Context: an optimization exercise on an open-source flow, tuned for small area. The choices shown serve that exercise and are no tape-out recipe. Only simulation tests tie the RTL to the original design; equivalence was not proved. The series may have gaps, and a smaller design here may also do less where the tests do not look. No driver is modelled on the clock port, so clocking that relies on it looks cheaper here than on a real chip. Power and IR-drop figures of this design are not reliable: the tool's default activity estimate is inflated in some of its runs.

### Signal wires by layer, run 1

(2 px per um) Two of the layers only.
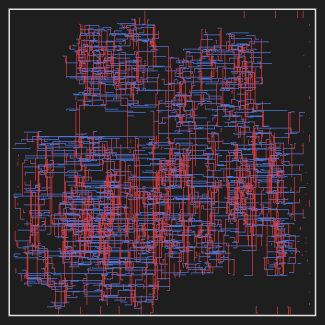
### Gate-type map, run 1

(3 px per um)
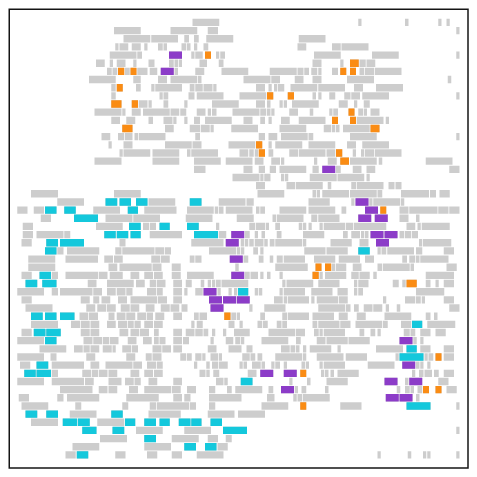
### Static IR drop, run 1

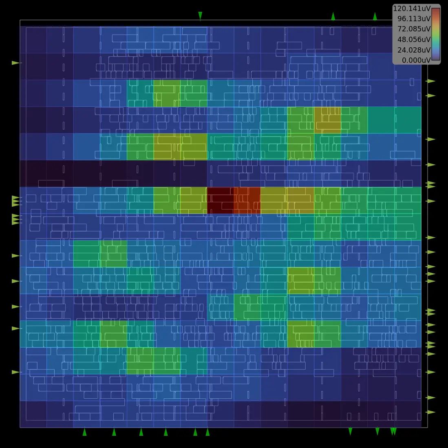
### design/flow/run.sh
#!/bin/bash
# synth_recipe.tcl (not shown) runs the flow's synth.tcl, then flattens the netlist and writes it again
# the make line also repeats each setting of config.mk as NAME=value (left out here)
make -C /OpenROAD-flow-scripts/flow DESIGN_CONFIG=/design/flow/config.mk WORK_HOME=/design/flow/orfs CLKGATE_MAP_FILE= SYNTH_SCRIPT=/design/flow/synth_recipe.tcl finish
### design/flow/design.v
module edge_detector_s
(
  input clock, reset, din,
  output reg rising_confirma
);
  reg [16:0] contador;
  reg [1:0] EA;
  always @(posedge clock or posedge reset)
  begin
    if (reset == 1'b1) begin
	  EA <= 2'd0;
      rising_confirma <= 1'b0;
	  contador <= 17'd0;
    end
    else begin
      case (EA)
        2'd0 : begin
          if (din == 1'b1) begin
            contador <= 17'd0;
			EA <= 2'd1;
			rising_confirma <= 1'b1;
          end
        end
        2'd1 : begin
	      EA <= 2'd2;
	      rising_confirma <= 1'b0;
        end	
        default : begin
          if (din == 1'b0 && contador > 1300) begin  
            EA <= 2'd0;
		  end
		  else begin
		    contador <= contador + 1;
          end
        end
      endcase
    end
  end
endmodule
module dspl_drv_NexysA7 
#(parameter HALF_MS_COUNT = 500)
(
  input clock, reset,
  input [6:0] d1, d2, d3, d4, d5, d6, d7, d8, 
  output reg [7:0] an, dec_ddp
);
  reg ck_1KHz;
  reg [2:0] dig_selection;
  reg [5:0] selected_dig;
  reg [31:0] count_50K;
  always @(posedge clock or posedge reset)
  begin
    if (reset == 1'b1) begin
      ck_1KHz   <= 1'b0;
      count_50K <= 32'd0;
    end
    else begin
      if (count_50K == HALF_MS_COUNT-1) begin
        ck_1KHz   <= ~ck_1KHz;
        count_50K <= 32'd0;
      end
      else begin
        count_50K <= count_50K + 1;
      end
    end
  end
  always @(posedge clock or posedge reset)
  begin
    if (reset == 1'b1) begin
      dig_selection <= 3'd0;
      selected_dig  <= 5'd0;
      an            <= 8'b11111111;  
    end
    else if (count_50K == HALF_MS_COUNT-1 && ck_1KHz == 1'b0) begin
      if (dig_selection == 3'b111) begin
        dig_selection <= 3'd0;
      end
      else begin
        dig_selection <= dig_selection + 1;
      end
      case (dig_selection) 
        3'd0 : begin
          selected_dig <= d1[5:0];
          an <= {7'b1111111, ~d1[6]};
        end
        3'd1 : begin
          selected_dig <= d2[5:0];
          an <= {6'b111111, ~d2[6], 1'b1};
        end
        3'd2 : begin
          selected_dig <= d3[5:0];
          an <= {5'b11111, ~d3[6], 2'b11};
        end
        3'd3 : begin
          selected_dig <= d4[5:0];
          an <= {4'b1111, ~d4[6], 3'b111};
        end
        3'd4 : begin
          selected_dig <= d5[5:0];
          an <= {3'b111, ~d5[6], 4'b1111};
        end
        3'd5 : begin
          selected_dig <= d6[5:0];
          an <= {2'b11, ~d6[6], 5'b11111};
        end
        3'd6 : begin
          selected_dig <= d7[5:0];
          an <= {1'b1, ~d7[6], 6'b111111};
        end
        default : begin
          selected_dig <= d8[5:0];
          an <= {~d8[6], 7'b1111111};
        end
      endcase
    end
  end
  always @*
  begin
    case (selected_dig[5:1])
      5'h0 : dec_ddp[7:1] = 7'b0000001;  
      5'h1 : dec_ddp[7:1] = 7'b1001111;  
      5'h2 : dec_ddp[7:1] = 7'b0010010;  
      5'h3 : dec_ddp[7:1] = 7'b0000110;  
      5'h4 : dec_ddp[7:1] = 7'b1001100;  
      5'h5 : dec_ddp[7:1] = 7'b1000111;  
      5'h6 : dec_ddp[7:1] = 7'b0100100;  
      5'h7 : dec_ddp[7:1] = 7'b0110000;  
      5'h8 : dec_ddp[7:1] = 7'b0001111;  
      5'h9 : dec_ddp[7:1] = 7'b1000001;  
      5'hA : dec_ddp[7:1] = 7'b0011000;  
      5'hB : dec_ddp[7:1] = 7'b1100000;  
      5'hC : dec_ddp[7:1] = 7'b0110001;  
      5'hD : dec_ddp[7:1] = 7'b1110001;  
      5'hE : dec_ddp[7:1] = 7'b1000100;  
      5'hF : dec_ddp[7:1] = 7'b0100001;  
      5'h10: dec_ddp[7:1] = 7'b1111111;  
      5'h11: dec_ddp[7:1] = 7'b1111110;  
      default : dec_ddp[7:1] = 7'b1111111;  
    endcase
    dec_ddp[0] = selected_dig[0];  
  end
endmodule
module BullsAndCows (
    input clock,  
    input reset,  
    input confirma_rising,  
    input logic[15:0] SW,     
    output logic[15:0] led,   
    output logic[6:0] d1, d2, d3, d4, d5, d6, d7, d8  
);
localparam NULL = 4'b1111;
logic [3:0] num1, num2, num3, num4;
logic is_diff;
assign is_diff = (num1 != num2 && num1 != num3 && num1 != num4 && num2 != num3 && num2 != num4 && num3 != num4) ? 1 : 0;
assign led = 16'b0;
typedef enum logic [2:0] {  
    P1SETUP,
    P2SETUP,
    P1GUESS,
    P2GUESS,
    CHECK_IF_EQUAL,
    RESULT,
    PRINT_BC,
    WIN
} state_t;
state_t EA, PE, UE;
always_ff @(posedge clock or posedge reset) begin
    if(reset)begin
    EA <= P1SETUP;
    end else
    EA <= PE;
end
logic [15:0] P1SECRET;
logic [15:0] P2SECRET;
logic switchguess;  
logic [2:0]verifica;
logic [2:0] bulls;
logic [2:0] cows;
logic check_done;  
logic [15:0] SECRET;
assign SECRET = switchguess ? P1SECRET : P2SECRET;
always_comb begin
   PE = EA;
   case(EA)
    P1SETUP:
    begin
        if(confirma_rising) PE = CHECK_IF_EQUAL;
    end
    P2SETUP:
    begin
        if(confirma_rising) PE = CHECK_IF_EQUAL;
    end
    CHECK_IF_EQUAL:
    begin
        if(is_diff) begin
                if(UE == P1SETUP) begin PE = P2SETUP; end
        else    if(UE == P2SETUP) begin PE = P1GUESS; end
        else    if(UE == P1GUESS) begin PE = RESULT; end
        else    if(UE == P2GUESS) begin PE = RESULT; end
        end else begin
            PE = UE;
        end
    end
    P1GUESS:
    begin
        if(confirma_rising) PE = CHECK_IF_EQUAL;
    end
    P2GUESS:
    begin
        if(confirma_rising) PE = CHECK_IF_EQUAL;
    end
    RESULT:
    begin
        if( confirma_rising ) begin
        if(bulls == 4) begin
            PE = WIN;
        end else if (switchguess && verifica == 4) begin
            PE = P1GUESS;
        end else if (!switchguess && verifica == 4) begin
            PE = P2GUESS;
        end
        end
    end
    PRINT_BC:
    begin
    end
    WIN:
    begin
        if(confirma_rising ) PE = P1SETUP;
    end
   endcase
end
always_ff @(posedge clock) begin
    case(EA)
        P1SETUP: UE <= P1SETUP;
        P2SETUP: UE <= P2SETUP;
        P1GUESS: UE <= P1GUESS;
        P2GUESS: UE <= P2GUESS;
        default: ;
    endcase
end
always @(posedge clock or posedge reset) begin
    if(reset)begin
        P1SECRET <= 0;
        P2SECRET <= 0;
        bulls <= 0;
        cows <= 0;
        switchguess <= 0;
        verifica <= 0;
        check_done <=0;
    end
    else begin  
        case(EA)
            P1SETUP:
            begin
                num1 <= SW[3:0];
                num2 <= SW[7:4];
                num3 <= SW[11:8];
                num4 <= SW[15:12];
                P1SECRET <= SW;
            end
            P2SETUP:
            begin
                num1 <= SW[3:0];
                num2 <= SW[7:4];
                num3 <= SW[11:8];
                num4 <= SW[15:12];
                P2SECRET <= SW;
            end
            CHECK_IF_EQUAL:
            begin
            end
            P1GUESS:
            begin
                num1 <= SW[3:0];
                num2 <= SW[7:4];
                num3 <= SW[11:8];
                num4 <= SW[15:12];
                cows <= 0;
                bulls <= 0;
                verifica <= 0;
                if(confirma_rising) switchguess <= 0;
            end
            P2GUESS:
            begin
                num1 <= SW[3:0];
                num2 <= SW[7:4];
                num3 <= SW[11:8];
                num4 <= SW[15:12];
                bulls <= 0;
                cows <=0;
                verifica <= 0;
                if(confirma_rising) switchguess <= 1;
            end
            RESULT:  
            begin
                case(verifica)
                    0: begin
                        if (num4 == SECRET[15:12]) begin
                        bulls <= bulls + 1;
                        num4 <= NULL;
                        end else if (
                        (num4 == SECRET[11:8] || num4 == SECRET[7:4] || num4 == SECRET[3:0])) begin
                        cows <= cows + 1;
                        num4 <= NULL;
                        end
                        verifica <= verifica + 1;
                    end
                    1: begin
                        if (num3 == SECRET[11:8]) begin
                            bulls <= bulls + 1;
                            num3 <= NULL;
                        end else if (
                            (num3 == SECRET[15:12] || num3 == SECRET[7:4] || num3 == SECRET[3:0])) begin
                            cows <= cows + 1;
                            num3 <= NULL;
                        end
                        verifica <= verifica + 1;
                    end
                    2: begin
                        if (num2 == SECRET[7:4]) begin
                                bulls <= bulls + 1;
                                num2 <= NULL;
                            end else if (
                                (num2 == SECRET[15:12] || num2 == SECRET[11:8] || num2 == SECRET[3:0])) begin
                                cows <= cows + 1;
                                num2 <= NULL;
                            end
                            verifica <= verifica + 1;
                    end
                    3: begin
                            if (num1 == SECRET[3:0] && verifica == 3) begin
                                bulls <= bulls + 1;
                                num1 <= NULL;
                            end else if ((num1 == SECRET[15:12] || num1 == SECRET[11:8] || num1 == SECRET[7:4])) begin
                                cows <= cows + 1;
                                num1 <= NULL;
                            end
                            verifica <= verifica + 1;
                    end
                    4: begin
                    end
                    default: ;
                endcase
            end  
                WIN:
                begin
                end
                default: ;
        endcase
        end  
    end  
    always @(posedge clock) begin
        case (EA)
            CHECK_IF_EQUAL: begin
                d8 <= {1'b1, 5'h11, 1'b1};
                d7 <= {1'b1, 5'h11, 1'b1};
                d6 <= {1'b1, 5'h11, 1'b1};
                d5 <= {1'b1, 5'h11, 1'b1};
                d4 <= {1'b1, 5'h11, 1'b1};
                d3 <= {1'b1, 5'h11, 1'b1};
                d2 <= {1'b1, 5'h11, 1'b1};
                d1 <= {1'b1, 5'h11, 1'b1};
            end
            P1SETUP: begin
                d8 <= {1'b1, 5'h5, 1'b1};
                d7 <= {1'b1, 5'h1, 1'b1};
                d6 <= {1'b1, 5'h10, 1'b1};
                d5 <= {1'b1, 5'h6, 1'b1};
                d4 <= {1'b1, 5'h7, 1'b1};
                d3 <= {1'b1, 5'h8, 1'b1};
                d2 <= {1'b1, 5'h9, 1'b1};
                d1 <= {1'b1, 5'hA, 1'b1};
            end
            P2SETUP: begin
                d8 <= {1'b1, 5'h5, 1'b1};
                d7 <= {1'b1, 5'h2, 1'b1};
                d6 <= {1'b1, 5'h10, 1'b1};
                d5 <= {1'b1, 5'h6, 1'b1};
                d4 <= {1'b1, 5'h7, 1'b1};
                d3 <= {1'b1, 5'h8, 1'b1};
                d2 <= {1'b1, 5'h9, 1'b1};
                d1 <= {1'b1, 5'hA, 1'b1};
            end
            P1GUESS: begin
                d8 <= {1'b1, 5'h5, 1'b1};
                d7 <= {1'b1, 5'h1, 1'b1};
                d6 <= {1'b1, 5'h10, 1'b1};
                d5 <= {1'b1, 5'hF, 1'b1};
                d4 <= {1'b1, 5'h9, 1'b1};
                d3 <= {1'b1, 5'h7, 1'b1};
                d2 <= {1'b1, 5'h6, 1'b1};
                d1 <= {1'b1, 5'h6, 1'b1};
            end
            P2GUESS: begin
                d8 <= {1'b1, 5'h5, 1'b1};
                d7 <= {1'b1, 5'h2, 1'b1};
                d6 <= {1'b1, 5'h10, 1'b1};
                d5 <= {1'b1, 5'hF, 1'b1};
                d4 <= {1'b1, 5'h9, 1'b1};
                d3 <= {1'b1, 5'h7, 1'b1};
                d2 <= {1'b1, 5'h6, 1'b1};
                d1 <= {1'b1, 5'h6, 1'b1};
            end
            RESULT: begin
                d8 <= {1'b1, 2'b00, bulls, 1'b1};  
                d7 <= {1'b1, 5'h10, 1'b1};  
                d6 <= {1'b1, 5'hB, 1'b1};  
                d5 <= {1'b1, 5'h10, 1'b1};  
                d4 <= {1'b1, 5'h10, 1'b1};  
                d3 <= {1'b1, 2'b00, cows, 1'b1};  
                d2 <= {1'b1, 5'h10, 1'b1};  
                d1 <= {1'b1, 5'hC, 1'b1};  
            end
            PRINT_BC:begin
                d8 <= {1'b1, 2'b00, bulls, 1'b1};  
                d7 <= {1'b1, 5'h10, 1'b1};  
                d6 <= {1'b1, 5'hB, 1'b1};  
                d5 <= {1'b1, 5'h10, 1'b1};  
                d4 <= {1'b1, 5'h10, 1'b1};  
                d3 <= {1'b1, 2'b00, cows, 1'b1};  
                d2 <= {1'b1, 5'h10, 1'b1};  
                d1 <= {1'b1, 5'hC, 1'b1};  
            end
            WIN: begin
                d8 <= {1'b1, 5'hB, 1'b1};
                d7 <= {1'b1, 5'h9, 1'b1};
                d6 <= {1'b1, 5'hD, 1'b1};
                d5 <= {1'b1, 5'hD, 1'b1};
                d4 <= {1'b1, 5'h6, 1'b1};
                d3 <= {1'b1, 5'h7, 1'b1};
                d2 <= {1'b1, 5'hE, 1'b1};
                d1 <= {1'b1, 5'h7, 1'b1};
            end
            default: begin
                d8 <= {1'b1, 5'h10, 1'b1};  
                d7 <= {1'b1, 5'h10, 1'b1};  
                d6 <= {1'b1, 5'h10, 1'b1};  
                d5 <= {1'b1, 5'h10, 1'b1};  
                d4 <= {1'b1, 5'h10, 1'b1};  
                d3 <= {1'b1, 5'h10, 1'b1};  
                d2 <= {1'b1, 5'h10, 1'b1};  
                d1 <= {1'b1, 5'h10, 1'b1};  
            end
        endcase
    end
endmodule
module top_nexys_a7 (
    input clock,  
    input reset,  
    input confirma,  
    input logic[15:0] SW,     
    output logic[15:0] LED,   
    output logic [7:0] AN,  
    output logic [7:0] DIGIT  
);
logic[6:0] d1, d2, d3, d4, d5, d6, d7, d8;
logic confirma_rising;
dspl_drv_NexysA7 display(
    .clock(clock),
    .reset(reset),
    .d1(d1),
    .d2(d2),
    .d3(d3),
    .d4(d4),
    .d5(d5),
    .d6(d6),
    .d7(d7),
    .d8(d8),
    .an(AN),
    .dec_ddp(DIGIT)
);
BullsAndCows game(
    .clock(clock),
    .reset(reset),
    .confirma_rising(confirma_rising),
    .led(LED),
    .SW(SW),
    .d1(d1),
    .d2(d2),
    .d3(d3),
    .d4(d4),
    .d5(d5),
    .d6(d6),
    .d7(d7),
    .d8(d8)
);
edge_detector_s borda(
    .clock(clock),
    .reset(reset),
    .din(confirma),
    .rising_confirma(confirma_rising)
);
endmodule
### design/flow/constraint.sdc
create_clock -name core_clock -period 10.0 [get_ports {clock}]
set_input_delay 2.0000 -clock core_clock [delete_from_list [all_inputs] [get_ports {clock}]]
set_output_delay 2.0000 -clock core_clock [all_outputs]
set_load 0.01 [all_outputs]
### design/flow/config.mk
export PLATFORM = sky130hd
export DESIGN_NAME = top_nexys_a7
export DESIGN_NICKNAME = top_nexys_a7
export VERILOG_FILES = /design/flow/design.v
export SDC_FILE = /design/flow/constraint.sdc
export NUM_CORES = 4
export LEC_CHECK = 0
export CAP_MARGIN = 20
export CORE_MARGIN = 2
export CORE_UTILIZATION = 40
export SLEW_MARGIN = 20
==> flow_summary.toml, run 1 <==
[status]
status = "complete, no violations"

[yosys]
async_flop_share = 0.710
synth_top_family_by_area = "simple AND/OR/NAND/NOR gates"
yosys.area_share.adder = 0.0398
synth_top_flop_cell = "dfrtp_1"
synth_seq_cells = 162
synth-edff-count = 18
ys_seq_area_frac = 0.455
synth_compound_area_frac = 0.0825

[finish]
num-fill-cells = 2030
regArea_um2 = 4010
reg_top3 = "display.count_50K: 32 flops, borda.contador: 17 flops"
largest_register_ffs = 32
top_register = "display.count_50K"
multi_input_area_um2 = 4400

[die]
die_y_um = 152
ios = 51
core_um2 = 21700
start_util = 0.406
dieWidth_um = 152
die_area_um2 = 23200

[setup_path]
cp-end-kind = "output pin"
cp.arrival_ns = 2.58
critPathMaxFanout = 9
cp_num_buf_inv = 2

[place]
hpwl_um = 11800
globalplace.congestion = 0.821
io_buffer_count = 34

[sta]
finalWorstSetupSlack_ns = 5.42
relSlewSlack = 0.334
layout_worst_path_cycle_share = 0.458
fin_crit_ns = 4.58

[detailed_routing]
drt_iter0_drc = 326
ant_nets = 0

[min_path]
hold_class = "reg -> reg"

[grt]
grt_pass1_vias = 5842
antenna_found_initial = 0

[clocking]
cts_buffer_depth = 2
Back to the opening pictures, 'Signal wires by layer':
met2: shown in red, wire length 8,100 um. met1: shown in blue, wire length 8,680 um.

Back to the opening pictures, 'Gate-type map':
AND and OR gates: shown in orange, cells 31, most used and3_1, where widely spread. multiplexers: shown in cyan, cells 55, most used mux2_2. adder and majority cells: shown in purple, cells 28, most used ha_1.

Back to the opening pictures, 'Static IR drop':

==> run 1: worst paths after layout <==
kind | slack [ns] | end | cells past startpoint | startpoint
max in group asynchronous | 6.65 | borda.contador[11]$_DFFE_PP0P_ | 3 | reset
min | 0.48 | display.an[6]$_DFFE_PP1P_ | 2 | display.an[6]$_DFFE_PP1P_
min reg2reg | 0.48 | display.an[6]$_DFFE_PP1P_ | 2 | display.an[6]$_DFFE_PP1P_
max | 5.42 | DIGIT[7] | 5 | display.selected_dig[1]$_DFFE_PP0P_
min in group asynchronous | 2.04 | game.P2SECRET[12]$_DFFE_PP0P_ | 2 | reset
max reg2reg | 6.61 | game.bulls[2]$_DFFE_PP0P_ | 7 | game.EA[2]$_DFFE_PP0P_
==> run 1: through the flow <==
stage / instances / instance area, um2
2_1_floorplan: 878 / 8860
3_3_place_gp: 1131 / 9270
3_5_place_dp: 1131 / 9270
4_1_cts: 1163 / 9860
5_1_grt: 1163 / 9860
6_report: 1163 / 9860
==> run 1: synth_stat cells (13+ instances only) <==
cell	count	share of area
dfrtp_1	107	0.30
nand3_1	13	0.0074
nor4_1	22	0.016
dfxtp_1	29	0.066
xnor2_1	93	0.092
o21ai_0	34	0.019
mux2_2	34	0.043
and3_1	16	0.011
nand4_1	17	0.012
nor3_1	14	0.0080
xor2_1	40	0.040
nor2_1	66	0.028
nand2_1	67	0.029
buf_4	17	0.014
inv_1	34	0.014
clkbuf_1	38	0.016
a21oi_1	27	0.015
nand2b_1	21	0.015
edfxtp_1	18	0.061
ha_1	28	0.040
==> run 1: cell type report <==
cell class | instances | area share
Clock buffer | 20 | 0.0486
Clock inverter | 12 | 0.0117
Inverter | 35 | 0.0136
Multi-Input combinational cell | 616 | 0.446
Sequential cell | 162 | 0.407
Tap cell | 280 | 0.0355
Timing Repair Buffer | 38 | 0.0376
==> run 1: metal layers <==
metal,track usage,part of all wire,vias to the layer above
met5,0,0,-
met4,0.0476,0.016,0
met3,0.0333,0.032,19
met2,0.249,0.46,108
met1,0.218,0.49,2898
li1,-,-,2959
--- run 2 (changed files replaced; the others as in run 1) ---
==> design/flow/design.v <==
module edge_detector_s
(
  input clock, reset, din,
  output rising_confirma
);
  reg        m;
  reg        c0;
  reg [16:1] ch;
  wire [16:0] c   = {ch, c0};
  wire [16:0] inc = c + 17'd1;
  wire rearm = !din && (c > 17'd1300);
  always @(posedge clock or posedge reset)
    if (reset) begin
      m  <= 1'b0;
      c0 <= 1'b0;
    end else begin
      m  <= m ? !rearm : c0;
      c0 <= !c0 && (m ? !rearm : din);
    end
  always @(posedge clock)
    ch <= m ? inc[16:1] : 16'd0;
  assign rising_confirma = !m && c0;
endmodule
module dspl_drv_NexysA7
(
  input clock, reset,
  input [4:0] code,           
  output reg [2:0] nxt,       
  output reg [7:0] an,
  output reg [7:0] dec_ddp
);
  reg [9:0] ph;
  reg       shown;
  reg [4:0] pend, sel;
  wire adv = (ph == 10'd499);
  always @(posedge clock or posedge reset)
    if (reset) begin
      ph    <= 10'd0;
      nxt   <= 3'd0;
      shown <= 1'b0;
    end else begin
      ph <= (ph == 10'd999) ? 10'd0 : ph + 10'd1;
      if (adv) begin
        nxt   <= nxt + 3'd1;
        shown <= 1'b1;
      end
    end
  always @(posedge clock) begin
    pend <= code;
    if (adv) sel <= pend;
  end
  wire [2:0] cur = nxt - 3'd1;
  always @* begin
    an = 8'hFF;
    if (shown) an[cur] = 1'b0;
    case (sel)
      5'h0 : dec_ddp[7:1] = 7'b0000001;  
      5'h1 : dec_ddp[7:1] = 7'b1001111;  
      5'h2 : dec_ddp[7:1] = 7'b0010010;  
      5'h3 : dec_ddp[7:1] = 7'b0000110;  
      5'h4 : dec_ddp[7:1] = 7'b1001100;  
      5'h5 : dec_ddp[7:1] = 7'b1000111;  
      5'h6 : dec_ddp[7:1] = 7'b0100100;  
      5'h7 : dec_ddp[7:1] = 7'b0110000;  
      5'h8 : dec_ddp[7:1] = 7'b0001111;  
      5'h9 : dec_ddp[7:1] = 7'b1000001;  
      5'hA : dec_ddp[7:1] = 7'b0011000;  
      5'hB : dec_ddp[7:1] = 7'b1100000;  
      5'hC : dec_ddp[7:1] = 7'b0110001;  
      5'hD : dec_ddp[7:1] = 7'b1110001;  
      5'hE : dec_ddp[7:1] = 7'b1000100;  
      5'hF : dec_ddp[7:1] = 7'b0100001;  
      5'h10: dec_ddp[7:1] = 7'b1111111;  
      default: dec_ddp[7:1] = 7'b1111110;  
    endcase
    if (!shown) dec_ddp[7:1] = 7'b0000001;
    dec_ddp[0] = shown;
  end
endmodule
module BullsAndCows (
    input clock,
    input reset,
    input confirma_rising,
    input [15:0] SW,
    input [2:0] nxt,             
    output [15:0] led,
    output reg [4:0] code        
);
localparam [3:0] S1  = 4'd0,   
                 S2  = 4'd1,   
                 G   = 4'd2,   
                 WIN = 4'd3,
                 CK1 = 4'd4,   
                 CK2 = 4'd5,
                 CKG = 4'd6,
                 R0  = 4'd8,   
                 R1  = 4'd9,
                 R2  = 4'd10,
                 R3  = 4'd11,
                 R4  = 4'd12;
assign led = 16'b0;
reg [3:0]  st;
reg        p;         
reg [15:0] sec1, sec2, g;
wire cr = confirma_rising;
wire is_diff = (g[3:0]  != g[7:4])  && (g[3:0]  != g[11:8]) && (g[3:0] != g[15:12]) &&
               (g[7:4]  != g[11:8]) && (g[7:4]  != g[15:12]) &&
               (g[11:8] != g[15:12]);
wire [15:0] sec = p ? sec1 : sec2;
wire [3:0] eq = {g[3:0] == sec[15:12], g[3:0] == sec[11:8],
                 g[3:0] == sec[7:4],   g[3:0] == sec[3:0]};
wire bull = eq[~st[1:0]];
wire cow  = !bull && (eq != 4'd0);
wire inR    = st[3];
wire load   = (st == S1) || (st == S2) || (st == G);
wire allbull = g[0] && g[4] && g[8] && g[12];
always @(posedge clock or posedge reset)
    if (reset) st <= S1;
    else case (st)
        S1:  if (cr) st <= CK1;
        S2:  if (cr) st <= CK2;
        G:   if (cr) st <= CKG;
        CK1: st <= is_diff ? S2 : S1;
        CK2: st <= is_diff ? G  : S2;
        CKG: st <= is_diff ? R0 : G;
        R0:  st <= R1;
        R1:  st <= R2;
        R2:  st <= R3;
        R3:  st <= R4;
        R4:  if (cr) st <= allbull ? WIN : G;
        WIN: if (cr) st <= S1;
        default: st <= S1;
    endcase
always @(posedge clock) begin
    if (st == CK2) p <= 1'b0;
    else if (st == R4 && cr) p <= !p;
    if (st == S1) sec1 <= SW;
    if (st == S2) sec2 <= SW;
    if (load) g <= SW;
    else begin
        g <= {g[11:0], g[15:12]};
        if (inR && !st[2]) g[5:4] <= {cow, bull};
    end
end
wire [3:0] done = {st[2] | (st[1] & st[0]), st[2] | st[1], st[2] | st[1] | st[0], st[2]} & {4{inR}};
wire [3:0] cnt_bits = (nxt == 3'd7) ? {g[12], g[8], g[4], g[0]} : {g[13], g[9], g[5], g[1]};
wire [3:0] cb = cnt_bits & {done[3], done[2], done[1], done[0]};
wire [2:0] count = cb[0] + cb[1] + cb[2] + cb[3];
localparam [4:0] C_J = 5'h5, C_S = 5'h6, C_E = 5'h7, C_T = 5'h8, C_U = 5'h9, C_P = 5'hA,
                 C_B = 5'hB, C_C = 5'hC, C_L = 5'hD, C_Y = 5'hE, C_G = 5'hF,
                 C_SP = 5'h10, C_DASH = 5'h11;
always @* begin
    code = C_SP;
    if (inR) begin
        case (nxt)
            3'd7: code = {2'b00, count};
            3'd5: code = C_B;
            3'd2: code = {2'b00, count};
            3'd0: code = C_C;
            default: code = C_SP;
        endcase
    end else if (st[2]) code = C_DASH;
    else case (st[1:0])
        2'd3:  
            case (nxt)
                3'd7: code = C_B;  3'd6: code = C_U;  3'd5: code = C_L;  3'd4: code = C_L;
                3'd3: code = C_S;  3'd2: code = C_E;  3'd1: code = C_Y;  default: code = C_E;
            endcase
        2'd2:  
            case (nxt)
                3'd7: code = C_J;  3'd6: code = p ? 5'h2 : 5'h1;  3'd5: code = C_SP;  3'd4: code = C_G;
                3'd3: code = C_U;  3'd2: code = C_E;  3'd1: code = C_S;  default: code = C_S;
            endcase
        default:  
            case (nxt)
                3'd7: code = C_J;  3'd6: code = st[0] ? 5'h2 : 5'h1;  3'd5: code = C_SP;  3'd4: code = C_S;
                3'd3: code = C_E;  3'd2: code = C_T;  3'd1: code = C_U;  default: code = C_P;
            endcase
    endcase
end
endmodule
module top_nexys_a7 (
    input clock,
    input reset,
    input confirma,
    input logic[15:0] SW,
    output logic[15:0] LED,
    output logic [7:0] AN,
    output logic [7:0] DIGIT
);
logic confirma_rising;
logic [4:0] code;
logic [2:0] nxt;
dspl_drv_NexysA7 display(
    .clock(clock),
    .reset(reset),
    .code(code),
    .nxt(nxt),
    .an(AN),
    .dec_ddp(DIGIT)
);
BullsAndCows game(
    .clock(clock),
    .reset(reset),
    .confirma_rising(confirma_rising),
    .SW(SW),
    .nxt(nxt),
    .led(LED),
    .code(code)
);
edge_detector_s borda(
    .clock(clock),
    .reset(reset),
    .din(confirma),
    .rising_confirma(confirma_rising)
);
endmodule
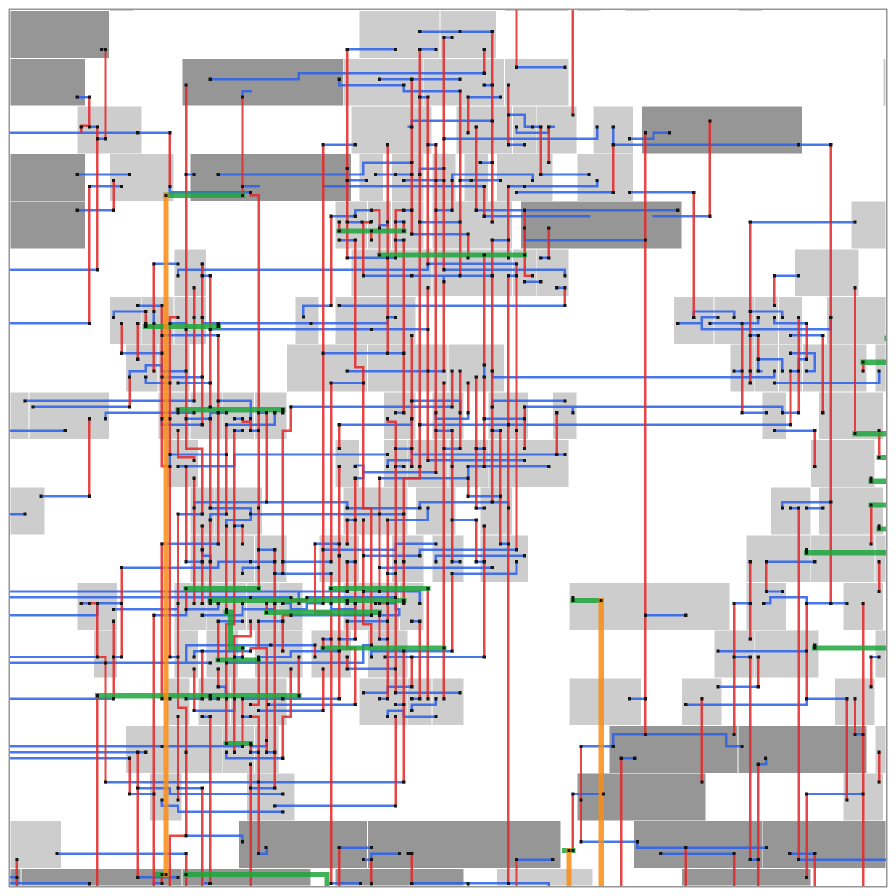
*Close-up of the layout, run 2*
Window x 67 to 117, y 67 to 117 um. Cells in grey, sequential cells in the stronger grey; small squares are vias.
met2: shown in red. met3: shown in green. met1: shown in blue. met4: shown in orange.
127 logic cells have their middle in the window. Most frequent: nand2_1 (14), a21oi_1 (12), ha_1 (12). Sequential cells in the window: 12. Netlist names of flops here include display.nxt (3).

==> run 2 against run 1 <==
Die area fell by 35%; first-iteration DRC count fell by 48%; critical path depth rose by 2; still clean on timing, DRC and antenna; non-clock buffer count fell by 1; clock skew fell by 0.012 ns.
==> flow_summary.toml, run 2 <==
[sta]
fmax_ghz = 0.226
layout_worst_path_cycle_share = 0.442
relSlewSlack = 0.379
fin_crit_ns = 4.42
finalWorstSetupSlack_ns = 5.58
tns_ns = 0
rsz0062_at_grt = "false"
final.setup_skew_ns = 0.00675

[yosys]
synth_seq_cells = 102
avgSynthCellArea_um2 = 10.1
synth_commonest_cells = "dfxtp_1 (45), edfxtp_1 (37), nor2_1 (36), nand2_1 (34), xnor2_1 (33)"
synth.most_common_cell = "dfxtp_1"
synth_top_flop_cell = "dfxtp_1"
ys_seq_area_frac = 0.448
synth-edff-count = 37
yosys.area.top_type = "edfxtp_1"
synth_area_um2 = 5610
async_flop_share = 0.196
synth_area_leaders = "edfxtp_1 (20%), dfxtp_1 (16%), dfrtp_1 (8.9%), xnor2_1 (5.2%), ha_1 (5.1%)"

[setup_path]
endpoint = "AN[7]"
reg2reg_to = "display.pend[1]$_DFF_P_"
cp-startpoint = "display.nxt[0]$_DFFE_PP0P_"
cp.arrival_ns = 2.42
cp-end-kind = "output pin"
critPathMaxFanout = 9
reg2reg_from = "display.nxt[0]$_DFFE_PP0P_"
reg2reg_depth = 11
rrSetupSlack_ns = 6.66

[die]
core_um2 = 13800
start_util = 0.407
ios = 51
die_y_um = 122
die_area_um2 = 15000
rows = 43
dieWidth_um = 122

[clocking]
root_buffer = "clkbuf_16"
cts_buffers = 9
path_clk_slew_ns = 0.07
cts_buffer_depth = 2

[finish]
final_cell_mix = "dfxtp_1 (45), edfxtp_1 (37), nor2_1 (35), nand2_1 (34), clkdlybuf4s50_1 (34)"
num-fill-cells = 1301
drive_gt1_frac = 0.0781
final_area_um2 = 6310
layoutNonFillerInstCount = 756

[detailed_routing]
ant_nets = 0
drt_iter0_drc = 171

[place]
globalplace.congestion = 0.840
io_buffer_count = 34
dp_cells = 740
hpwl_um = 7810
dpl_cell_area_um2 = 6000

[grt]
antenna_found_initial = 0
grt_pass1_wl_um = 18100
grt_pass1_vias = 3709

[min_path]
hold_class = "reg -> reg"

[status]
status = "complete, no violations"
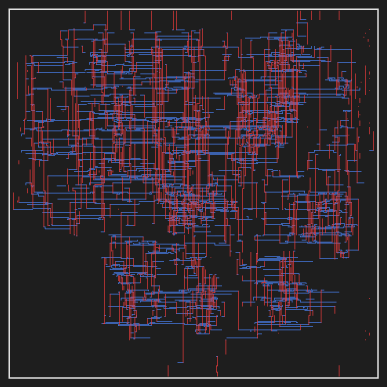
*Signal wires by layer, run 2*
(3 px per um) Two of the layers only.
met2: shown in red, wire length 5,240 um. met1: shown in blue, wire length 4,870 um.
Post-Route WL: 10,900 um
via count: 3,915

==> run 2: logic make-up after synthesis <==
family	Yosys count	share of synthesized area
compound gates	89	0.0988
xor+xnor	61	0.0953
fa+ha+maj	24	0.0549
buf+inv	56	0.0533
flops	102	0.448
mux	43	0.0826
other cells	1	0.000669
simple gates	177	0.166
==> run 2: cell type report <==
class	instances	area, um2	share of cell area
Inverter	11	41.3	0.00655
Clock buffer	10	229	0.0363
Clock inverter	6	77.6	0.0123
Multi-Input combinational cell	410	2860	0.453
Timing Repair Buffer	37	363	0.0575
Tap cell	180	225	0.0357
Sequential cell	102	2510	0.398
==> run 2: layer usage <==
metal / share of wire / global-route usage / up-vias
met5: 0 / 0 / -
met4: 0.026 / 0.0625 / 0
met3: 0.046 / 0.0353 / 22
met2: 0.48 / 0.253 / 103
met1: 0.45 / 0.200 / 1827
li1: - / - / 1963
==> run 2: worst min path at each step <==
| stage | startpoint | endpoint | slack [ns] | depth (start not counted) |
|---|---|---|---|---|
| final | display.pend[4]$_DFF_P_ | display.sel[4]$_DFFE_PP_ | 0.44 | 0 |
| after global routing | display.pend[4]$_DFF_P_ | display.sel[4]$_DFFE_PP_ | 0.46 | 0 |
| after CTS | display.pend[1]$_DFF_P_ | display.sel[1]$_DFFE_PP_ | 0.44 | 0 |
| after detailed placement | display.pend[4]$_DFF_P_ | display.sel[4]$_DFFE_PP_ | 0.43 | 0 |
| after global placement | display.pend[4]$_DFF_P_ | display.sel[4]$_DFFE_PP_ | 0.42 | 0 |
| after floorplan | display.pend[4]$_DFF_P_ | display.sel[4]$_DFFE_PP_ | 0.40 | 0 |
==> run 2: critical path, stage by stage (launching register included) <==
cell and delay (ns):
dfrtp_1 0.50, inv_1 0.17, ha_1 0.24, xnor2_1 0.23
xnor2_1 0.18, and2_1 0.19, nand2_1 0.07, clkdlybuf4s50_1 0.49
==> run 3: a larger rewrite; changed files in full <==
removed: design/flow/run.sh
==> design/flow/design.v <==
module edge_detector_s
(
  input clock, reset, din,
  output rising_confirma
);
  localparam [16:0] S1300 = 17'b11101100010001000;   
  reg        m;
  reg        s0;
  reg [16:1] sh;
  reg        rdy;
  wire [16:0] s = {sh, s0};
  wire zero15 = (s[15:0] == 16'd0);
  wire fb     = s[16] ^ s[13] ^ zero15;
  wire last   = s[16] && zero15;                     
  wire rearm  = !din && rdy;
  always @(posedge clock or posedge reset)
    if (reset) begin
      m  <= 1'b0;
      s0 <= 1'b0;
    end else begin
      m  <= m ? !rearm : s0;
      s0 <= m ? (!rearm && fb) : (!s0 && din);
    end
  always @(posedge clock) begin
    sh  <= m ? s[15:0] : 16'd0;
    rdy <= m && ((s == S1300) || (rdy && !last));
  end
  assign rising_confirma = !m && s0;
endmodule
module dspl_drv_NexysA7
(
  input clock, reset,
  input [2:0] code,           
  output reg [2:0] nxt,       
  output reg [7:0] an,
  output reg [7:0] dec_ddp
);
  localparam [9:0] PH_RESET = 10'b1111100000, PH_ADV = 10'b0000111000;
  reg [9:0] ph;
  reg       shown;
  reg [2:0] pend, sel;
  wire adv = (ph == PH_ADV);
  always @(posedge clock or posedge reset)
    if (reset) begin
      ph    <= PH_RESET;
      nxt   <= 3'd0;
      shown <= 1'b0;
    end else begin
      ph <= {ph[8:0], (ph[9] ^ ph[2]) | adv};
      if (adv) begin
        nxt   <= nxt + 3'd1;
        shown <= 1'b1;
      end
    end
  always @(posedge clock) begin
    pend <= code;
    if (adv) sel <= pend;
  end
  wire [2:0] cur = nxt - 3'd1;    
  localparam [6:0] G_0 = 7'b0000001, G_1 = 7'b1001111, G_2 = 7'b0010010, G_3 = 7'b0000110,
                   G_4 = 7'b1001100, G_J = 7'b1000111, G_S = 7'b0100100, G_E = 7'b0110000,
                   G_T = 7'b0001111, G_U = 7'b1000001, G_P = 7'b0011000, G_B = 7'b1100000,
                   G_C = 7'b0110001, G_L = 7'b1110001, G_Y = 7'b1000100, G_G = 7'b0100001,
                   G_SP = 7'b1111111, G_DASH = 7'b1111110;
  reg [6:0] seg;
  always @* begin
    if (cur == 3'd7 || cur == 3'd2)
      case (sel)
        3'd0: seg = G_0;
        3'd1: seg = G_1;
        3'd2: seg = G_2;
        3'd3: seg = G_3;
        3'd4: seg = G_4;
        3'd5: seg = G_DASH;
        3'd6: seg = (cur == 3'd7) ? G_B : G_E;
        default: seg = (cur == 3'd7) ? G_J : G_T;
      endcase
    else if (sel == 3'd5) seg = G_DASH;
    else
      case (cur)
        3'd0: case (sel) 3'd0, 3'd1: seg = G_P; 3'd2, 3'd3: seg = G_S; 3'd4: seg = G_C; default: seg = G_E; endcase
        3'd1: case (sel) 3'd0, 3'd1: seg = G_U; 3'd2, 3'd3: seg = G_S; 3'd4: seg = G_SP; default: seg = G_Y; endcase
        3'd3: case (sel) 3'd0, 3'd1: seg = G_E; 3'd2, 3'd3: seg = G_U; 3'd4: seg = G_SP; default: seg = G_S; endcase
        3'd4: case (sel) 3'd0, 3'd1: seg = G_S; 3'd2, 3'd3: seg = G_G; 3'd4: seg = G_SP; default: seg = G_L; endcase
        3'd5: case (sel) 3'd4: seg = G_B; 3'd6, 3'd7: seg = G_L; default: seg = G_SP; endcase
        default: case (sel) 3'd0, 3'd2: seg = G_1; 3'd1, 3'd3: seg = G_2; 3'd4: seg = G_SP; default: seg = G_U; endcase
      endcase
  end
  always @* begin
    an = 8'hFF;
    if (shown) an[cur] = 1'b0;
    dec_ddp = shown ? {seg, 1'b1} : 8'b00000010;
  end
endmodule
module BullsAndCows (
    input clock,
    input reset,
    input confirma_rising,
    input [15:0] SW,
    input [2:0] nxt,             
    output [15:0] led,
    output reg [2:0] code        
);
localparam [3:0] S1  = 4'd0,   
                 S2  = 4'd1,   
                 G   = 4'd2,   
                 WIN = 4'd3,
                 CK1 = 4'd4,   
                 CK2 = 4'd5,
                 CKG = 4'd6,
                 R0  = 4'd8,   
                 R1  = 4'd9,
                 R2  = 4'd10,
                 R3  = 4'd11,
                 R4  = 4'd12;
assign led = 16'b0;
reg [3:0]  st;
reg        p;         
reg [15:0] sec1, sec2, g;
wire cr = confirma_rising;
wire is_diff = (g[3:0]  != g[7:4])  && (g[3:0]  != g[11:8]) && (g[3:0] != g[15:12]) &&
               (g[7:4]  != g[11:8]) && (g[7:4]  != g[15:12]) &&
               (g[11:8] != g[15:12]);
wire [15:0] sec = p ? sec1 : sec2;
wire [3:0] eq = {g[3:0] == sec[15:12], g[3:0] == sec[11:8],
                 g[3:0] == sec[7:4],   g[3:0] == sec[3:0]};
wire bull = eq[~st[1:0]];
wire cow  = !bull && (eq != 4'd0);
wire inR    = st[3];
wire load   = (st == S1) || (st == S2) || (st == G);
wire allbull = g[0] && g[4] && g[8] && g[12];
always @(posedge clock or posedge reset)
    if (reset) st <= S1;
    else case (st)
        S1:  if (cr) st <= CK1;
        S2:  if (cr) st <= CK2;
        G:   if (cr) st <= CKG;
        CK1: st <= is_diff ? S2 : S1;
        CK2: st <= is_diff ? G  : S2;
        CKG: st <= is_diff ? R0 : G;
        R0:  st <= R1;
        R1:  st <= R2;
        R2:  st <= R3;
        R3:  st <= R4;
        R4:  if (cr) st <= allbull ? WIN : G;
        WIN: if (cr) st <= S1;
        default: st <= S1;
    endcase
always @(posedge clock) begin
    if (st == CK2) p <= 1'b0;
    else if (st == R4 && cr) p <= !p;
    if (st == S1) sec1 <= SW;
    if (st == S2) sec2 <= SW;
    if (load) g <= SW;
    else begin
        g <= {g[11:0], g[15:12]};
        if (inR && !st[2]) g[5:4] <= {cow, bull};
    end
end
wire [3:0] done = {st[2] | (st[1] & st[0]), st[2] | st[1], st[2] | st[1] | st[0], st[2]} & {4{inR}};
wire [3:0] cnt_bits = (nxt == 3'd7) ? {g[12], g[8], g[4], g[0]} : {g[13], g[9], g[5], g[1]};
wire [3:0] cb = cnt_bits & {done[3], done[2], done[1], done[0]};
wire [2:0] count = cb[0] + cb[1] + cb[2] + cb[3];
wire cpos = (nxt == 3'd7) || (nxt == 3'd2);
always @* begin
    if (inR)                 code = cpos ? count : 3'd4;
    else if (st[2])          code = 3'd5;
    else case (st[1:0])
        2'd3:    code = 3'd6;                                         
        2'd2:    code = (nxt == 3'd7) ? 3'd7 : cpos ? 3'd6 : {2'b01, p};  
        default: code = cpos ? 3'd7 : {2'b00, st[0]};                 
    endcase
end
endmodule
module top_nexys_a7 (
    input clock,
    input reset,
    input confirma,
    input logic[15:0] SW,
    output logic[15:0] LED,
    output logic [7:0] AN,
    output logic [7:0] DIGIT
);
logic confirma_rising;
logic [2:0] code;
logic [2:0] nxt;
dspl_drv_NexysA7 display(
    .clock(clock),
    .reset(reset),
    .code(code),
    .nxt(nxt),
    .an(AN),
    .dec_ddp(DIGIT)
);
BullsAndCows game(
    .clock(clock),
    .reset(reset),
    .confirma_rising(confirma_rising),
    .SW(SW),
    .nxt(nxt),
    .led(LED),
    .code(code)
);
edge_detector_s borda(
    .clock(clock),
    .reset(reset),
    .din(confirma),
    .rising_confirma(confirma_rising)
);
endmodule
==> design/flow/flow/run.sh <==
#!/bin/bash
# The standard layout (standard.sh), with three changes: ports are buffered
# with the smallest buffer, clock tree synthesis inserts no dummy loads, and
# the single constant driver of LED is not split into one tie cell per port.
set -euo pipefail
export BUFFER_PORTS_ARGS="-buffer_cell sky130_fd_sc_hd__buf_1"
export CTS_ARGS="-sink_clustering_enable -repair_clock_nets -buf_list sky130_fd_sc_hd__clkbuf_8 -dont_use_dummy_load"
export SKIP_REPAIR_TIE_FANOUT=1
bash standard.sh > standard.log 2>&1
==> design/flow/standard.sh <==
#!/bin/bash
# synth_recipe.tcl (not shown) runs the flow's synth.tcl, then flattens the netlist and writes it again
# the make line also repeats each setting of config.mk as NAME=value (left out here)
make -C /OpenROAD-flow-scripts/flow DESIGN_CONFIG=/design/flow/config.mk WORK_HOME=/design/flow/orfs CLKGATE_MAP_FILE= SYNTH_SCRIPT=/design/flow/synth_recipe.tcl "${@:-finish}"
==> design/flow/config.mk <==
export PLATFORM = sky130hd
export DESIGN_NAME = top_nexys_a7
export DESIGN_NICKNAME = top_nexys_a7
export VERILOG_FILES = /design/flow/design.v
export SDC_FILE = /design/flow/constraint.sdc
export NUM_CORES = 4
export LEC_CHECK = 0
export CAP_MARGIN = 20
export CORE_MARGIN = 2
export CORE_UTILIZATION = 40
export CTS_BUF_LIST = sky130_fd_sc_hd__clkbuf_8
export SLEW_MARGIN = 20
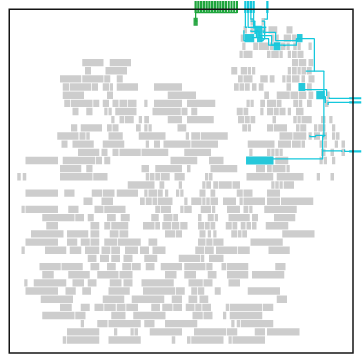
*Port wiring, run 3*
(3 px per um)
DIGIT: shown in cyan, direction output, edge 5 top, 3 right, end cells 8, buffers 8, wire 213 um. LED: shown in green, direction output, edge top, end cells 1, buffers 0, wire 28.0 um.

==> run 3 against run 2 <==
Critical endpoint is now DIGIT[1]; synthesized cell count down 14%; still clean; die area decreased by 13%; maximum frequency decreased by 15%; clock-buffer cell count shrank 1; first-iteration DRC count rose by 110%; via count fell by 13%; clock skew increased by 0.016 ns.
==> flow_summary.toml, run 3 <==
[status]
status = "complete, no violations"

[yosys]
synth_seq_cells = 92
synth.most_common_cell = "nand2_1"
synth_area_um2 = 4850
synth-edff-count = 35
yosys.area.top_type = "edfxtp_1"
synth_commonest_cells = "nand2_1 (43), dfxtp_1 (37), xor2_1 (37), edfxtp_1 (35)"
ys_seq_area_frac = 0.474
synth_area_leaders = "edfxtp_1 (22%), dfxtp_1 (15%), dfrtp_1 (7.7%), xor2_1 (6.7%), mux2i_1 (4.3%)"
avgSynthCellArea_um2 = 10.2
synth_top_flop_cell = "dfxtp_1"

[clocking]
root_buffer = "clkbuf_8"
path_clk_slew_ns = 0.07
cts_buffer_depth = 2

[setup_path]
cp.arrival_ns = 3.21
critPathMaxFanout = 16
cp-end-kind = "output pin"

[grt]
antenna_found_initial = 0
busiest_layer = "met2"
grt_pass1_vias = 3352
grtUsageMet1 = 0.219
grt_use_met3 = 0.0275
grt.met2_usage = 0.250
grt_pass1_wl_um = 16300

[place]
hpwl_um = 6890
io_buffer_count = 34

[detailed_routing]
ant_nets = 0

[sta]
relSlewSlack = 0.418
rsz0062_at_grt = "false"
final.setup_skew_ns = 0.0227
fmax_ghz = 0.192
fin_crit_ns = 5.21

[min_path]
hold_class = "reg -> reg"

[die]
core_um2 = 11900
rows = 40
start_util = 0.407
ios = 51
dieWidth_um = 114
die_area_um2 = 13000

[finish]
drive_gt1_frac = 0.0911
multi_input_area_um2 = 2250
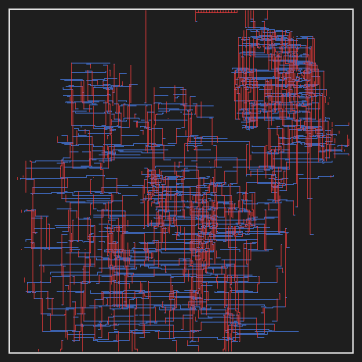
*Signal wires by layer, run 3*
(3 px per um) Two of the layers only.
met2: shown in red, wire length 4,560 um. met1: shown in blue, wire length 4,640 um.
Post-Route WL: 9760 um
via count: 3,394
WL/cell: 15.8 um
GRT Overall Usage: 0.159

run 3: changes by cell type after synthesis, sizes merged, moves of 5 or more:
cell,delta
o21ai,-5
mux2i,-5
dfxtp,-8
dfstp,+5
xnor2,-26
nor2,-12
nand3,-12
ha,-11
dfrtp,-5
nand2,+9
a21boi,-5
and3,-5
xor2,+9
run 3: worst max-delay path, stage by stage (launching register included):
cell and delay [ns]:
dfrtp_1 0.45, inv_1 0.17, ha_1 0.18, xor2_1 0.30
inv_2 0.19, ha_1 0.33, a21oi_1 0.52, nand2_1 0.15
a222oi_1 0.28, o21ai_0 0.12, buf_1 0.15
run 3: path summary, 6_finish.rpt:
kind,start,end,slack (ns),depth (start not counted)
setup reg to reg,display.nxt[0]$_DFFE_PP0P_,display.pend[2]$_DFF_P_,7.18,9
min in group asynchronous,reset,borda.s0$_DFF_PP0_,1.73,2
max in group asynchronous,reset,game.st[0]$_DFFE_PP0P_,7.80,2
hold / removal,display.ph[6]$_DFF_PP1_,display.ph[7]$_DFF_PP1_,0.37,0
hold reg to reg,display.ph[6]$_DFF_PP1_,display.ph[7]$_DFF_PP1_,0.37,0
setup / recovery,display.nxt[0]$_DFFE_PP0P_,DIGIT[1],4.79,10
run 3: cells by family after synthesis:
kind of cell	synth area share
compound gates	0.114
xor+xnor	0.0795
fa+ha+maj	0.0351
mux	0.0759
flops	0.474
simple gates	0.157
other cells	0.000774
buf+inv	0.0630
run 3: per-stage QoR:
stage               instances  cell area, um2  worst slack [ns]   util
CTS                       619            5050              4.82  0.424
detailed placement        610            4920              5.22  0.413
global placement          610            4920              5.34  0.413
finish                    619            5050              4.79  0.424
global route              619            5050              4.51  0.424
floorplan                 473            4850              5.51      -
run 3: metal layers:
layer / part of all wire / up-vias / routed length, um
li1: - / 1661 / -
met4: 0.017 / 0 / 165
met5: 0 / - / 0
met3: 0.040 / 16 / 395
met1: 0.48 / 1630 / 4640
met2: 0.47 / 87 / 4560
run 3: layout make-up:
type,count,area share
clock buffer,9,0.0245
inverter,12,0.00892
multi-input combinational,323,0.446
sequential,92,0.455
tap,147,0.0364
timing repair buffer,36,0.0282
==> run 3 -> run 4 <==
==> design/flow/flow/run.sh (replaced) <==
#!/bin/bash
# The standard layout (standard.sh), with three changes: ports are buffered
# with the smallest buffer, clock tree synthesis inserts no dummy loads, and
# the single constant driver of LED is not split into one tie cell per port.
set -euo pipefail
export BUFFER_PORTS_ARGS="-buffer_cell sky130_fd_sc_hd__buf_1"
export CTS_ARGS="-sink_clustering_enable -sink_clustering_size 100 -sink_clustering_max_diameter 1000 -repair_clock_nets -buf_list sky130_fd_sc_hd__clkbuf_16 -root_buf sky130_fd_sc_hd__clkbuf_16 -dont_use_dummy_load"
export SKIP_REPAIR_TIE_FANOUT=1
bash standard.sh > standard.log 2>&1
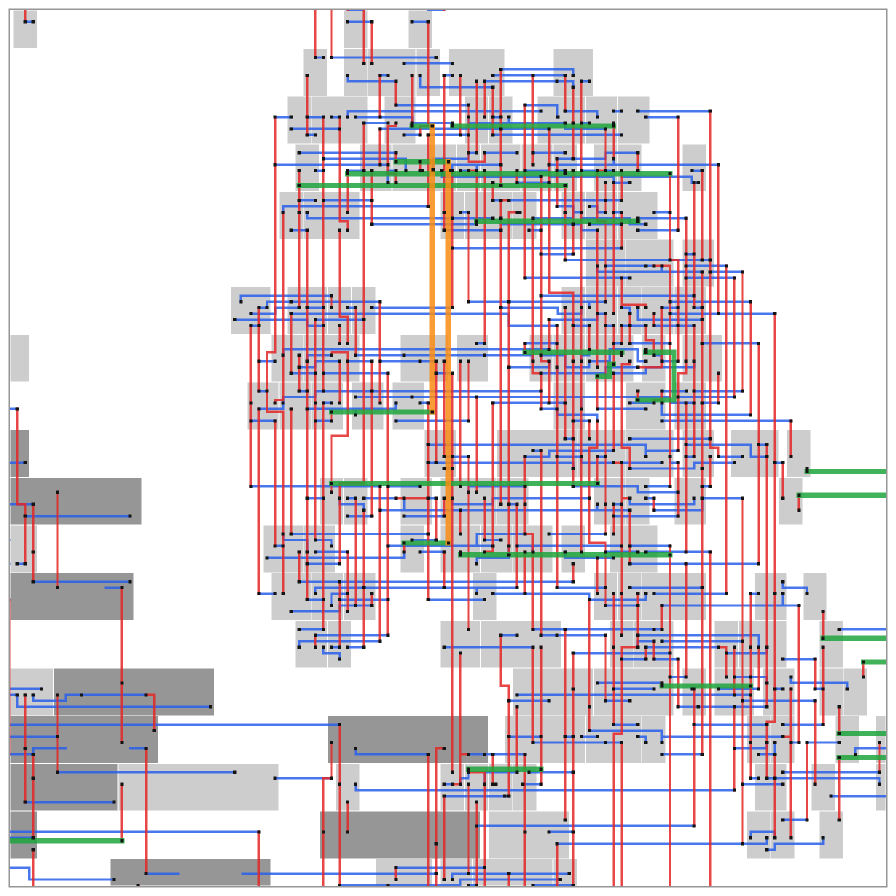
*Close-up of the layout, run 4*
Window x 61 to 111, y 61 to 111 um. Cells in grey, sequential cells in the stronger grey; small squares are vias.
met1: shown in blue. met2: shown in red. met3: shown in green. met4: shown in orange.
145 logic cells have their middle in the window. Most frequent: nand2_1 (25), o21ai_0 (15). Netlist names of flops here include display.ph (5). Sequential cells in the window: 8.

==> run 4 against run 3 <==
Clock skew down 0.0082 ns; cell count is the same; worst setup slack gained 0.039 ns; synthesized cell count did not move; critical path depth stayed put; design area up 2.0%; hold slack lost 0.0028 ns; critical path type unchanged; largest cell class unchanged.
==> flow_summary.toml, run 4 <==
[detailed_routing]
first_pass_iters = 4
routed_wirelength_um = 9870
ant_nets = 0

[die]
dieWidth_um = 114
rows = 40
ios = 51
start_util = 0.407
die_area_um2 = 13000
core_um2 = 11900

[sta]
layout_worst_path_cycle_share = 0.517
fmax_ghz = 0.194
final.setup_skew_ns = 0.0145
rsz0062_at_grt = "false"
fin_crit_ns = 5.17
hold_viol_final = 0
relSlewSlack = 0.410
tns_ns = 0
finalWorstSetupSlack_ns = 4.83
finalSetupViolations = 0

[setup_path]
worstPathCellList = "inv_1 -> ha_1 -> xor2_1 -> inv_2 -> ha_1 -> a21oi_1 -> nand2_1 -> a222oi_1 -> o21ai_0 -> buf_1"
critPathMaxFanout = 16
critPathTopFamily = "compound AO/OA/AOI/OAI gates"
cpMaxStageDelayCell = "a21oi_1"
critPathMostFrequentCell = "ha_1"
rrSetupSlack_ns = 7.19
cp_slowest_stage_delay_ns = 0.51
cp-end-kind = "output pin"
cp.arrival_ns = 3.17
cp_num_buf_inv = 3

[grt]
grt_max_degree = 21
grt_pass1_vias = 3362
grt_pass1_wl_um = 16500
antenna_found_initial = 0

[finish]
syn2layout_area_growth_pct = 6.27
final_common_cell = "nand2_1"
drive_gt1_frac = 0.0911
layoutNonFillerInstCount = 619
num-fill-cells = 1142

[clocking]
cts_buffer_depth = 2
path_clk_slew_ns = 0.05
worst_skew_pair.late_latency_ns = 0.34
root_buffer = "clkbuf_16"
cts_buffers = 9
cts_tree = "built"
clock-sinks = 92

[yosys]
synth_top_flop_cell = "dfxtp_1"
synth-edff-count = 35
yosysWarnings = 3
synth_area_um2 = 4850
avgSynthCellArea_um2 = 10.2
synthMuxAreaShare = 0.0759
synth_compound_area_frac = 0.114
synth_area_leaders = "edfxtp_1 (22%), dfxtp_1 (15%), dfrtp_1 (7.7%), xor2_1 (6.7%), mux2i_1 (4.3%)"
synth.most_common_cell = "nand2_1"
ys_seq_area_frac = 0.474
synth_seq_cells = 92
synthSimpleGateAreaFrac = 0.157
syn_inst = 473
synth_top_area_frac = 0.217
yosys.area_share.adder = 0.0351
synth-xor-area-share = 0.0795
synth_commonest_cells = "nand2_1 (43), dfxtp_1 (37), xor2_1 (37), edfxtp_1 (35)"
synth_top_family_by_area = "simple AND/OR/NAND/NOR gates"
yosys.area.top_type = "edfxtp_1"

[place]
hpwl_um = 6890
io_buffer_count = 34
dp_cells = 610
place_ws_ns = 5.22

[status]
status = "complete, no violations"

[min_path]
hold_class = "reg -> reg"
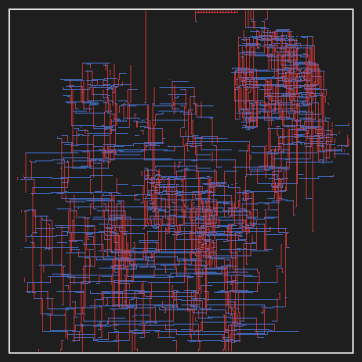
*Signal wires by layer, run 4*
(3 px per um) Two of the layers only.
met1: shown in blue, wire length 4,620 um. met2: shown in red, wire length 4,680 um.
GRT Overall Usage: 0.161
WL/cell: 15.9 um
via count: 3,388

[run 4: per-stage QoR]
stage	utilization	area (um2)	hold WS, ns
2_1_floorplan	-	4850	0.346
3_3_place_gp	0.413	4920	0.356
3_5_place_dp	0.413	4920	0.359
4_1_cts	0.432	5150	0.366
5_1_grt	0.432	5150	0.370
6_report	0.432	5150	0.365
[run 4: layer usage]
layer | part of all wire | wire, um | global-route usage | up-vias
met5 | 0 | 0 | 0 | -
met2 | 0.47 | 4680 | 0.252 | 75
met4 | 0.017 | 169 | 0.0659 | 0
li1 | - | - | - | 1660
met3 | 0.041 | 401 | 0.0275 | 14
met1 | 0.47 | 4620 | 0.222 | 1639
[run 4: logic make-up (layout without fill, tap and decap cells)]
logic type / count (synthesis) / count (layout)
and+or+nand+nor: 143 / 143
DFF: 92 / 92
AOI/OAI and AO/OA: 87 / 87
buffers and inverters: 58 / 57
xor gates and xnor gates: 44 / 44
muxes: 35 / 35
adders and majority gates: 13 / 13
other: 1 / 1
[run 4: path summary, 6_finish.rpt]
path,start,endpoint,cells after the start
max,display.nxt[0]$_DFFE_PP0P_,DIGIT[1],10
max reg2reg,display.nxt[0]$_DFFE_PP0P_,display.pend[2]$_DFF_P_,9
min reg2reg,display.ph[8]$_DFF_PP1_,display.ph[9]$_DFF_PP1_,0
min,display.ph[8]$_DFF_PP1_,display.ph[9]$_DFF_PP1_,0
min in group asynchronous,reset,display.nxt[2]$_DFFE_PP0P_,2
max in group asynchronous,reset,game.st[0]$_DFFE_PP0P_,2
[run 4: area by class of cell]
| class | instances | area, um2 | area share |
|---|---|---|---|
| clock buffer | 9 | 225 | 0.0437 |
| sequential | 92 | 2300 | 0.446 |
| inverter | 12 | 45.0 | 0.00874 |
| tap | 147 | 184 | 0.0357 |
| multi-input combinational | 323 | 2250 | 0.438 |
| timing repair buffer | 36 | 143 | 0.0277 |
==> run 4 -> run 5 <==
==> design/flow/flow/run.sh (replaced) <==
#!/bin/bash
# The standard layout (standard.sh), with three changes: ports are buffered
# with the smallest buffer, clock tree synthesis inserts no dummy loads, and
# the single constant driver of LED is not split into one tie cell per port.
set -euo pipefail
export BUFFER_PORTS_ARGS="-buffer_cell sky130_fd_sc_hd__buf_1"
export CTS_ARGS="-sink_clustering_enable -sink_clustering_size 50 -sink_clustering_max_diameter 1000 -repair_clock_nets -buf_list sky130_fd_sc_hd__clkbuf_8 -root_buf sky130_fd_sc_hd__clkbuf_8 -dont_use_dummy_load"
export SKIP_REPAIR_TIE_FANOUT=1
bash standard.sh > standard.log 2>&1
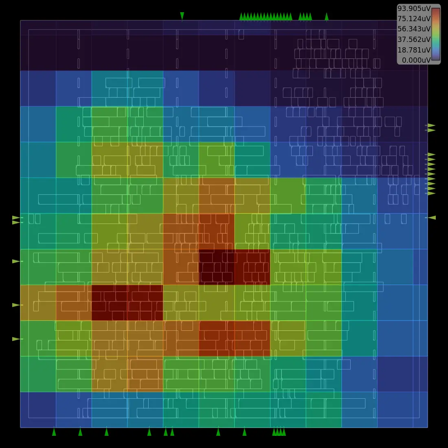
*Static IR drop, run 5*

==> run 5 against run 4 <==
Sequential cell count unchanged; still clean; register-to-register slack hardly changed; synthesized cell count is the same; via count rose by 0.18%; worst setup slack got worse by 0.039 ns; clock-buffer cell count is the same; cell count stayed put; global-route usage down 0.19 points; sequential share of layout area up 0.90 points.
==> flow_summary.toml, run 5 <==
[status]
status = "complete, no violations"

[finish]
syn2layout_area_growth_pct = 4.18
final_common_cell = "nand2_1"
fin_util = 0.424
drive_gt1_frac = 0.0911
num-fill-cells = 1154

[sta]
relSlewSlack = 0.418
fin_crit_ns = 5.21
fmax_ghz = 0.192
finalSetupViolations = 0
tns_ns = 0
hold_viol_final = 0
layout_worst_path_cycle_share = 0.521
final.setup_skew_ns = 0.0227
rsz0062_at_grt = "false"

[setup_path]
reg2reg_to = "display.pend[2]$_DFF_P_"
cp_slowest_stage_delay_ns = 0.52
critPathMaxFanout = 16
cp.arrival_ns = 3.21
reg2reg_depth = 9
reg2reg_from = "display.nxt[0]$_DFFE_PP0P_"
cpMaxStageDelayCell = "a21oi_1"
cp-end-kind = "output pin"
worstPathCellList = "inv_1 -> ha_1 -> xor2_1 -> inv_2 -> ha_1 -> a21oi_1 -> nand2_1 -> a222oi_1 -> o21ai_0 -> buf_1"
critPathMostFrequentCell = "ha_1"
rrSetupSlack_ns = 7.18

[die]
core_um2 = 11900
die_y_um = 114
ios = 51
die_area_um2 = 13000
dieWidth_um = 114
rows = 40

[yosys]
synth_commonest_cells = "nand2_1 (43), dfxtp_1 (37), xor2_1 (37), edfxtp_1 (35)"
synth.most_common_cell = "nand2_1"
yosysWarnings = 3
synth_area_um2 = 4850
synth_seq_cells = 92
syn_inst = 473
synth_top_area_frac = 0.217
synth_top_flop_cell = "dfxtp_1"
synth_area_leaders = "edfxtp_1 (22%), dfxtp_1 (15%), dfrtp_1 (7.7%), xor2_1 (6.7%), mux2i_1 (4.3%)"
ys_seq_area_frac = 0.474
synth-edff-count = 35

[clocking]
cts_buffer_depth = 2
path_clk_slew_ns = 0.07
cts_tree = "built"
root_buffer = "clkbuf_8"
cts_buffers = 9
worst_skew_pair.late_latency_ns = 0.36

[detailed_routing]
ant_nets = 0
wl_per_cell_um = 15.8
first_pass_iters = 5
via_count = 3394

[grt]
antenna_found_initial = 0
grt_max_degree = 21
grtUsageTotal = 0.159
grt_pass1_vias = 3352

[min_path]
hold_path_end = "display.ph[7]$_DFF_PP1_"
holdPathStages = 0
hp-start = "display.ph[6]$_DFF_PP1_"

[place]
io_buffer_count = 34
dpl_cell_area_um2 = 4920
hpwl_um = 6890

[power_and_ir_drop]
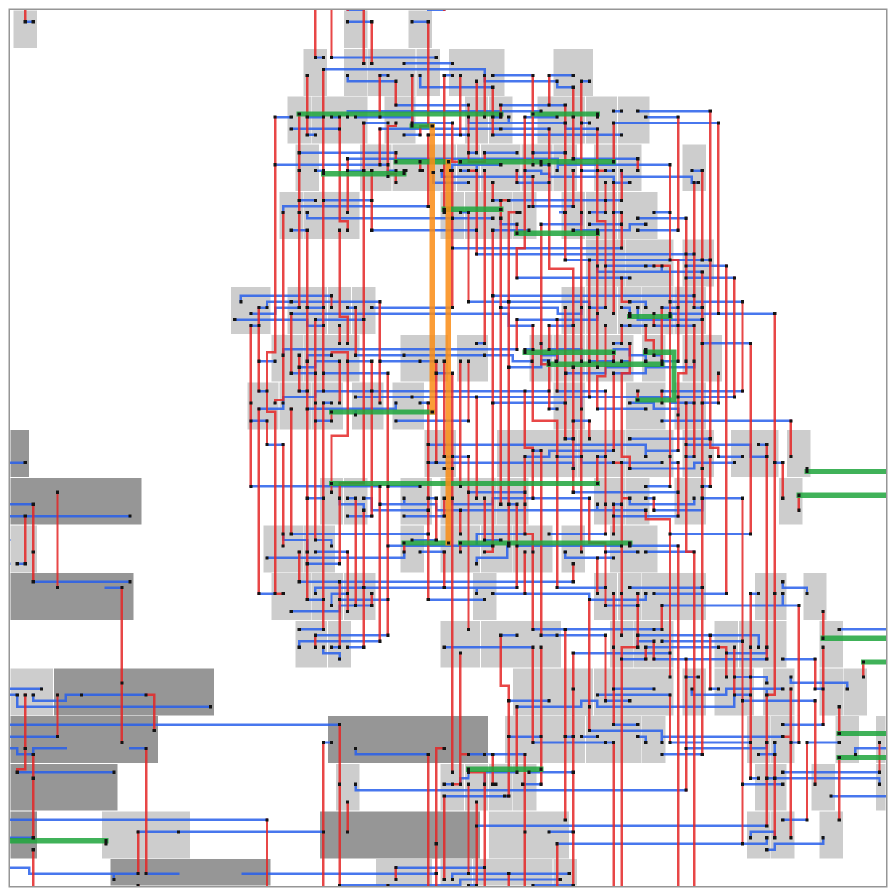
*Close-up of the layout, run 5*
Window x 61 to 111, y 61 to 111 um. Cells in grey, sequential cells in the stronger grey; small squares are vias.
met2: shown in red. met3: shown in green. met1: shown in blue. met4: shown in orange.
Sequential cells in the window: 8. Most frequent: nand2_1 (25), o21ai_0 (15). Netlist names of flops here include display.ph (5). 145 logic cells have their middle in the window.

## run 5: worst max-delay path by stage
stage	startpoint	to
CTS	display.nxt[0]$_DFFE_PP0P_	DIGIT[6]
finish	display.nxt[0]$_DFFE_PP0P_	DIGIT[1]
global placement	display.nxt[0]$_DFFE_PP0P_	DIGIT[5]
global route	display.nxt[0]$_DFFE_PP0P_	DIGIT[1]
floorplan	display.nxt[0]$_DFFE_PP0P_	DIGIT[5]
detailed placement	display.nxt[0]$_DFFE_PP0P_	DIGIT[6]
## run 5: routing by layer
| metal | GRT usage | share of wire |
|---|---|---|
| met2 | 0.250 | 0.47 |
| met1 | 0.219 | 0.48 |
| met3 | 0.0275 | 0.040 |
| met5 | 0 | 0 |
| met4 | 0.0610 | 0.017 |
## run 5: kinds of logic after synthesis
kind of cell             after synthesis  synth area share
other                                  1          0.000774
flip-flops                            92             0.474
buffers and inverters                 58            0.0630
adder cells (fa/ha/maj)               13            0.0351
XOR/XNOR                              44            0.0795
AO/OA/AOI/OAI                         87             0.114
AND/OR/NAND/NOR                      143             0.157
multiplexers                          35            0.0759
## run 5: area by class of cell
cell class	count	area, um2	area share
inverter	12	45.0	0.00892
timing repair buffer	36	143	0.0282
clock buffer	9	124	0.0245
multi-input combinational	323	2250	0.446
sequential	92	2300	0.455
tap	147	184	0.0364
## run 5: through the flow
| step | hold slack (ns) | setup slack (ns) | cells |
|---|---|---|---|
| 2_1_floorplan | 0.346 | 5.51 | 473 |
| 4_1_cts | 0.368 | 4.82 | 619 |
| 6_report | 0.368 | 4.79 | 619 |
| 3_5_place_dp | 0.359 | 5.22 | 610 |
| 5_1_grt | 0.373 | 4.51 | 619 |
| 3_3_place_gp | 0.356 | 5.34 | 610 |
## run 5: worst max-delay path: cells and delay by family, from the launching register on
family / cells / cell delay, ns
xor gates and xnor gates: 1 / 0.30
buffers and inverters: 3 / 0.51
DFF: 1 / 0.45
AOI/OAI and AO/OA: 3 / 0.92
adders and majority gates: 2 / 0.51
and+or+nand+nor: 1 / 0.15
==> run 5 -> run 6 <==
==> design/flow/run.sh (new file) <==
#!/bin/bash
# synth_recipe.tcl (not shown) runs the flow's synth.tcl, then flattens the netlist and writes it again
# the make line also repeats each setting of config.mk as NAME=value (left out here)
make -C /OpenROAD-flow-scripts/flow DESIGN_CONFIG=/design/flow/config.mk WORK_HOME=/design/flow/orfs CLKGATE_MAP_FILE= SYNTH_SCRIPT=/design/flow/synth_recipe.tcl finish
removed: design/flow/flow/run.sh
removed: design/flow/standard.sh
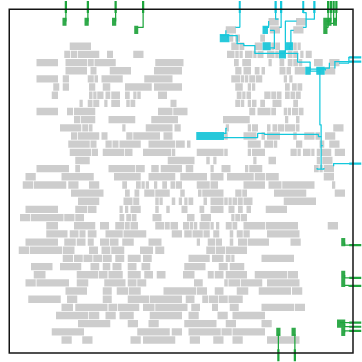
*Port wiring, run 6*
(3 px per um)
LED: shown in green, direction output, edge 8 top, 6 right, 2 bottom, end cells 16, buffers 0, wire 66.8 um. DIGIT: shown in cyan, direction output, edge 5 top, 3 right, end cells 8, buffers 8, wire 219 um.

==> run 6 against run 5 <==
Sequential share of layout area down 2.7 points; die area unchanged; clock skew down 0.014 ns; worst setup slack worse by 0.36 ns; hold slack better by 0.0025 ns; register-to-register slack better by 0.02 ns; critical endpoint is now DIGIT[6]; highest routed layer unchanged.
==> flow_summary.toml, run 6 <==
[setup_path]
cp_slowest_stage_delay_ns = 0.52
cp.arrival_ns = 3.56
critPathMostFrequentCell = "ha_1"
reg2reg_from = "display.nxt[1]$_DFFE_PP0P_"
cp_num_buf_inv = 3
worstPathCellList = "inv_1 -> ha_1 -> xor2_1 -> inv_2 -> ha_1 -> a21oi_1 -> nand2_1 -> a221oi_1 -> o21a_1 -> clkdlybuf4s50_1"
crit_cells = 10
cp-startpoint = "display.nxt[0]$_DFFE_PP0P_"
critPathTopFamily = "compound AO/OA/AOI/OAI gates"
cp-end-kind = "output pin"
endpoint = "DIGIT[6]"
rrSetupSlack_ns = 7.20
reg2reg_depth = 9
critPathMaxFanout = 16
cpMaxStageDelayCell = "clkdlybuf4s50_1"
reg2reg_to = "display.pend[1]$_DFF_P_"

[grt]
grt_pass1_vias = 3306
antenna_found_initial = 0
grtUsageTotal = 0.164
grt_max_degree = 21

[clocking]
cts_buffer_depth = 2
path_clk_slew_ns = 0.07
worst_skew_pair.late_latency_ns = 0.35
clock-sinks = 92
cts_buffers = 9
cts_tree = "built"
root_buffer = "clkbuf_8"

[detailed_routing]
routed_wirelength_um = 10100
wl_per_cell_um = 15.7
first_pass_iters = 4
avgViaCountPerCell = 5.36
via_count = 3439
ant_nets = 0

[finish]
syn2layout_area_growth_pct = 10.6
multi_input_area_um2 = 2310
fin_util = 0.450
fin_nets = 522
num-fill-cells = 1128
regArea_um2 = 2300
drive_gt1_frac = 0.0929

[yosys]
synth_top_flop_cell = "dfxtp_1"
syn_inst = 473
ys_seq_area_frac = 0.474
synth_seq_cells = 92
synth_cell_types = 56
synth_area_um2 = 4850
synth.most_common_cell = "nand2_1"
yosysWarnings = 3
synth_area_leaders = "edfxtp_1 (22%), dfxtp_1 (15%), dfrtp_1 (7.7%), xor2_1 (6.7%), mux2i_1 (4.3%)"
synth_top_area_frac = 0.217
synth-edff-count = 35
async_flop_share = 0.217
synth_commonest_cells = "nand2_1 (43), dfxtp_1 (37), xor2_1 (37), edfxtp_1 (35)"

[die]
core_um2 = 11900
die_y_um = 114
rows = 40
dieWidth_um = 114
ios = 51
die_area_um2 = 13000

[place]
io_buffer_count = 34
hpwl_um = 7110

[status]
status = "complete, no violations"

[sta]
worstMarginPinSlew_ns = 0.836
layout_worst_path_cycle_share = 0.556
finalSetupViolations = 0
fin_hold_ws_ns = 0.370
hold_viol_final = 0
rsz0062_at_grt = "false"
tns_ns = 0
relSlewSlack = 0.443
fin_crit_ns = 5.56
fmax_ghz = 0.180
final.setup_skew_ns = 0.00918

[min_path]
hp-start = "display.ph[8]$_DFF_PP1_"
hold_path_end = "display.ph[9]$_DFF_PP1_"
holdPathStages = 0

[power_and_ir_drop]
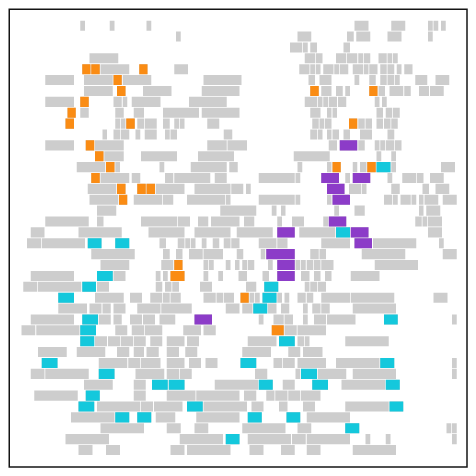
*Gate-type map, run 6*
(4 px per um)
multiplexers: shown in cyan, cells 35, most used mux2i_1. adder and majority cells: shown in purple, cells 13, most used ha_1. AND and OR gates: shown in orange, cells 26, most used and2_1.
multi-input gate share of total cell area: 0.431
commonest non-fill, non-tap cell in the layout: nand2_1
Non-Filler Instances: 642

==> run 6: cell types whose count changed in the layout (fill, tap and decap cells not counted) <==
cell | before | now
dfxtp_2 | 1 | 0
clkinvlp_4 | 0 | 1
clkdlybuf4s50_1 | 0 | 34
dfxtp_1 | 36 | 37
clkinv_1 | 0 | 2
clkinv_4 | 0 | 1
buf_4 | 2 | 3
buf_1 | 34 | 0
clkinv_2 | 0 | 1
conb_1 | 1 | 16
inv_1 | 11 | 13
==> run 6: cell families (layout without fill, tap and decap cells) <==
logic type	after synthesis	count (layout)	share of synthesized area
AO/OA/AOI/OAI	87	87	0.114
XOR/XNOR	44	44	0.0795
adder cells (fa/ha/maj)	13	13	0.0351
buffers and inverters	58	65	0.0630
flip-flops	92	92	0.474
multiplexers	35	35	0.0759
other	1	16	0.000774
AND/OR/NAND/NOR	143	143	0.157
==> run 6: area by class of cell <==
type / count / area share
well taps: 147 / 0.0343
multi-input cells: 338 / 0.431
flip-flops and latches: 92 / 0.429
clock inverters: 7 / 0.00677
clock buffers: 9 / 0.0231
inverters: 12 / 0.00840
repair buffers: 37 / 0.0677
==> run 6: worst reg2reg max path, stage by stage (launching register included) <==
cell	delay, ns
dfrtp_1	0.43
ha_1	0.35
ha_1	0.38
mux2i_1	0.12
a211oi_1	0.25
ha_1	0.29
fa_1	0.40
ha_1	0.28
nand2_1	0.07
o32ai_1	0.09
==> run 6: per-stage QoR <==
stage	setup slack [ns]	std cells	area [um2]
2_1_floorplan	5.51	488	4900
3_3_place_gp	4.97	626	5200
3_5_place_dp	4.86	626	5200
4_1_cts	4.45	642	5360
5_1_grt	4.20	642	5360
6_report	4.44	642	5360
==> run 6: layer usage <==
layer	wire (um)	GRT usage	vias to the layer above
li1	-	-	1687
met1	5000	0.234	1658
met2	4550	0.252	85
met3	365	0.0281	9
met4	148	0.0577	0
met5	0	0	-
==> run 6 -> run 7 <==
--- a/design/flow/design.v
+++ b/design/flow/design.v
@@ -38,7 +38,7 @@
   localparam [9:0] PH_RESET = 10'b1111100000, PH_ADV = 10'b0000111000;
   reg [9:0] ph;
   reg       shown;
-  reg [2:0] pend, sel;
+  reg [2:0] sel;
   wire adv = (ph == PH_ADV);
   always @(posedge clock or posedge reset)
     if (reset) begin
@@ -52,10 +52,8 @@
         shown <= 1'b1;
       end
     end
-  always @(posedge clock) begin
-    pend <= code;
-    if (adv) sel <= pend;
-  end
+  always @(posedge clock)
+    if (adv) sel <= code;
   wire [2:0] cur = nxt - 3'd1;    
   localparam [6:0] G_0 = 7'b0000001, G_1 = 7'b1001111, G_2 = 7'b0010010, G_3 = 7'b0000110,
                    G_4 = 7'b1001100, G_J = 7'b1000111, G_S = 7'b0100100, G_E = 7'b0110000,
@@ -117,17 +115,19 @@
 reg [3:0]  st;
 reg        p;         
 reg [15:0] sec1, sec2, g;
-wire cr = confirma_rising;
+reg crd;       
+always @(posedge clock) crd <= confirma_rising;
+wire cr = crd;
 wire is_diff = (g[3:0]  != g[7:4])  && (g[3:0]  != g[11:8]) && (g[3:0] != g[15:12]) &&
                (g[7:4]  != g[11:8]) && (g[7:4]  != g[15:12]) &&
                (g[11:8] != g[15:12]);
 wire [15:0] sec = p ? sec1 : sec2;
-wire [3:0] eq = {g[3:0] == sec[15:12], g[3:0] == sec[11:8],
-                 g[3:0] == sec[7:4],   g[3:0] == sec[3:0]};
+wire [3:0] eq = {g[7:4] == sec[15:12], g[7:4] == sec[11:8],
+                 g[7:4] == sec[7:4],   g[7:4] == sec[3:0]};
 wire bull = eq[~st[1:0]];
 wire cow  = !bull && (eq != 4'd0);
 wire inR    = st[3];
-wire load   = (st == S1) || (st == S2) || (st == G);
+wire load   = ((st == S1) || (st == S2) || (st == G)) && !cr;
 wire allbull = g[0] && g[4] && g[8] && g[12];
 always @(posedge clock or posedge reset)
     if (reset) st <= S1;
@@ -149,15 +149,15 @@
 always @(posedge clock) begin
     if (st == CK2) p <= 1'b0;
     else if (st == R4 && cr) p <= !p;
-    if (st == S1) sec1 <= SW;
-    if (st == S2) sec2 <= SW;
+    if (st == S1 && !cr) sec1 <= SW;
+    if (st == S2 && !cr) sec2 <= SW;
     if (load) g <= SW;
     else begin
         g <= {g[11:0], g[15:12]};
-        if (inR && !st[2]) g[5:4] <= {cow, bull};
+        if (inR && !st[2]) g[9:8] <= {cow, bull};
     end
 end
-wire [3:0] done = {st[2] | (st[1] & st[0]), st[2] | st[1], st[2] | st[1] | st[0], st[2]} & {4{inR}};
+wire [3:0] done = {st[2] | st[1], st[2] | st[1] | st[0], st[2], st[2] | (st[1] & st[0])} & {4{inR}};
 wire [3:0] cnt_bits = (nxt == 3'd7) ? {g[12], g[8], g[4], g[0]} : {g[13], g[9], g[5], g[1]};
 wire [3:0] cb = cnt_bits & {done[3], done[2], done[1], done[0]};
 wire [2:0] count = cb[0] + cb[1] + cb[2] + cb[3];
==> design/flow/flow/run.sh (new file) <==
#!/bin/bash
# The standard layout (standard.sh), with three changes: ports are buffered
# with the smallest buffer, clock tree synthesis inserts no dummy loads, and
# the single constant driver of LED is not split into one tie cell per port.
set -euo pipefail
export BUFFER_PORTS_ARGS="-buffer_cell sky130_fd_sc_hd__buf_1"
export CTS_ARGS="-sink_clustering_enable -repair_clock_nets -buf_list sky130_fd_sc_hd__clkbuf_8 -dont_use_dummy_load"
export SKIP_REPAIR_TIE_FANOUT=1
bash standard.sh > standard.log 2>&1
==> design/flow/standard.sh (new file) <==
#!/bin/bash
# synth_recipe.tcl (not shown) runs the flow's synth.tcl, then flattens the netlist and writes it again
# the make line also repeats each setting of config.mk as NAME=value (left out here)
make -C /OpenROAD-flow-scripts/flow DESIGN_CONFIG=/design/flow/config.mk WORK_HOME=/design/flow/orfs CLKGATE_MAP_FILE= SYNTH_SCRIPT=/design/flow/synth_recipe.tcl "${@:-finish}"
--- a/design/flow/config.mk
+++ b/design/flow/config.mk
@@ -7,6 +7,7 @@
 export LEC_CHECK = 0
 export CAP_MARGIN = 20
 export CORE_MARGIN = 2
-export CORE_UTILIZATION = 40
+export CORE_UTILIZATION = 70
 export CTS_BUF_LIST = sky130_fd_sc_hd__clkbuf_8
+export PLACE_DENSITY = 0.8
 export SLEW_MARGIN = 20
removed: design/flow/run.sh
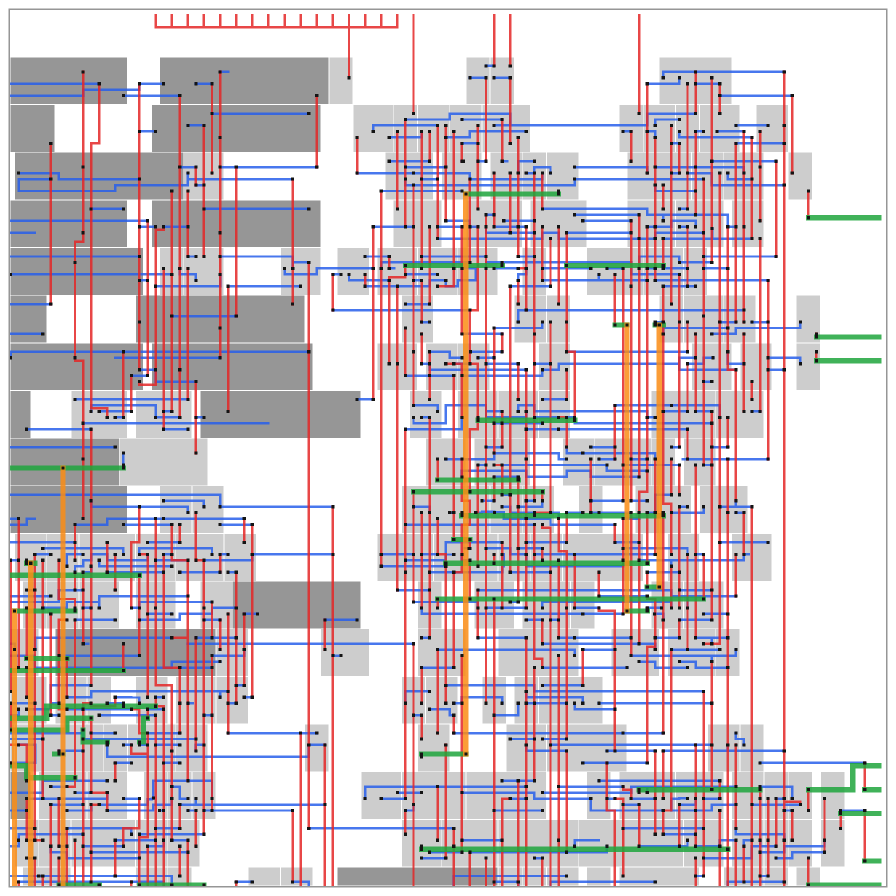
*Close-up of the layout, run 7*
Window x 37 to 87, y 37 to 87 um. Cells in grey, sequential cells in the stronger grey; small squares are vias.
met1: shown in blue. met2: shown in red. met3: shown in green. met4: shown in orange.
Sequential cells in the window: 15. Netlist names of flops here include display.ph (10), game.st (2). Most frequent: o21ai_0 (18), a21oi_1 (17), nand2_1 (17). 178 logic cells have their middle in the window.

==> run 7 against run 6 <==
Maximum frequency increased by 9.7%; sequential cell count down 2; design area is 7.7% lower; global-route usage increased by 11 points; cell count is 14% lower; routed wire length down 3.1%; largest cell class unchanged; highest routed layer unchanged.
==> flow_summary.toml, run 7 <==
[status]
status = "complete, no violations"

[clocking]
clock-sinks = 90
htreeDepth = 3
cts_tree = "built"
cts_buffers = 9
ctsResizeCount = 0
path_clk_slew_ns = 0.07
root_buffer = "clkbuf_8"
cts_setup_buffers = 0
worst_skew_pair.late_latency_ns = 0.36
postCtsHoldBufs = 0
cts_buffer_depth = 2

[yosys]
synth_seq_cells = 90
synth-edff-count = 35
synth_area_leaders = "edfxtp_1 (22%), dfxtp_1 (15%), dfrtp_1 (7.8%), xor2_1 (5.8%), mux2i_1 (5.0%)"
synth_top_flop_cell = "edfxtp_1"
async_flop_share = 0.222
yosysWarnings = 3
syn_inst = 472
yosys.area.top_type = "edfxtp_1"
synth_commonest_cells = "dfxtp_1 (35), edfxtp_1 (35), nand2_1 (32), xor2_1 (32), o21ai_0 (28)"
synth_cell_types = 60
avgSynthCellArea_um2 = 10.2
synth_top_area_frac = 0.218
ys_seq_area_frac = 0.468
synth_area_um2 = 4820

[sta]
tns_ns = 0
maxSlewViolCount = 0
fin_crit_ns = 5.07
fmax_ghz = 0.197
layout_worst_path_cycle_share = 0.507
worstMarginPinSlew_ns = 0.840
rsz0062_at_grt = "false"
finalSetupViolations = 0
relSlewSlack = 0.440
final.setup_skew_ns = 0.0256
hold_viol_final = 0

[place]
io_buffer_count = 34
globalplace.congestion = 0.914
hpwl_um = 6990

[job]
cap_violations = 0

[detailed_routing]
wl_per_cell_um = 17.7
via_count = 3454
avgViaCountPerCell = 6.26
routed_wirelength_um = 9750
drt_iter0_drc = 173
drc = 0
first_pass_iters = 5
ant_nets = 0

[die]
ios = 51
die_area_um2 = 7570
dieWidth_um = 87.0
core_um2 = 6720
die_y_um = 87.0
rows = 30
start_util = 0.718

[finish]
syn2layout_area_growth_pct = 2.67
diodes = 0
drive_gt1_frac = 0.0826
num-fill-cells = 505
fin_nets = 506
final_cell_mix = "dfxtp_1 (35), edfxtp_1 (35), buf_1 (34), nand2_1 (32), xor2_1 (32)"

[setup_path]
startpoint_type = "flip-flop"
crit_required_ns = 8.00
cp-end-kind = "output pin"
criticalPathCategory = "reg -> out"
cp.arrival_ns = 3.07
critPathMaxFanout = 16

[min_path]
hold_class = "reg -> reg"

[grt]
grt_max_degree = 25
grt_pass1_vias = 3308
grt_pass1_wl_um = 15800
antenna_found_initial = 0
grtUsageTotal = 0.271
grt-ovfl-total = 0
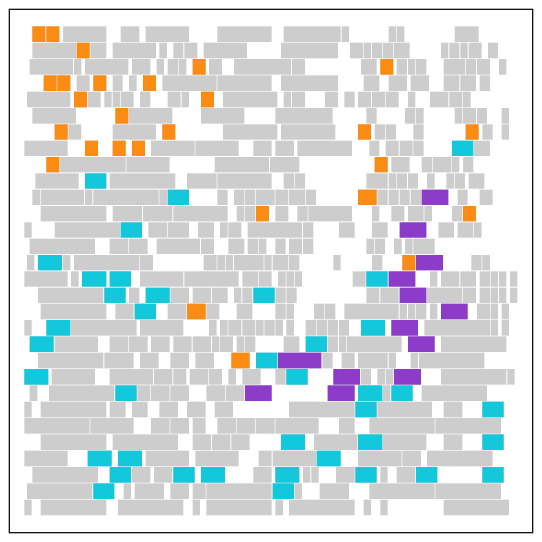
*Gate-type map, run 7*
(6 px per um)
multiplexers: shown in cyan, cells 39, most used mux2i_1. AND and OR gates: shown in orange, cells 27, most used and2_1. adder and majority cells: shown in purple, cells 13, most used ha_1.
Non-Filler Instances: 552
multi-input gate share of total cell area: 0.460

-- run 7: final timing paths --
check	from	end	slack, ns	cells after the start
setup reg to reg	display.nxt[1]$_DFFE_PP0P_	display.sel[2]$_DFFE_PP_	6.99	9
max in group asynchronous	reset	display.ph[4]$_DFF_PP0_	7.74	2
hold / removal	display.ph[6]$_DFF_PP1_	display.ph[7]$_DFF_PP1_	0.37	0
setup / recovery	display.nxt[0]$_DFFE_PP0P_	DIGIT[7]	4.93	11
min in group asynchronous	reset	borda.s0$_DFF_PP0_	1.75	2
hold reg to reg	display.ph[6]$_DFF_PP1_	display.ph[7]$_DFF_PP1_	0.37	0
-- run 7: kinds of logic after synthesis --
family,share of synthesized area
compound gates,0.121
flops,0.468
simple gates,0.149
buf+inv,0.0594
mux,0.0849
other cells,0.000778
xor+xnor,0.0815
fa+ha+maj,0.0353
-- run 7: critical path, cell delays in order, from the launching register on --
cell and delay (ns):
dfrtp_1 0.43, inv_1 0.14, ha_1 0.25, xor2_2 0.20
inv_2 0.25, ha_1 0.32, a21o_1 0.29, o2111ai_1 0.19
o41ai_1 0.26, o21ai_1 0.10, and3_1 0.18, buf_1 0.12
-- run 7: cell type report --
class	instances	area, um2	share of cell area
multi-input combinational	325	2280	0.460
sequential	90	2260	0.456
timing repair buffer	37	150	0.0303
clock buffer	9	124	0.0250
tap	80	100	0.0202
inverter	11	41.3	0.00834
-- run 7: layer usage --
layer / track usage / routed length [um]
met1: 0.359 / 4290
met2: 0.442 / 4700
met3: 0.0531 / 494
met4: 0.102 / 262
met5: 0 / 0
-- run 7: stage by stage --
step / hold WS, ns / area (um2) / std cells / setup slack (ns) / util
after floorplan: 0.346 / 4820 / 472 / 5.51 / -
after global placement: 0.357 / 4830 / 543 / 5.43 / 0.718
after detailed placement: 0.359 / 4830 / 543 / 5.32 / 0.718
after CTS: 0.370 / 4950 / 552 / 4.96 / 0.737
after global routing: 0.376 / 4950 / 552 / 4.68 / 0.737
final: 0.370 / 4950 / 552 / 4.93 / 0.737
==> run 7 -> run 8 <==
--- a/design/flow/config.mk
+++ b/design/flow/config.mk
@@ -7,7 +7,6 @@
 export LEC_CHECK = 0
 export CAP_MARGIN = 20
 export CORE_MARGIN = 2
-export CORE_UTILIZATION = 70
+export CORE_UTILIZATION = 40
 export CTS_BUF_LIST = sky130_fd_sc_hd__clkbuf_8
-export PLACE_DENSITY = 0.8
 export SLEW_MARGIN = 20
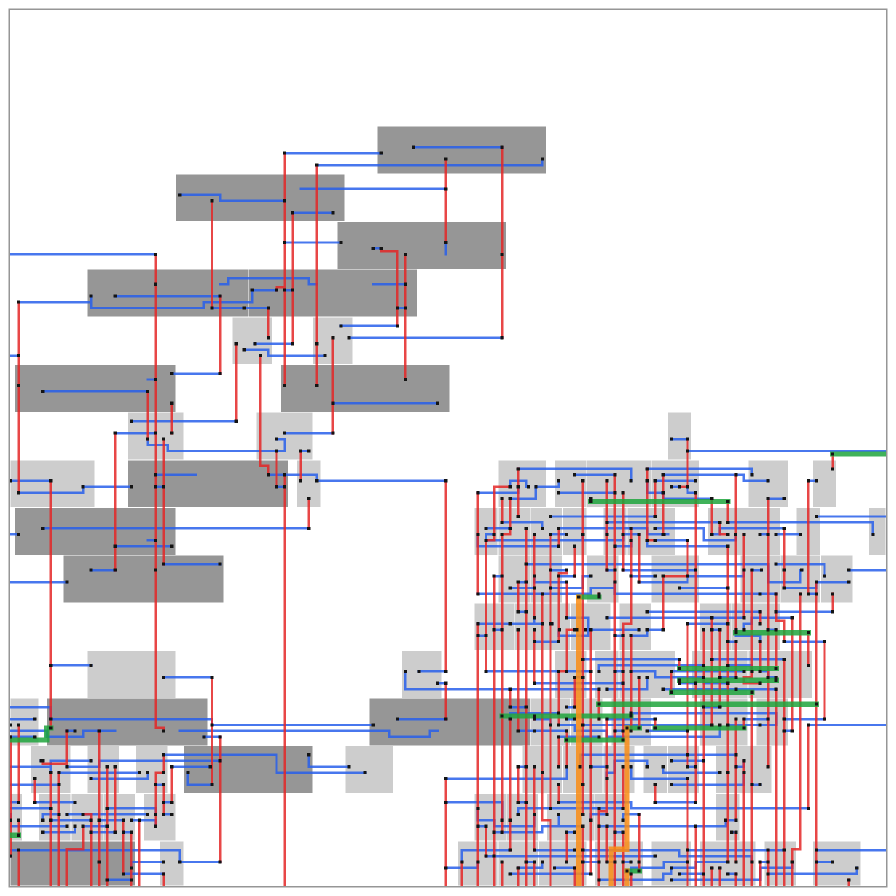
*Close-up of the layout, run 8*
Window x 60 to 110, y 60 to 110 um. Cells in grey, sequential cells in the stronger grey; small squares are vias.
met1: shown in blue. met2: shown in red. met4: shown in orange. met3: shown in green.
Netlist names of flops here include display.ph (10), game.st (2). Most frequent: a21oi_1 (10), o21ai_0 (10), dfrtp_1 (8). 90 logic cells have their middle in the window. Sequential cells in the window: 14.

==> run 8 against run 7 <==
Non-clock buffer count did not move; design area rose by 1.7%; routed wire length fell by 1.4%; die area up 71%; via count fell by 2.1%; utilization is 31 points lower; maximum frequency decreased by 0.75%; register-to-register slack improved by 0.08 ns; cell count up 12%; first-iteration DRC count increased by 88%; highest routed layer unchanged.
==> flow_summary.toml, run 8 <==
[detailed_routing]
avgViaCountPerCell = 5.46
ant_nets = 0
drt_iter0_drc = 325
first_pass_iters = 7
drc = 0

[die]
die_y_um = 114
rows = 40
start_util = 0.405
dieWidth_um = 114
die_area_um2 = 12900
ios = 51
core_um2 = 11900

[sta]
layout_worst_path_cycle_share = 0.511
maxSlewViolCount = 0
fmax_ghz = 0.196
finalSetupViolations = 0
final.setup_skew_ns = 0.0260
rsz0062_at_grt = "false"
relSlewSlack = 0.434
hold_viol_final = 0
fin_crit_ns = 5.11
tns_ns = 0
worstMarginPinSlew_ns = 0.848

[grt]
grt_pass1_wl_um = 16300
antenna_found_initial = 0
grt-ovfl-total = 0
grt_max_degree = 25
grt_pass1_vias = 3289

[clocking]
cts_buffers = 9
cts_tree = "built"
worst_skew_pair.late_latency_ns = 0.36
htreeDepth = 3
cts_buffer_depth = 2
postCtsHoldBufs = 0
root_buffer = "clkbuf_8"
cts_setup_buffers = 0
path_clk_slew_ns = 0.08
clock-sinks = 90
ctsResizeCount = 0

[setup_path]
startpoint_type = "flip-flop"
worstPathCellList = "inv_1 -> ha_1 -> xor2_2 -> inv_2 -> ha_1 -> a21o_1 -> o2111ai_1 -> o41ai_1 -> o21ai_1 -> and3_1 -> buf_1"
rrSetupSlack_ns = 7.07
reg2reg_from = "display.nxt[0]$_DFFE_PP0P_"
critPathMaxFanout = 16
critPathMostFrequentCell = "ha_1"
cp-end-kind = "output pin"
cp_num_buf_inv = 3
crit_required_ns = 8.00
criticalPathCategory = "reg -> out"
cp.arrival_ns = 3.11
reg2reg_to = "display.sel[1]$_DFFE_PP_"
reg2reg_depth = 9
critPathTopFamily = "compound AO/OA/AOI/OAI gates"
cp_slowest_stage_delay_ns = 0.44
cpMaxStageDelayCell = "dfrtp_1"

[yosys]
yosys.area.top_type = "edfxtp_1"
ys_seq_area_frac = 0.468
synth_top_flop_cell = "edfxtp_1"
avgSynthCellArea_um2 = 10.2
yosysWarnings = 3
synth_seq_cells = 90
syn_inst = 472
synth-edff-count = 35
async_flop_share = 0.222
synth_area_leaders = "edfxtp_1 (22%), dfxtp_1 (15%), dfrtp_1 (7.8%), xor2_1 (5.8%), mux2i_1 (5.0%)"
synth_commonest_cells = "dfxtp_1 (35), edfxtp_1 (35), nand2_1 (32), xor2_1 (32), o21ai_0 (28)"
synth_area_um2 = 4820
synth_cell_types = 60
synth_top_area_frac = 0.218

[finish]
drive_gt1_frac = 0.0826
fin_nets = 506
regArea_um2 = 2260
syn2layout_area_growth_pct = 4.41
fin_util = 0.423
diodes = 0
num-fill-cells = 1169
multi_input_area_um2 = 2280
final_cell_mix = "dfxtp_1 (35), edfxtp_1 (35), buf_1 (34), nand2_1 (32), xor2_1 (32)"

[min_path]
hp-start = "display.ph[6]$_DFF_PP1_"
hold_class = "reg -> reg"
holdPathStages = 0
hold_path_end = "display.ph[7]$_DFF_PP1_"

[place]
globalplace.congestion = 0.930
io_buffer_count = 34
hpwl_um = 6850

[job]
cap_violations = 0

[status]
status = "complete, no violations"
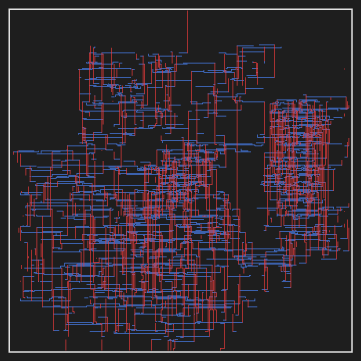
*Signal wires by layer, run 8*
(3 px per um) Two of the layers only.
met2: shown in red, wire length 4,450 um. met1: shown in blue, wire length 4,570 um.
GRT Overall Usage: 0.156
via count: 3,381
WL/cell: 15.5 um
Post-Route WL: 9620 um

run 8: how the worst max path moves through the flow:
stage                                    start        to  slack (ns)  depth (start not counted)
floorplan           display.nxt[0]$_DFFE_PP0P_  DIGIT[7]        5.51                         12
global placement    display.nxt[0]$_DFFE_PP0P_  DIGIT[7]        5.41                         11
detailed placement  display.nxt[0]$_DFFE_PP0P_  DIGIT[7]        5.31                         11
CTS                 display.nxt[0]$_DFFE_PP0P_  DIGIT[7]        4.93                         11
global route        display.nxt[0]$_DFFE_PP0P_  DIGIT[7]        4.61                         11
finish              display.nxt[0]$_DFFE_PP0P_  DIGIT[7]        4.89                         11
run 8: routing by layer:
metal | GRT usage | up-vias | routed length [um]
met5 | 0 | - | 0
met4 | 0.0569 | 0 | 178
li1 | - | 1671 | -
met3 | 0.0260 | 17 | 417
met1 | 0.208 | 1595 | 4570
met2 | 0.257 | 98 | 4450
run 8: through the flow:
| stage | worst slack, ns | hold slack, ns | instance area, um2 | std cells |
|---|---|---|---|---|
| floorplan | 5.51 | 0.346 | 4820 | 472 |
| global placement | 5.41 | 0.356 | 4910 | 610 |
| detailed placement | 5.31 | 0.358 | 4910 | 610 |
| CTS | 4.93 | 0.369 | 5030 | 619 |
| global route | 4.61 | 0.372 | 5030 | 619 |
| finish | 4.89 | 0.369 | 5030 | 619 |
run 8: kinds of logic after synthesis:
group / synth area share
and+or+nand+nor: 0.149
AOI/OAI and AO/OA: 0.121
DFF: 0.468
buffers and inverters: 0.0594
xor gates and xnor gates: 0.0815
muxes: 0.0849
adders and majority gates: 0.0353
other: 0.000778
run 8: final cells by class:
type / count / area share
inverter: 11 / 0.00820
tap: 147 / 0.0365
clock buffer: 9 / 0.0246
multi-input combinational: 325 / 0.452
sequential: 90 / 0.449
timing repair buffer: 37 / 0.0298
==> run 8 -> run 9 <==
--- a/design/flow/design.v
+++ b/design/flow/design.v
@@ -6,12 +6,13 @@
   localparam [16:0] S1300 = 17'b11101100010001000;   
   reg        m;
   reg        s0;
-  reg [16:1] sh;
+  reg [16:1] sh;      
   reg        rdy;
-  wire [16:0] s = {sh, s0};
-  wire zero15 = (s[15:0] == 16'd0);
-  wire fb     = s[16] ^ s[13] ^ zero15;
-  wire last   = s[16] && zero15;                     
+  localparam [16:1] INV = 16'b0101010101010101;
+  wire [16:0] s = {sh ^ INV, s0};
+  wire zero16 = (s[15:0] == 16'd0);
+  wire fb     = s[16] ^ s[13] ^ zero16;
+  wire last   = s[16] && zero16;                     
   wire rearm  = !din && rdy;
   always @(posedge clock or posedge reset)
     if (reset) begin
@@ -22,7 +23,7 @@
       s0 <= m ? (!rearm && fb) : (!s0 && din);
     end
   always @(posedge clock) begin
-    sh  <= m ? s[15:0] : 16'd0;
+    sh  <= (m ? s[15:0] : 16'd0) ^ INV;
     rdy <= m && ((s == S1300) || (rdy && !last));
   end
   assign rising_confirma = !m && s0;
@@ -118,9 +119,10 @@
 reg crd;       
 always @(posedge clock) crd <= confirma_rising;
 wire cr = crd;
-wire is_diff = (g[3:0]  != g[7:4])  && (g[3:0]  != g[11:8]) && (g[3:0] != g[15:12]) &&
-               (g[7:4]  != g[11:8]) && (g[7:4]  != g[15:12]) &&
-               (g[11:8] != g[15:12]);
+wire half_diff = (g[3:0] != g[7:4]) && (g[11:8] != g[15:12]) && (g[3:0] != g[11:8]);
+reg  diff1;
+always @(posedge clock) diff1 <= half_diff;
+wire is_diff = diff1 && half_diff;
 wire [15:0] sec = p ? sec1 : sec2;
 wire [3:0] eq = {g[7:4] == sec[15:12], g[7:4] == sec[11:8],
                  g[7:4] == sec[7:4],   g[7:4] == sec[3:0]};
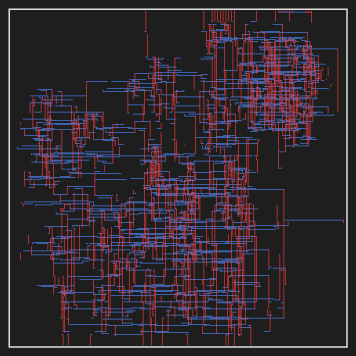
*Signal wires by layer, run 9*
(3 px per um) Two of the layers only.
met2: shown in red, wire length 4,230 um. met1: shown in blue, wire length 4,350 um.

==> run 9 against run 8 <==
Still clean on timing, DRC and antenna; non-clock buffer count unchanged; die area decreased by 3.0%; critical endpoint is now DIGIT[4].
==> flow_summary.toml, run 9 <==
[yosys]
yosysWarnings = 3
synth-edff-count = 35
synth_area_leaders = "edfxtp_1 (23%), dfxtp_1 (15%), dfrtp_1 (8.0%), xor2_1 (5.1%), mux2i_1 (4.7%)"
avgSynthCellArea_um2 = 10.4
yosys.area.top_type = "edfxtp_1"
ys_seq_area_frac = 0.488
syn_inst = 450
synth_cell_types = 60
async_flop_share = 0.220
synth_commonest_cells = "nand2_1 (44), dfxtp_1 (36), edfxtp_1 (35), xor2_1 (27), a21oi_1 (25)"

[detailed_routing]
drc = 0
ant_nets = 0
via_count = 3219
wl_met1_um = 4350
first_pass_iters = 4

[status]
status = "complete, no violations"

[grt]
grt_max_degree = 26
grt_pass1_wl_um = 15200
grt_pass1_vias = 3128

[setup_path]
startpoint_type = "flip-flop"
critPathMostFrequentCell = "ha_1"
criticalPathCategory = "reg -> out"
cp-end-kind = "output pin"
critPathMaxFanout = 14

[place]
globalplace.congestion = 0.842
io_buffer_count = 34
dp_cells = 583

[sta]
finalSetupViolations = 0
layout_worst_path_cycle_share = 0.525
rsz0062_at_grt = "false"
finalWorstSetupSlack_ns = 4.75
tns_ns = 0
fin_crit_ns = 5.25
final.setup_skew_ns = 0.0170
fin_hold_ws_ns = 0.372

[clocking]
htreeDepth = 3
cts_setup_buffers = 0
cts_buffers = 9
worst_skew_pair.late_latency_ns = 0.36
clock-sinks = 91
ctsResizeCount = 0

[finish]
syn2layout_area_growth_pct = 4.34
layoutNonFillerInstCount = 592
final_area_um2 = 4870

[die]
dieWidth_um = 112
ios = 51
core_um2 = 11400
start_util = 0.409
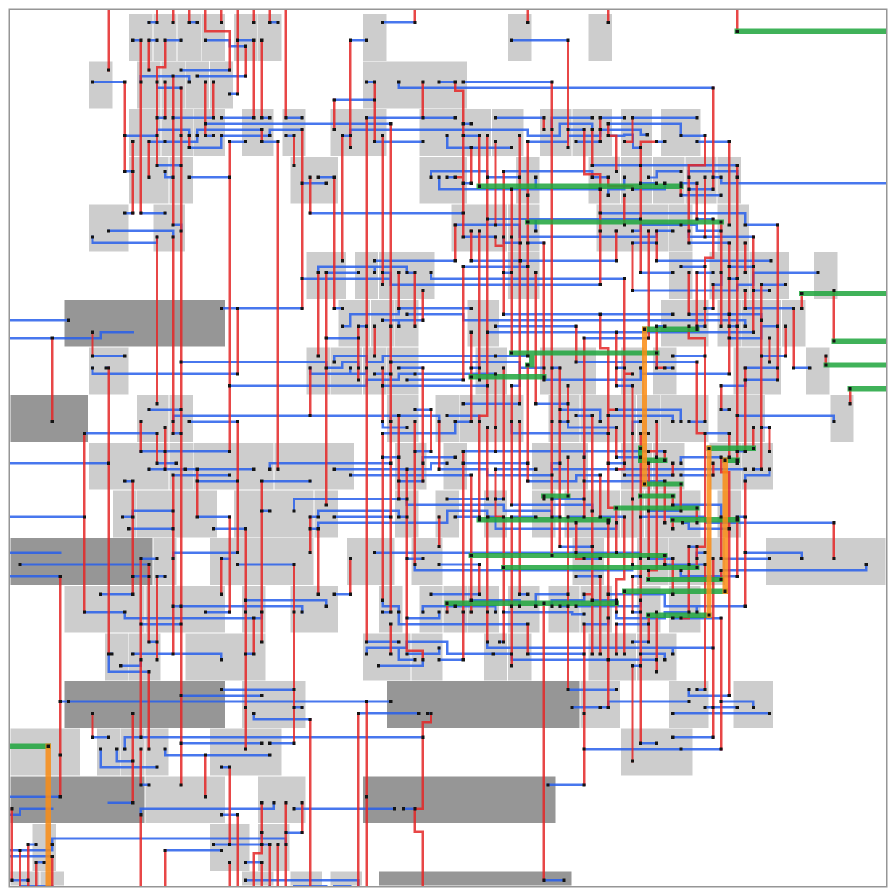
*Close-up of the layout, run 9*
Window x 59 to 109, y 59 to 109 um. Cells in grey, sequential cells in the stronger grey; small squares are vias.
met4: shown in orange. met2: shown in red. met3: shown in green. met1: shown in blue.
Most frequent: nand2_1 (28), buf_1 (16), a21oi_1 (14). Sequential cells in the window: 6. 156 logic cells have their middle in the window. Netlist names of flops here include display.nxt (2), display.sel (2).

run 9: cell types whose count changed in the layout (fill, tap and decap cells not counted), moves of 3 or more:
cell,delta
o2111ai_1,-4
a21oi_1,+5
nor2b_1,+10
nor3_1,+7
xor2_1,-5
nand2_1,+12
and2_1,-17
nor4_1,-3
xnor2_1,-5
o21ai_0,-13
nand2b_1,-3
o21ai_1,-3
run 9: worst paths after layout:
kind,end,depth (start not counted),slack (ns),start
min reg2reg,display.ph[6]$_DFF_PP1_,0,0.37,display.ph[5]$_DFF_PP1_
min,display.ph[6]$_DFF_PP1_,0,0.37,display.ph[5]$_DFF_PP1_
max,DIGIT[4],11,4.75,display.nxt[0]$_DFFE_PP0P_
max in group asynchronous,display.nxt[2]$_DFFE_PP0P_,2,7.81,reset
min in group asynchronous,display.ph[2]$_DFF_PP0_,2,1.72,reset
max reg2reg,display.sel[1]$_DFFE_PP_,9,7.09,display.nxt[0]$_DFFE_PP0P_
run 9: layout make-up:
cell class / instances / area [um2]
Multi-Input combinational cell: 301 / 2100
Inverter: 11 / 41.3
Fill cell: 1120 / 6550
Timing Repair Buffer: 37 / 150
Tap cell: 143 / 179
Clock buffer: 9 / 124
Sequential cell: 91 / 2280
run 9: routing by layer:
metal / up-vias / track usage
li1: 1575 / -
met1: 1559 / 0.209
met2: 70 / 0.235
met3: 15 / 0.0292
met4: 0 / 0.0569
met5: - / 0
run 9: worst max-delay path, delay by kind of cell (launching register included):
| family | cells | cell delay [ns] |
|---|---|---|
| AND/OR/NAND/NOR | 1 | 0.09 |
| XOR/XNOR | 1 | 0.32 |
| AO/OA/AOI/OAI | 3 | 0.74 |
| adder cells (fa/ha/maj) | 2 | 0.55 |
| flip-flops | 1 | 0.45 |
| buffers and inverters | 4 | 0.73 |
run 9: cell families (layout without fill, tap and decap cells):
kind of cell	count (synthesis)	in the layout	share of synthesized area
multiplexers	38	38	0.0857
AND/OR/NAND/NOR	134	134	0.143
XOR/XNOR	34	34	0.0654
buffers and inverters	58	57	0.0640
other	1	1	0.000803
AO/OA/AOI/OAI	81	81	0.117
adder cells (fa/ha/maj)	13	13	0.0364
flip-flops	91	91	0.488
==> run 9 -> run 10 <==
==> design/flow/flow/run.sh (replaced) <==
#!/bin/bash
# The standard layout (standard.sh), with these changes: ports are buffered
# with the smallest buffer; the clock tree is built from small buffers with
# no dummy loads, and flow/cts_pre.tcl then upsizes the clock buffers whose
# loads see too large a slew; the single constant driver of LED is not split
# into one tie cell per port.
set -euo pipefail
export BUFFER_PORTS_ARGS="-buffer_cell sky130_fd_sc_hd__buf_1"
export CTS_ARGS="-sink_clustering_enable -repair_clock_nets -buf_list sky130_fd_sc_hd__clkbuf_4 -dont_use_dummy_load"
export PRE_CTS_TCL="$(pwd)/flow/cts_pre.tcl"
export CLK_SLEW_LIMIT_NS=0.110 CLK_UPSIZE=sky130_fd_sc_hd__clkbuf_8
export SKIP_REPAIR_TIE_FANOUT=1
bash standard.sh > standard.log 2>&1
==> design/flow/flow/cts_pre.tcl (new file) <==
# Clock tree: clock_tree_synthesis builds the tree from small buffers
# (CTS_ARGS), then each clock buffer whose loads see a slew above
# CLK_SLEW_LIMIT_NS (placement estimate) is upsized to CLK_UPSIZE, the
# largest slews first, until none is left above the limit.
rename clock_tree_synthesis orig_clock_tree_synthesis
proc clock_tree_synthesis {args} {
  orig_clock_tree_synthesis {*}$args
  set limit $::env(CLK_SLEW_LIMIT_NS)
  set big $::env(CLK_UPSIZE)
  set_propagated_clock [all_clocks]
  for {set round 0} {$round < 20} {incr round} {
    estimate_parasitics -placement
    set worst 0; set worst_buf ""
    foreach b [get_cells -filter "ref_name =~ sky130_fd_sc_hd__clkbuf_*"] {
      if {[get_property $b ref_name] eq $big} { continue }
      set net [get_nets -of_objects [get_pins -of_objects $b -filter "direction == output"]]
      set w 0
      foreach p [get_pins -of_objects $net -filter "direction == input"] {
        foreach e {rise fall} { set s [get_property $p slew_max_$e]; if {$s > $w} { set w $s } }
      }
      if {$w > $limit && $w > $worst} { set worst $w; set worst_buf $b }
    }
    if {$worst_buf eq ""} { break }
    puts "clock buffer [get_full_name $worst_buf]: load slew $worst ns, upsized to $big"
    replace_cell $worst_buf $big
  }
}
--- a/design/flow/config.mk
+++ b/design/flow/config.mk
@@ -7,6 +7,6 @@
 export LEC_CHECK = 0
 export CAP_MARGIN = 20
 export CORE_MARGIN = 2
-export CORE_UTILIZATION = 40
-export CTS_BUF_LIST = sky130_fd_sc_hd__clkbuf_8
+export CORE_UTILIZATION = 80
+export PLACE_DENSITY = 0.9
 export SLEW_MARGIN = 20
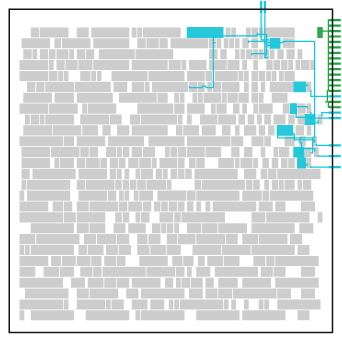
*Port wiring, run 10*
(4 px per um)
LED: shown in green, direction output, edge right, end cells 1, buffers 0, wire 30.9 um. DIGIT: shown in cyan, direction output, edge 6 right, 2 top, end cells 8, buffers 8, wire 186 um.

==> run 10 against run 9 <==
Global-route usage up 16 points; hold slack got worse by 0.021 ns; maximum frequency fell by 0.23%; utilization is 43 points higher; worst setup slack worse by 0.012 ns; register-to-register slack worse by 0.07 ns; clock skew rose by 0.018 ns.
==> flow_summary.toml, run 10 <==
[status]
status = "complete, no violations"

[setup_path]
critPathMostFrequentCell = "ha_1"
startpoint_type = "flip-flop"
critPathMaxFanout = 14
critPathTopFamily = "compound AO/OA/AOI/OAI gates"

[clocking]
cts_buffers = 9
cts_setup_buffers = 0
clock-sinks = 91
worst_skew_pair.late_latency_ns = 0.36

[yosys]
synth_commonest_cells = "nand2_1 (44), dfxtp_1 (36), edfxtp_1 (35), xor2_1 (27), a21oi_1 (25)"
synth_cell_types = 60
synth_area_leaders = "edfxtp_1 (23%), dfxtp_1 (15%), dfrtp_1 (8.0%), xor2_1 (5.1%), mux2i_1 (4.7%)"
ys_seq_area_frac = 0.488
synth-edff-count = 35
avgSynthCellArea_um2 = 10.4

[die]
dieWidth_um = 80.4
start_util = 0.838
ios = 51
core_um2 = 5570

[grt]
grt.met2_usage = 0.523
grt_max_degree = 26
grt_pass1_wl_um = 15200
busiest_layer = "met2"
grt_use_met3 = 0.0798

[sta]
rsz0062_at_grt = "false"
finalSetupViolations = 0
fin_crit_ns = 5.26
tns_ns = 0
final.setup_skew_ns = 0.0354

[finish]
syn2layout_area_growth_pct = 2.01
layoutNonFillerInstCount = 522

[detailed_routing]
first_pass_iters = 5
drc = 0
ant_nets = 0

[place]
dp_cells = 513
globalplace.congestion = 0.901
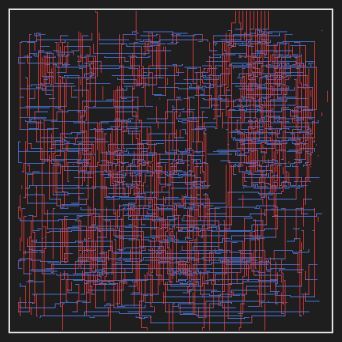
*Signal wires by layer, run 10*
(4 px per um) Two of the layers only.
met1: shown in blue, wire length 3,910 um. met2: shown in red, wire length 4,540 um.
WL/cell: 17.6 um
via count: 3,337

run 10: cell count changes in the layout (fill, tap and decap cells not counted), sizes merged:
cell | previous run | this run
buf | 37 | 38
run 10: worst register-to-register path: stages (launching register included):
cell     delay (ns)
dfrtp_1        0.45
ha_1           0.36
ha_1           0.39
mux2i_1        0.24
nor3_1         0.07
ha_1           0.34
fa_1           0.41
ha_1           0.20
nor3_1         0.19
a31oi_1        0.06
run 10: per-stage QoR:
step | setup WS, ns | utilization | hold slack [ns]
2_1_floorplan | 5.13 | - | 0.346
3_3_place_gp | 5.19 | 0.837 | 0.355
3_5_place_dp | 5.12 | 0.837 | 0.357
4_1_cts | 4.71 | 0.855 | 0.351
5_1_grt | 4.49 | 0.855 | 0.355
6_report | 4.74 | 0.855 | 0.351
run 10: cells by family (layout without fill, tap and decap cells):
group	count (synthesis)	after routing	synth area share
adder cells (fa/ha/maj)	13	13	0.0364
XOR/XNOR	34	34	0.0654
AO/OA/AOI/OAI	81	81	0.117
other	1	1	0.000803
multiplexers	38	38	0.0857
buffers and inverters	58	58	0.0640
AND/OR/NAND/NOR	134	134	0.143
flip-flops	91	91	0.488
run 10: final timing paths:
check | cells past startpoint | endpoint | from | slack (ns)
worst max-delay path | 11 | DIGIT[4] | display.nxt[0]$_DFFE_PP0P_ | 4.74
worst min-delay path | 0 | display.ph[7]$_DFF_PP1_ | display.ph[6]$_DFF_PP1_ | 0.35
worst max register to register | 9 | display.sel[2]$_DFFE_PP_ | display.nxt[0]$_DFFE_PP0P_ | 7.02
worst min register to register | 0 | display.ph[7]$_DFF_PP1_ | display.ph[6]$_DFF_PP1_ | 0.35
max in group asynchronous | 2 | borda.s0$_DFF_PP0_ | reset | 7.84
min in group asynchronous | 2 | game.st[1]$_DFFE_PP0P_ | reset | 1.69
run 10: cell type report:
cell class	instances	area (um2)
clock buffer	9	98.8
sequential	91	2280
tap	72	90.1
timing repair buffer	38	158
fill	315	810
inverter	11	41.3
multi-input combinational	301	2100
==> run 10 -> run 11 <==
--- a/design/flow/config.mk
+++ b/design/flow/config.mk
@@ -7,6 +7,5 @@
 export LEC_CHECK = 0
 export CAP_MARGIN = 20
 export CORE_MARGIN = 2
-export CORE_UTILIZATION = 80
-export PLACE_DENSITY = 0.9
+export CORE_UTILIZATION = 40
 export SLEW_MARGIN = 20
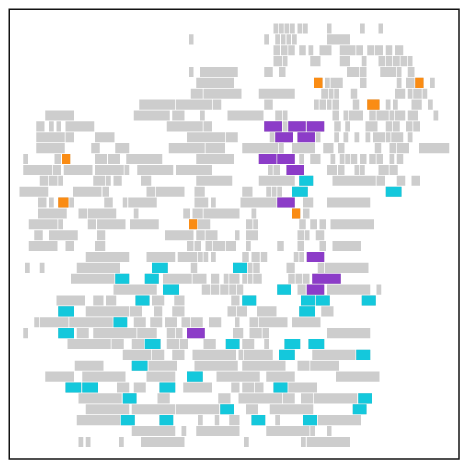
*Gate-type map, run 11*
(4 px per um)
AND and OR gates: shown in orange, cells 7, most used and3_1. adder and majority cells: shown in purple, cells 13, most used ha_1. multiplexers: shown in cyan, cells 38, most used mux2i_1.

==> run 11 against run 10 <==
Via count decreased by 2.8%; critical endpoint unchanged; synthesized cell count unchanged; largest cell class unchanged; worst setup slack improved by 0.029 ns.
==> flow_summary.toml, run 11 <==
[status]
status = "complete, no violations"

[yosys]
synth_commonest_cells = "nand2_1 (44), dfxtp_1 (36), edfxtp_1 (35), xor2_1 (27), a21oi_1 (25)"
async_flop_share = 0.220
synth_top_area_frac = 0.225
synth-edff-count = 35
synth_area_um2 = 4670
ys_seq_area_frac = 0.488
yosys.area.top_type = "edfxtp_1"
syn_inst = 450
yosysWarnings = 3
synth_seq_cells = 91
synth_top_flop_cell = "dfxtp_1"
avgSynthCellArea_um2 = 10.4
synth_area_leaders = "edfxtp_1 (23%), dfxtp_1 (15%), dfrtp_1 (8.0%), xor2_1 (5.1%), mux2i_1 (4.7%)"
synth.most_common_cell = "nand2_1"
synth_cell_types = 60

[setup_path]
critPathMostFrequentCell = "ha_1"
cpMaxStageDelayCell = "dfrtp_1"
reg2reg_from = "display.nxt[0]$_DFFE_PP0P_"
crit_required_ns = 8.00
worstPathCellList = "inv_1 -> ha_1 -> xor2_2 -> inv_2 -> ha_1 -> a211oi_1 -> buf_4 -> a21oi_1 -> a2111oi_0 -> nor3b_1 -> buf_1"
critPathMaxFanout = 14
rrSetupSlack_ns = 7.13
cp_num_buf_inv = 4
cp_slowest_stage_delay_ns = 0.42
cp.arrival_ns = 3.23
reg2reg_to = "display.sel[1]$_DFFE_PP_"
cp-end-kind = "output pin"
startpoint_type = "flip-flop"
criticalPathCategory = "reg -> out"
reg2reg_depth = 9
cp-startpoint = "display.nxt[1]$_DFFE_PP0P_"
critPathTopFamily = "compound AO/OA/AOI/OAI gates"

[grt]
grt_max_degree = 26
grt_pass1_wl_um = 15200
grtUsageTotal = 0.150
grt-ovfl-total = 0
grt_pass1_vias = 3128
antenna_found_initial = 0

[sta]
finalSetupViolations = 0
rsz0062_at_grt = "false"
final.setup_skew_ns = 0.0334
layout_worst_path_cycle_share = 0.523
relSlewSlack = 0.258
tns_ns = 0
fmax_ghz = 0.191
worstMarginPinSlew_ns = 1.11
fin_crit_ns = 5.23
hold_viol_final = 0
maxSlewViolCount = 0

[min_path]
hp-start = "borda.sh[2]$_SDFF_PN0_"
holdPathStages = 1
hold_class = "reg -> reg"
hold_path_end = "borda.sh[3]$_DFF_P_"

[place]
hpwl_um = 6370
globalplace.congestion = 0.842
io_buffer_count = 34

[finish]
drive_gt1_frac = 0.0958
fin_util = 0.425
num-fill-cells = 1126
final_common_cell = "nand2_1"
final_cell_mix = "nand2_1 (44), dfxtp_1 (36), edfxtp_1 (35), buf_1 (34), xor2_1 (27)"
syn2layout_area_growth_pct = 3.80
diodes = 0
fin_nets = 483

[detailed_routing]
first_pass_iters = 4
drc = 0
routed_wirelength_um = 9150
drt_iter0_drc = 267
avgViaCountPerCell = 5.48
ant_nets = 0
via_count = 3243
wl_per_cell_um = 15.5

[clocking]
cts_setup_buffers = 0
postCtsHoldBufs = 0
ctsResizeCount = 0
clock-sinks = 91
cts_buffers = 9
path_clk_slew_ns = 0.10
worst_skew_pair.late_latency_ns = 0.37
cts_tree = "built"

[die]
dieWidth_um = 112
start_util = 0.409
die_area_um2 = 12600
core_um2 = 11400
ios = 51
rows = 39
die_y_um = 112

[job]
cap_violations = 0

[power_and_ir_drop]
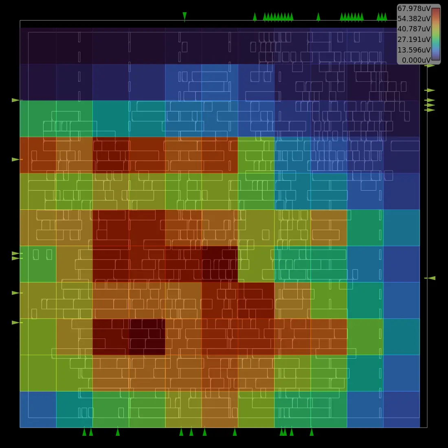
*Static IR drop, run 11*

run 11: stage by stage:
stage	setup slack, ns	instance area, um2	hold WS, ns	cells
6_report	4.77	4850	0.369	592
3_3_place_gp	5.28	4750	0.354	583
4_1_cts	4.74	4850	0.365	592
5_1_grt	4.43	4850	0.380	592
2_1_floorplan	5.13	4670	0.346	450
3_5_place_dp	5.14	4750	0.358	583
run 11: cells by family (layout without fill, tap and decap cells):
kind of cell	after synthesis	in the layout	synth area share
AO/OA/AOI/OAI	81	81	0.117
XOR/XNOR	34	34	0.0654
flip-flops	91	91	0.488
adder cells (fa/ha/maj)	13	13	0.0364
multiplexers	38	38	0.0857
AND/OR/NAND/NOR	134	134	0.143
buffers and inverters	58	57	0.0640
other	1	1	0.000803
run 11: how the worst max path moves through the flow:
stage          endpoint  slack, ns  depth (start not counted)
6_report       DIGIT[4]       4.77                         11
5_1_grt        DIGIT[4]       4.43                         11
4_1_cts        DIGIT[4]       4.74                         11
3_5_place_dp   DIGIT[4]       5.14                         11
3_3_place_gp   DIGIT[4]       5.28                         11
2_1_floorplan  DIGIT[5]       5.13                         13
run 11: cell type report:
| type | instances | area [um2] | share of cell area |
|---|---|---|---|
| flip-flops and latches | 91 | 2280 | 0.470 |
| multi-input cells | 301 | 2100 | 0.433 |
| well taps | 143 | 179 | 0.0369 |
| repair buffers | 37 | 150 | 0.0310 |
| clock buffers | 9 | 98.8 | 0.0204 |
| inverters | 11 | 41.3 | 0.00852 |
run 11: metal layers:
metal | vias to the layer above | track usage | wire length, um | part of all wire
li1 | 1580 | - | - | -
met5 | - | 0 | 0 | 0
met1 | 1568 | 0.209 | 4440 | 0.48
met2 | 78 | 0.235 | 4160 | 0.45
met3 | 17 | 0.0275 | 389 | 0.042
met4 | 0 | 0.0569 | 165 | 0.018
## Run 12: large edit since run 11, in outline
design/flow/design.v: 212 -> 190 lines; modules unchanged: 2
  dspl_drv_NexysA7: edited, 63 -> 43 lines
  BullsAndCows: edited, 83 -> 81 lines
--- a/design/flow/flow/run.sh
+++ b/design/flow/flow/run.sh
@@ -9,5 +9,5 @@
 export CTS_ARGS="-sink_clustering_enable -repair_clock_nets -buf_list sky130_fd_sc_hd__clkbuf_4 -dont_use_dummy_load"
 export PRE_CTS_TCL="$(pwd)/flow/cts_pre.tcl"
-export CLK_SLEW_LIMIT_NS=0.110 CLK_UPSIZE=sky130_fd_sc_hd__clkbuf_8
+export CLK_SLEW_LIMIT_NS=0.120 CLK_UPSIZE=sky130_fd_sc_hd__clkbuf_8
 export SKIP_REPAIR_TIE_FANOUT=1
 bash standard.sh > standard.log 2>&1
--- a/design/flow/config.mk
+++ b/design/flow/config.mk
@@ -6,6 +6,6 @@
 export NUM_CORES = 4
 export LEC_CHECK = 0
-export CAP_MARGIN = 20
+export CAP_MARGIN = 0
 export CORE_MARGIN = 2
 export CORE_UTILIZATION = 40
-export SLEW_MARGIN = 20
+export SLEW_MARGIN = 0
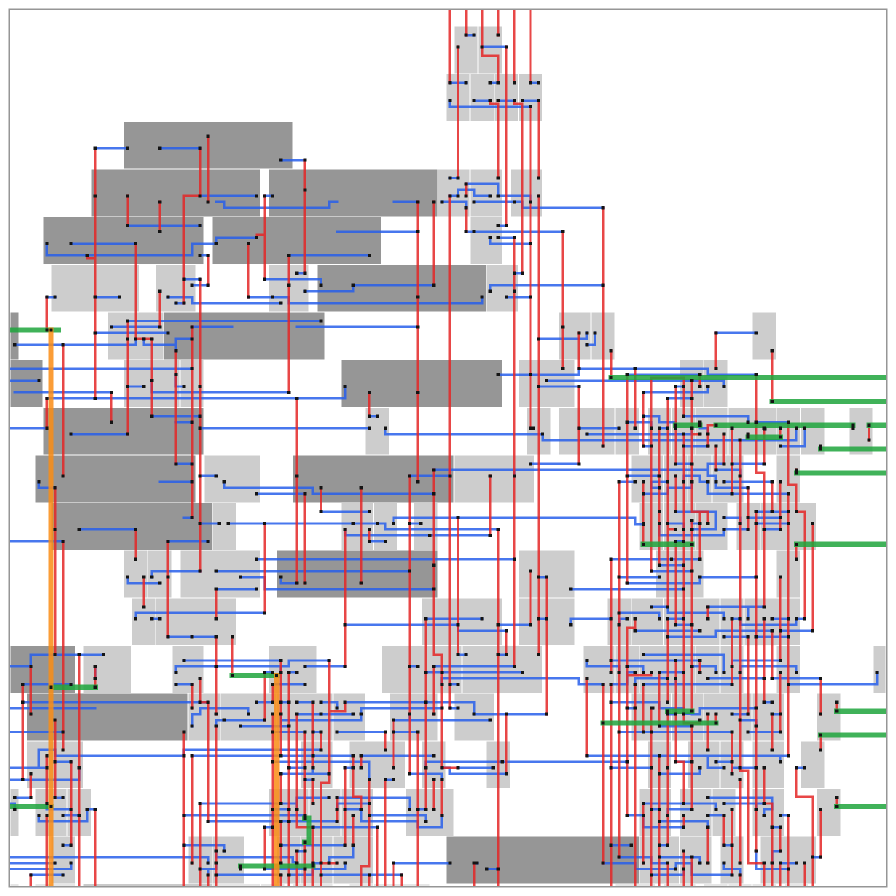
*Close-up of the layout, run 12*
Window x 57 to 107, y 57 to 107 um. Cells in grey, sequential cells in the stronger grey; small squares are vias.
met4: shown in orange. met1: shown in blue. met2: shown in red. met3: shown in green.
Sequential cells in the window: 15. Most frequent: nand2_1 (22), buf_1 (16), o21ai_0 (14). 134 logic cells have their middle in the window. Netlist names of flops here include display.ph (9), display.nxt (3).

==> run 12 against run 11 <==
Non-clock buffer count down 2; die area down 3.9%; design area down 4.8%; highest routed layer unchanged; sequential share of layout area up 2.4 points; routed wire length down 10%; still clean; clock-buffer cell count unchanged.
==> flow_summary.toml, run 12 <==
[status]
status = "complete, no violations"

[yosys]
synth_area_leaders = "edfxtp_1 (23%), dfxtp_1 (16%), dfrtp_1 (8.4%), xor2_1 (5.5%), mux2i_1 (4.5%)"
synth_area_um2 = 4480
synth_top_family_by_area = "simple AND/OR/NAND/NOR gates"
yosys.area_share.adder = 0.0296
avgSynthCellArea_um2 = 10.8
ys_seq_area_frac = 0.508
synth.most_common_cell = "nand2_1"
synth_seq_cells = 91
synth_top_flop_cell = "dfxtp_1"
syn_inst = 417
synth_compound_area_frac = 0.104
synth_top_area_frac = 0.234
synth-edff-count = 35
synth_commonest_cells = "nand2_1 (44), dfxtp_1 (36), edfxtp_1 (35), xor2_1 (28)"
synthMuxAreaShare = 0.0848
synth_cell_types = 58
async_flop_share = 0.220
synthSimpleGateAreaFrac = 0.129
yosysWarnings = 3

[detailed_routing]
via_count = 2919
first_pass_iters = 4
wl_per_cell_um = 14.8
routed_wirelength_um = 8210
drc = 0
ant_nets = 0
avgViaCountPerCell = 5.25

[sta]
finalSetupViolations = 0
fin_hold_ws_ns = 0.364
tns_ns = 0
layout_worst_path_cycle_share = 0.515
rsz0062_at_grt = "false"
hold_viol_final = 0
worstMarginPinSlew_ns = 1.10
fin_crit_ns = 5.15
finalWorstSetupSlack_ns = 4.85
relSlewSlack = 0.267
final.setup_skew_ns = 0.0303
maxSlewViolCount = 0

[grt]
grt_pass1_wl_um = 13600
antenna_found_initial = 0
grt_max_degree = 26
grt_pass1_vias = 2791

[setup_path]
criticalPathCategory = "reg -> out"
rrSetupSlack_ns = 6.85
crit_required_ns = 8.00
cp-end-kind = "output pin"
startpoint_type = "flip-flop"

[place]
place_ws_ns = 5.26
io_buffer_count = 34
dp_cells = 547
globalplace.congestion = 0.778
dpl_cell_area_um2 = 4520

[clocking]
ctsResizeCount = 0
path_clk_slew_ns = 0.11
clock-sinks = 91
postCtsHoldBufs = 0

[die]
die_y_um = 110
start_util = 0.412
dieWidth_um = 110
rows = 38

[finish]
fin_nets = 447
fin_util = 0.424
final_area_um2 = 4610
drive_gt1_frac = 0.0913

[min_path]
hold_class = "reg -> reg"

[job]
cap_violations = 0
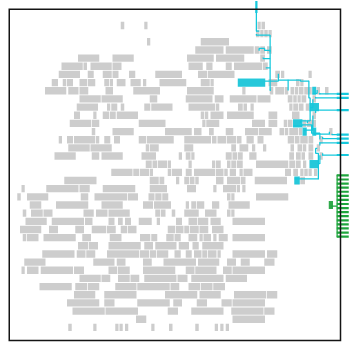
*Port wiring, run 12*
(3 px per um)
DIGIT: shown in cyan, direction output, edge 7 right, 1 top, end cells 8, buffers 8, wire 179 um. LED: shown in green, direction output, edge right, end cells 1, buffers 0, wire 29.5 um.

## run 12: changes by cell type after synthesis, sizes merged, moves of 3 or more
cell / previous run / this run
o211ai: 2 / 5
nor2b: 18 / 14
a31oi: 5 / 1
o22a: 0 / 3
o22ai: 5 / 2
nand3: 13 / 10
nor3: 13 / 7
clkbuf: 20 / 16
a21oi: 26 / 14
ha: 12 / 9
## run 12: path summary, 6_finish.rpt
path / from / to / cells after the start
setup / recovery: display.nxt[0]$_DFFE_PP0P_ / DIGIT[5] / 9
min in group asynchronous: reset / game.st[1]$_DFFE_PP0P_ / 2
setup reg to reg: display.nxt[0]$_DFFE_PP0P_ / display.sel[1]$_DFFE_PP_ / 11
max in group asynchronous: reset / display.ph[4]$_DFF_PP0_ / 2
hold reg to reg: display.ph[0]$_DFF_PP0_ / display.ph[1]$_DFF_PP0_ / 0
hold / removal: display.ph[0]$_DFF_PP0_ / display.ph[1]$_DFF_PP0_ / 0
## run 12: routing by layer
layer / vias up / track usage / wire [um]
li1: 1454 / - / -
met1: 1394 / 0.193 / 3920
met5: - / 0 / 0
met2: 60 / 0.235 / 3790
met3: 11 / 0.0296 / 363
met4: 0 / 0.0552 / 136
## run 12: worst max-delay path: stages (launching register included)
cell      delay, ns
dfrtp_1        0.77
inv_1          0.32
ha_1           0.32
xor2_1         0.61
nor2_1         0.15
o21ai_0        0.18
a21oi_1        0.08
a211oi_1       0.19
nor2_1         0.06
buf_1          0.13
## run 12: cell type report
| type | instances | area, um2 |
|---|---|---|
| Fill cell | 1029 | 6270 |
| Sequential cell | 91 | 2280 |
| Multi-Input combinational cell | 268 | 1880 |
| Tap cell | 140 | 175 |
| Timing Repair Buffer | 35 | 135 |
| Clock buffer | 9 | 92.6 |
| Inverter | 13 | 48.8 |
## run 12: cell families after synthesis
group / count (synthesis)
simple gates: 118
flops: 91
buf+inv: 58
mux: 36
other cells: 1
xor+xnor: 36
compound gates: 67
fa+ha+maj: 10

==> port drivers added, routing unchanged <==
The flow's constraints put no driver on any port. The routed layouts listed below were extracted and timed again, unchanged, in two steps. Step 1: set_driving_cell puts a clkbuf_16 on clock and a buf_2 on each other input, an assumption about the parent block. Step 2 times the ports against the registers' clock, not the clock port: input delays grow and output delays shrink by t, the midpoint of the rising clock arrivals with the driver on. Slacks: no drivers / after step 1 / after step 2; pairs: no drivers / after step 1.
| run | shift t [ns] | setup slack, ns | worst setup path at the end |
|---|---|---|---|
| run 1 | 0.471 | 5.422 / 5.378 / 5.849 | register to output |
| run 2 | 0.390 | 5.580 / 5.538 / 5.928 | register to output |
| run 3 | 0.380 | 4.795 / 4.764 / 5.143 | register to output |
| run 4 | 0.368 | 4.834 / 4.799 / 5.167 | register to output |
| run 5 | 0.380 | 4.795 / 4.764 / 5.143 | register to output |
| run 6 | 0.376 | 4.440 / 4.409 / 4.785 | register to output |
| run 7 | 0.378 | 4.932 / 4.900 / 5.278 | register to output |
| run 8 | 0.375 | 4.894 / 4.862 / 5.237 | register to output |
| run 9 | 0.386 | 4.748 / 4.719 / 5.105 | register to output |
| run 10 | 0.377 | 4.736 / 4.706 / 5.082 | register to output |
| run 11 | 0.380 | 4.766 / 4.736 / 5.116 | register to output |
| run 12 | 0.372 | 4.850 / 4.821 / 5.193 | register to output |
After both steps every run listed still meets setup and hold.
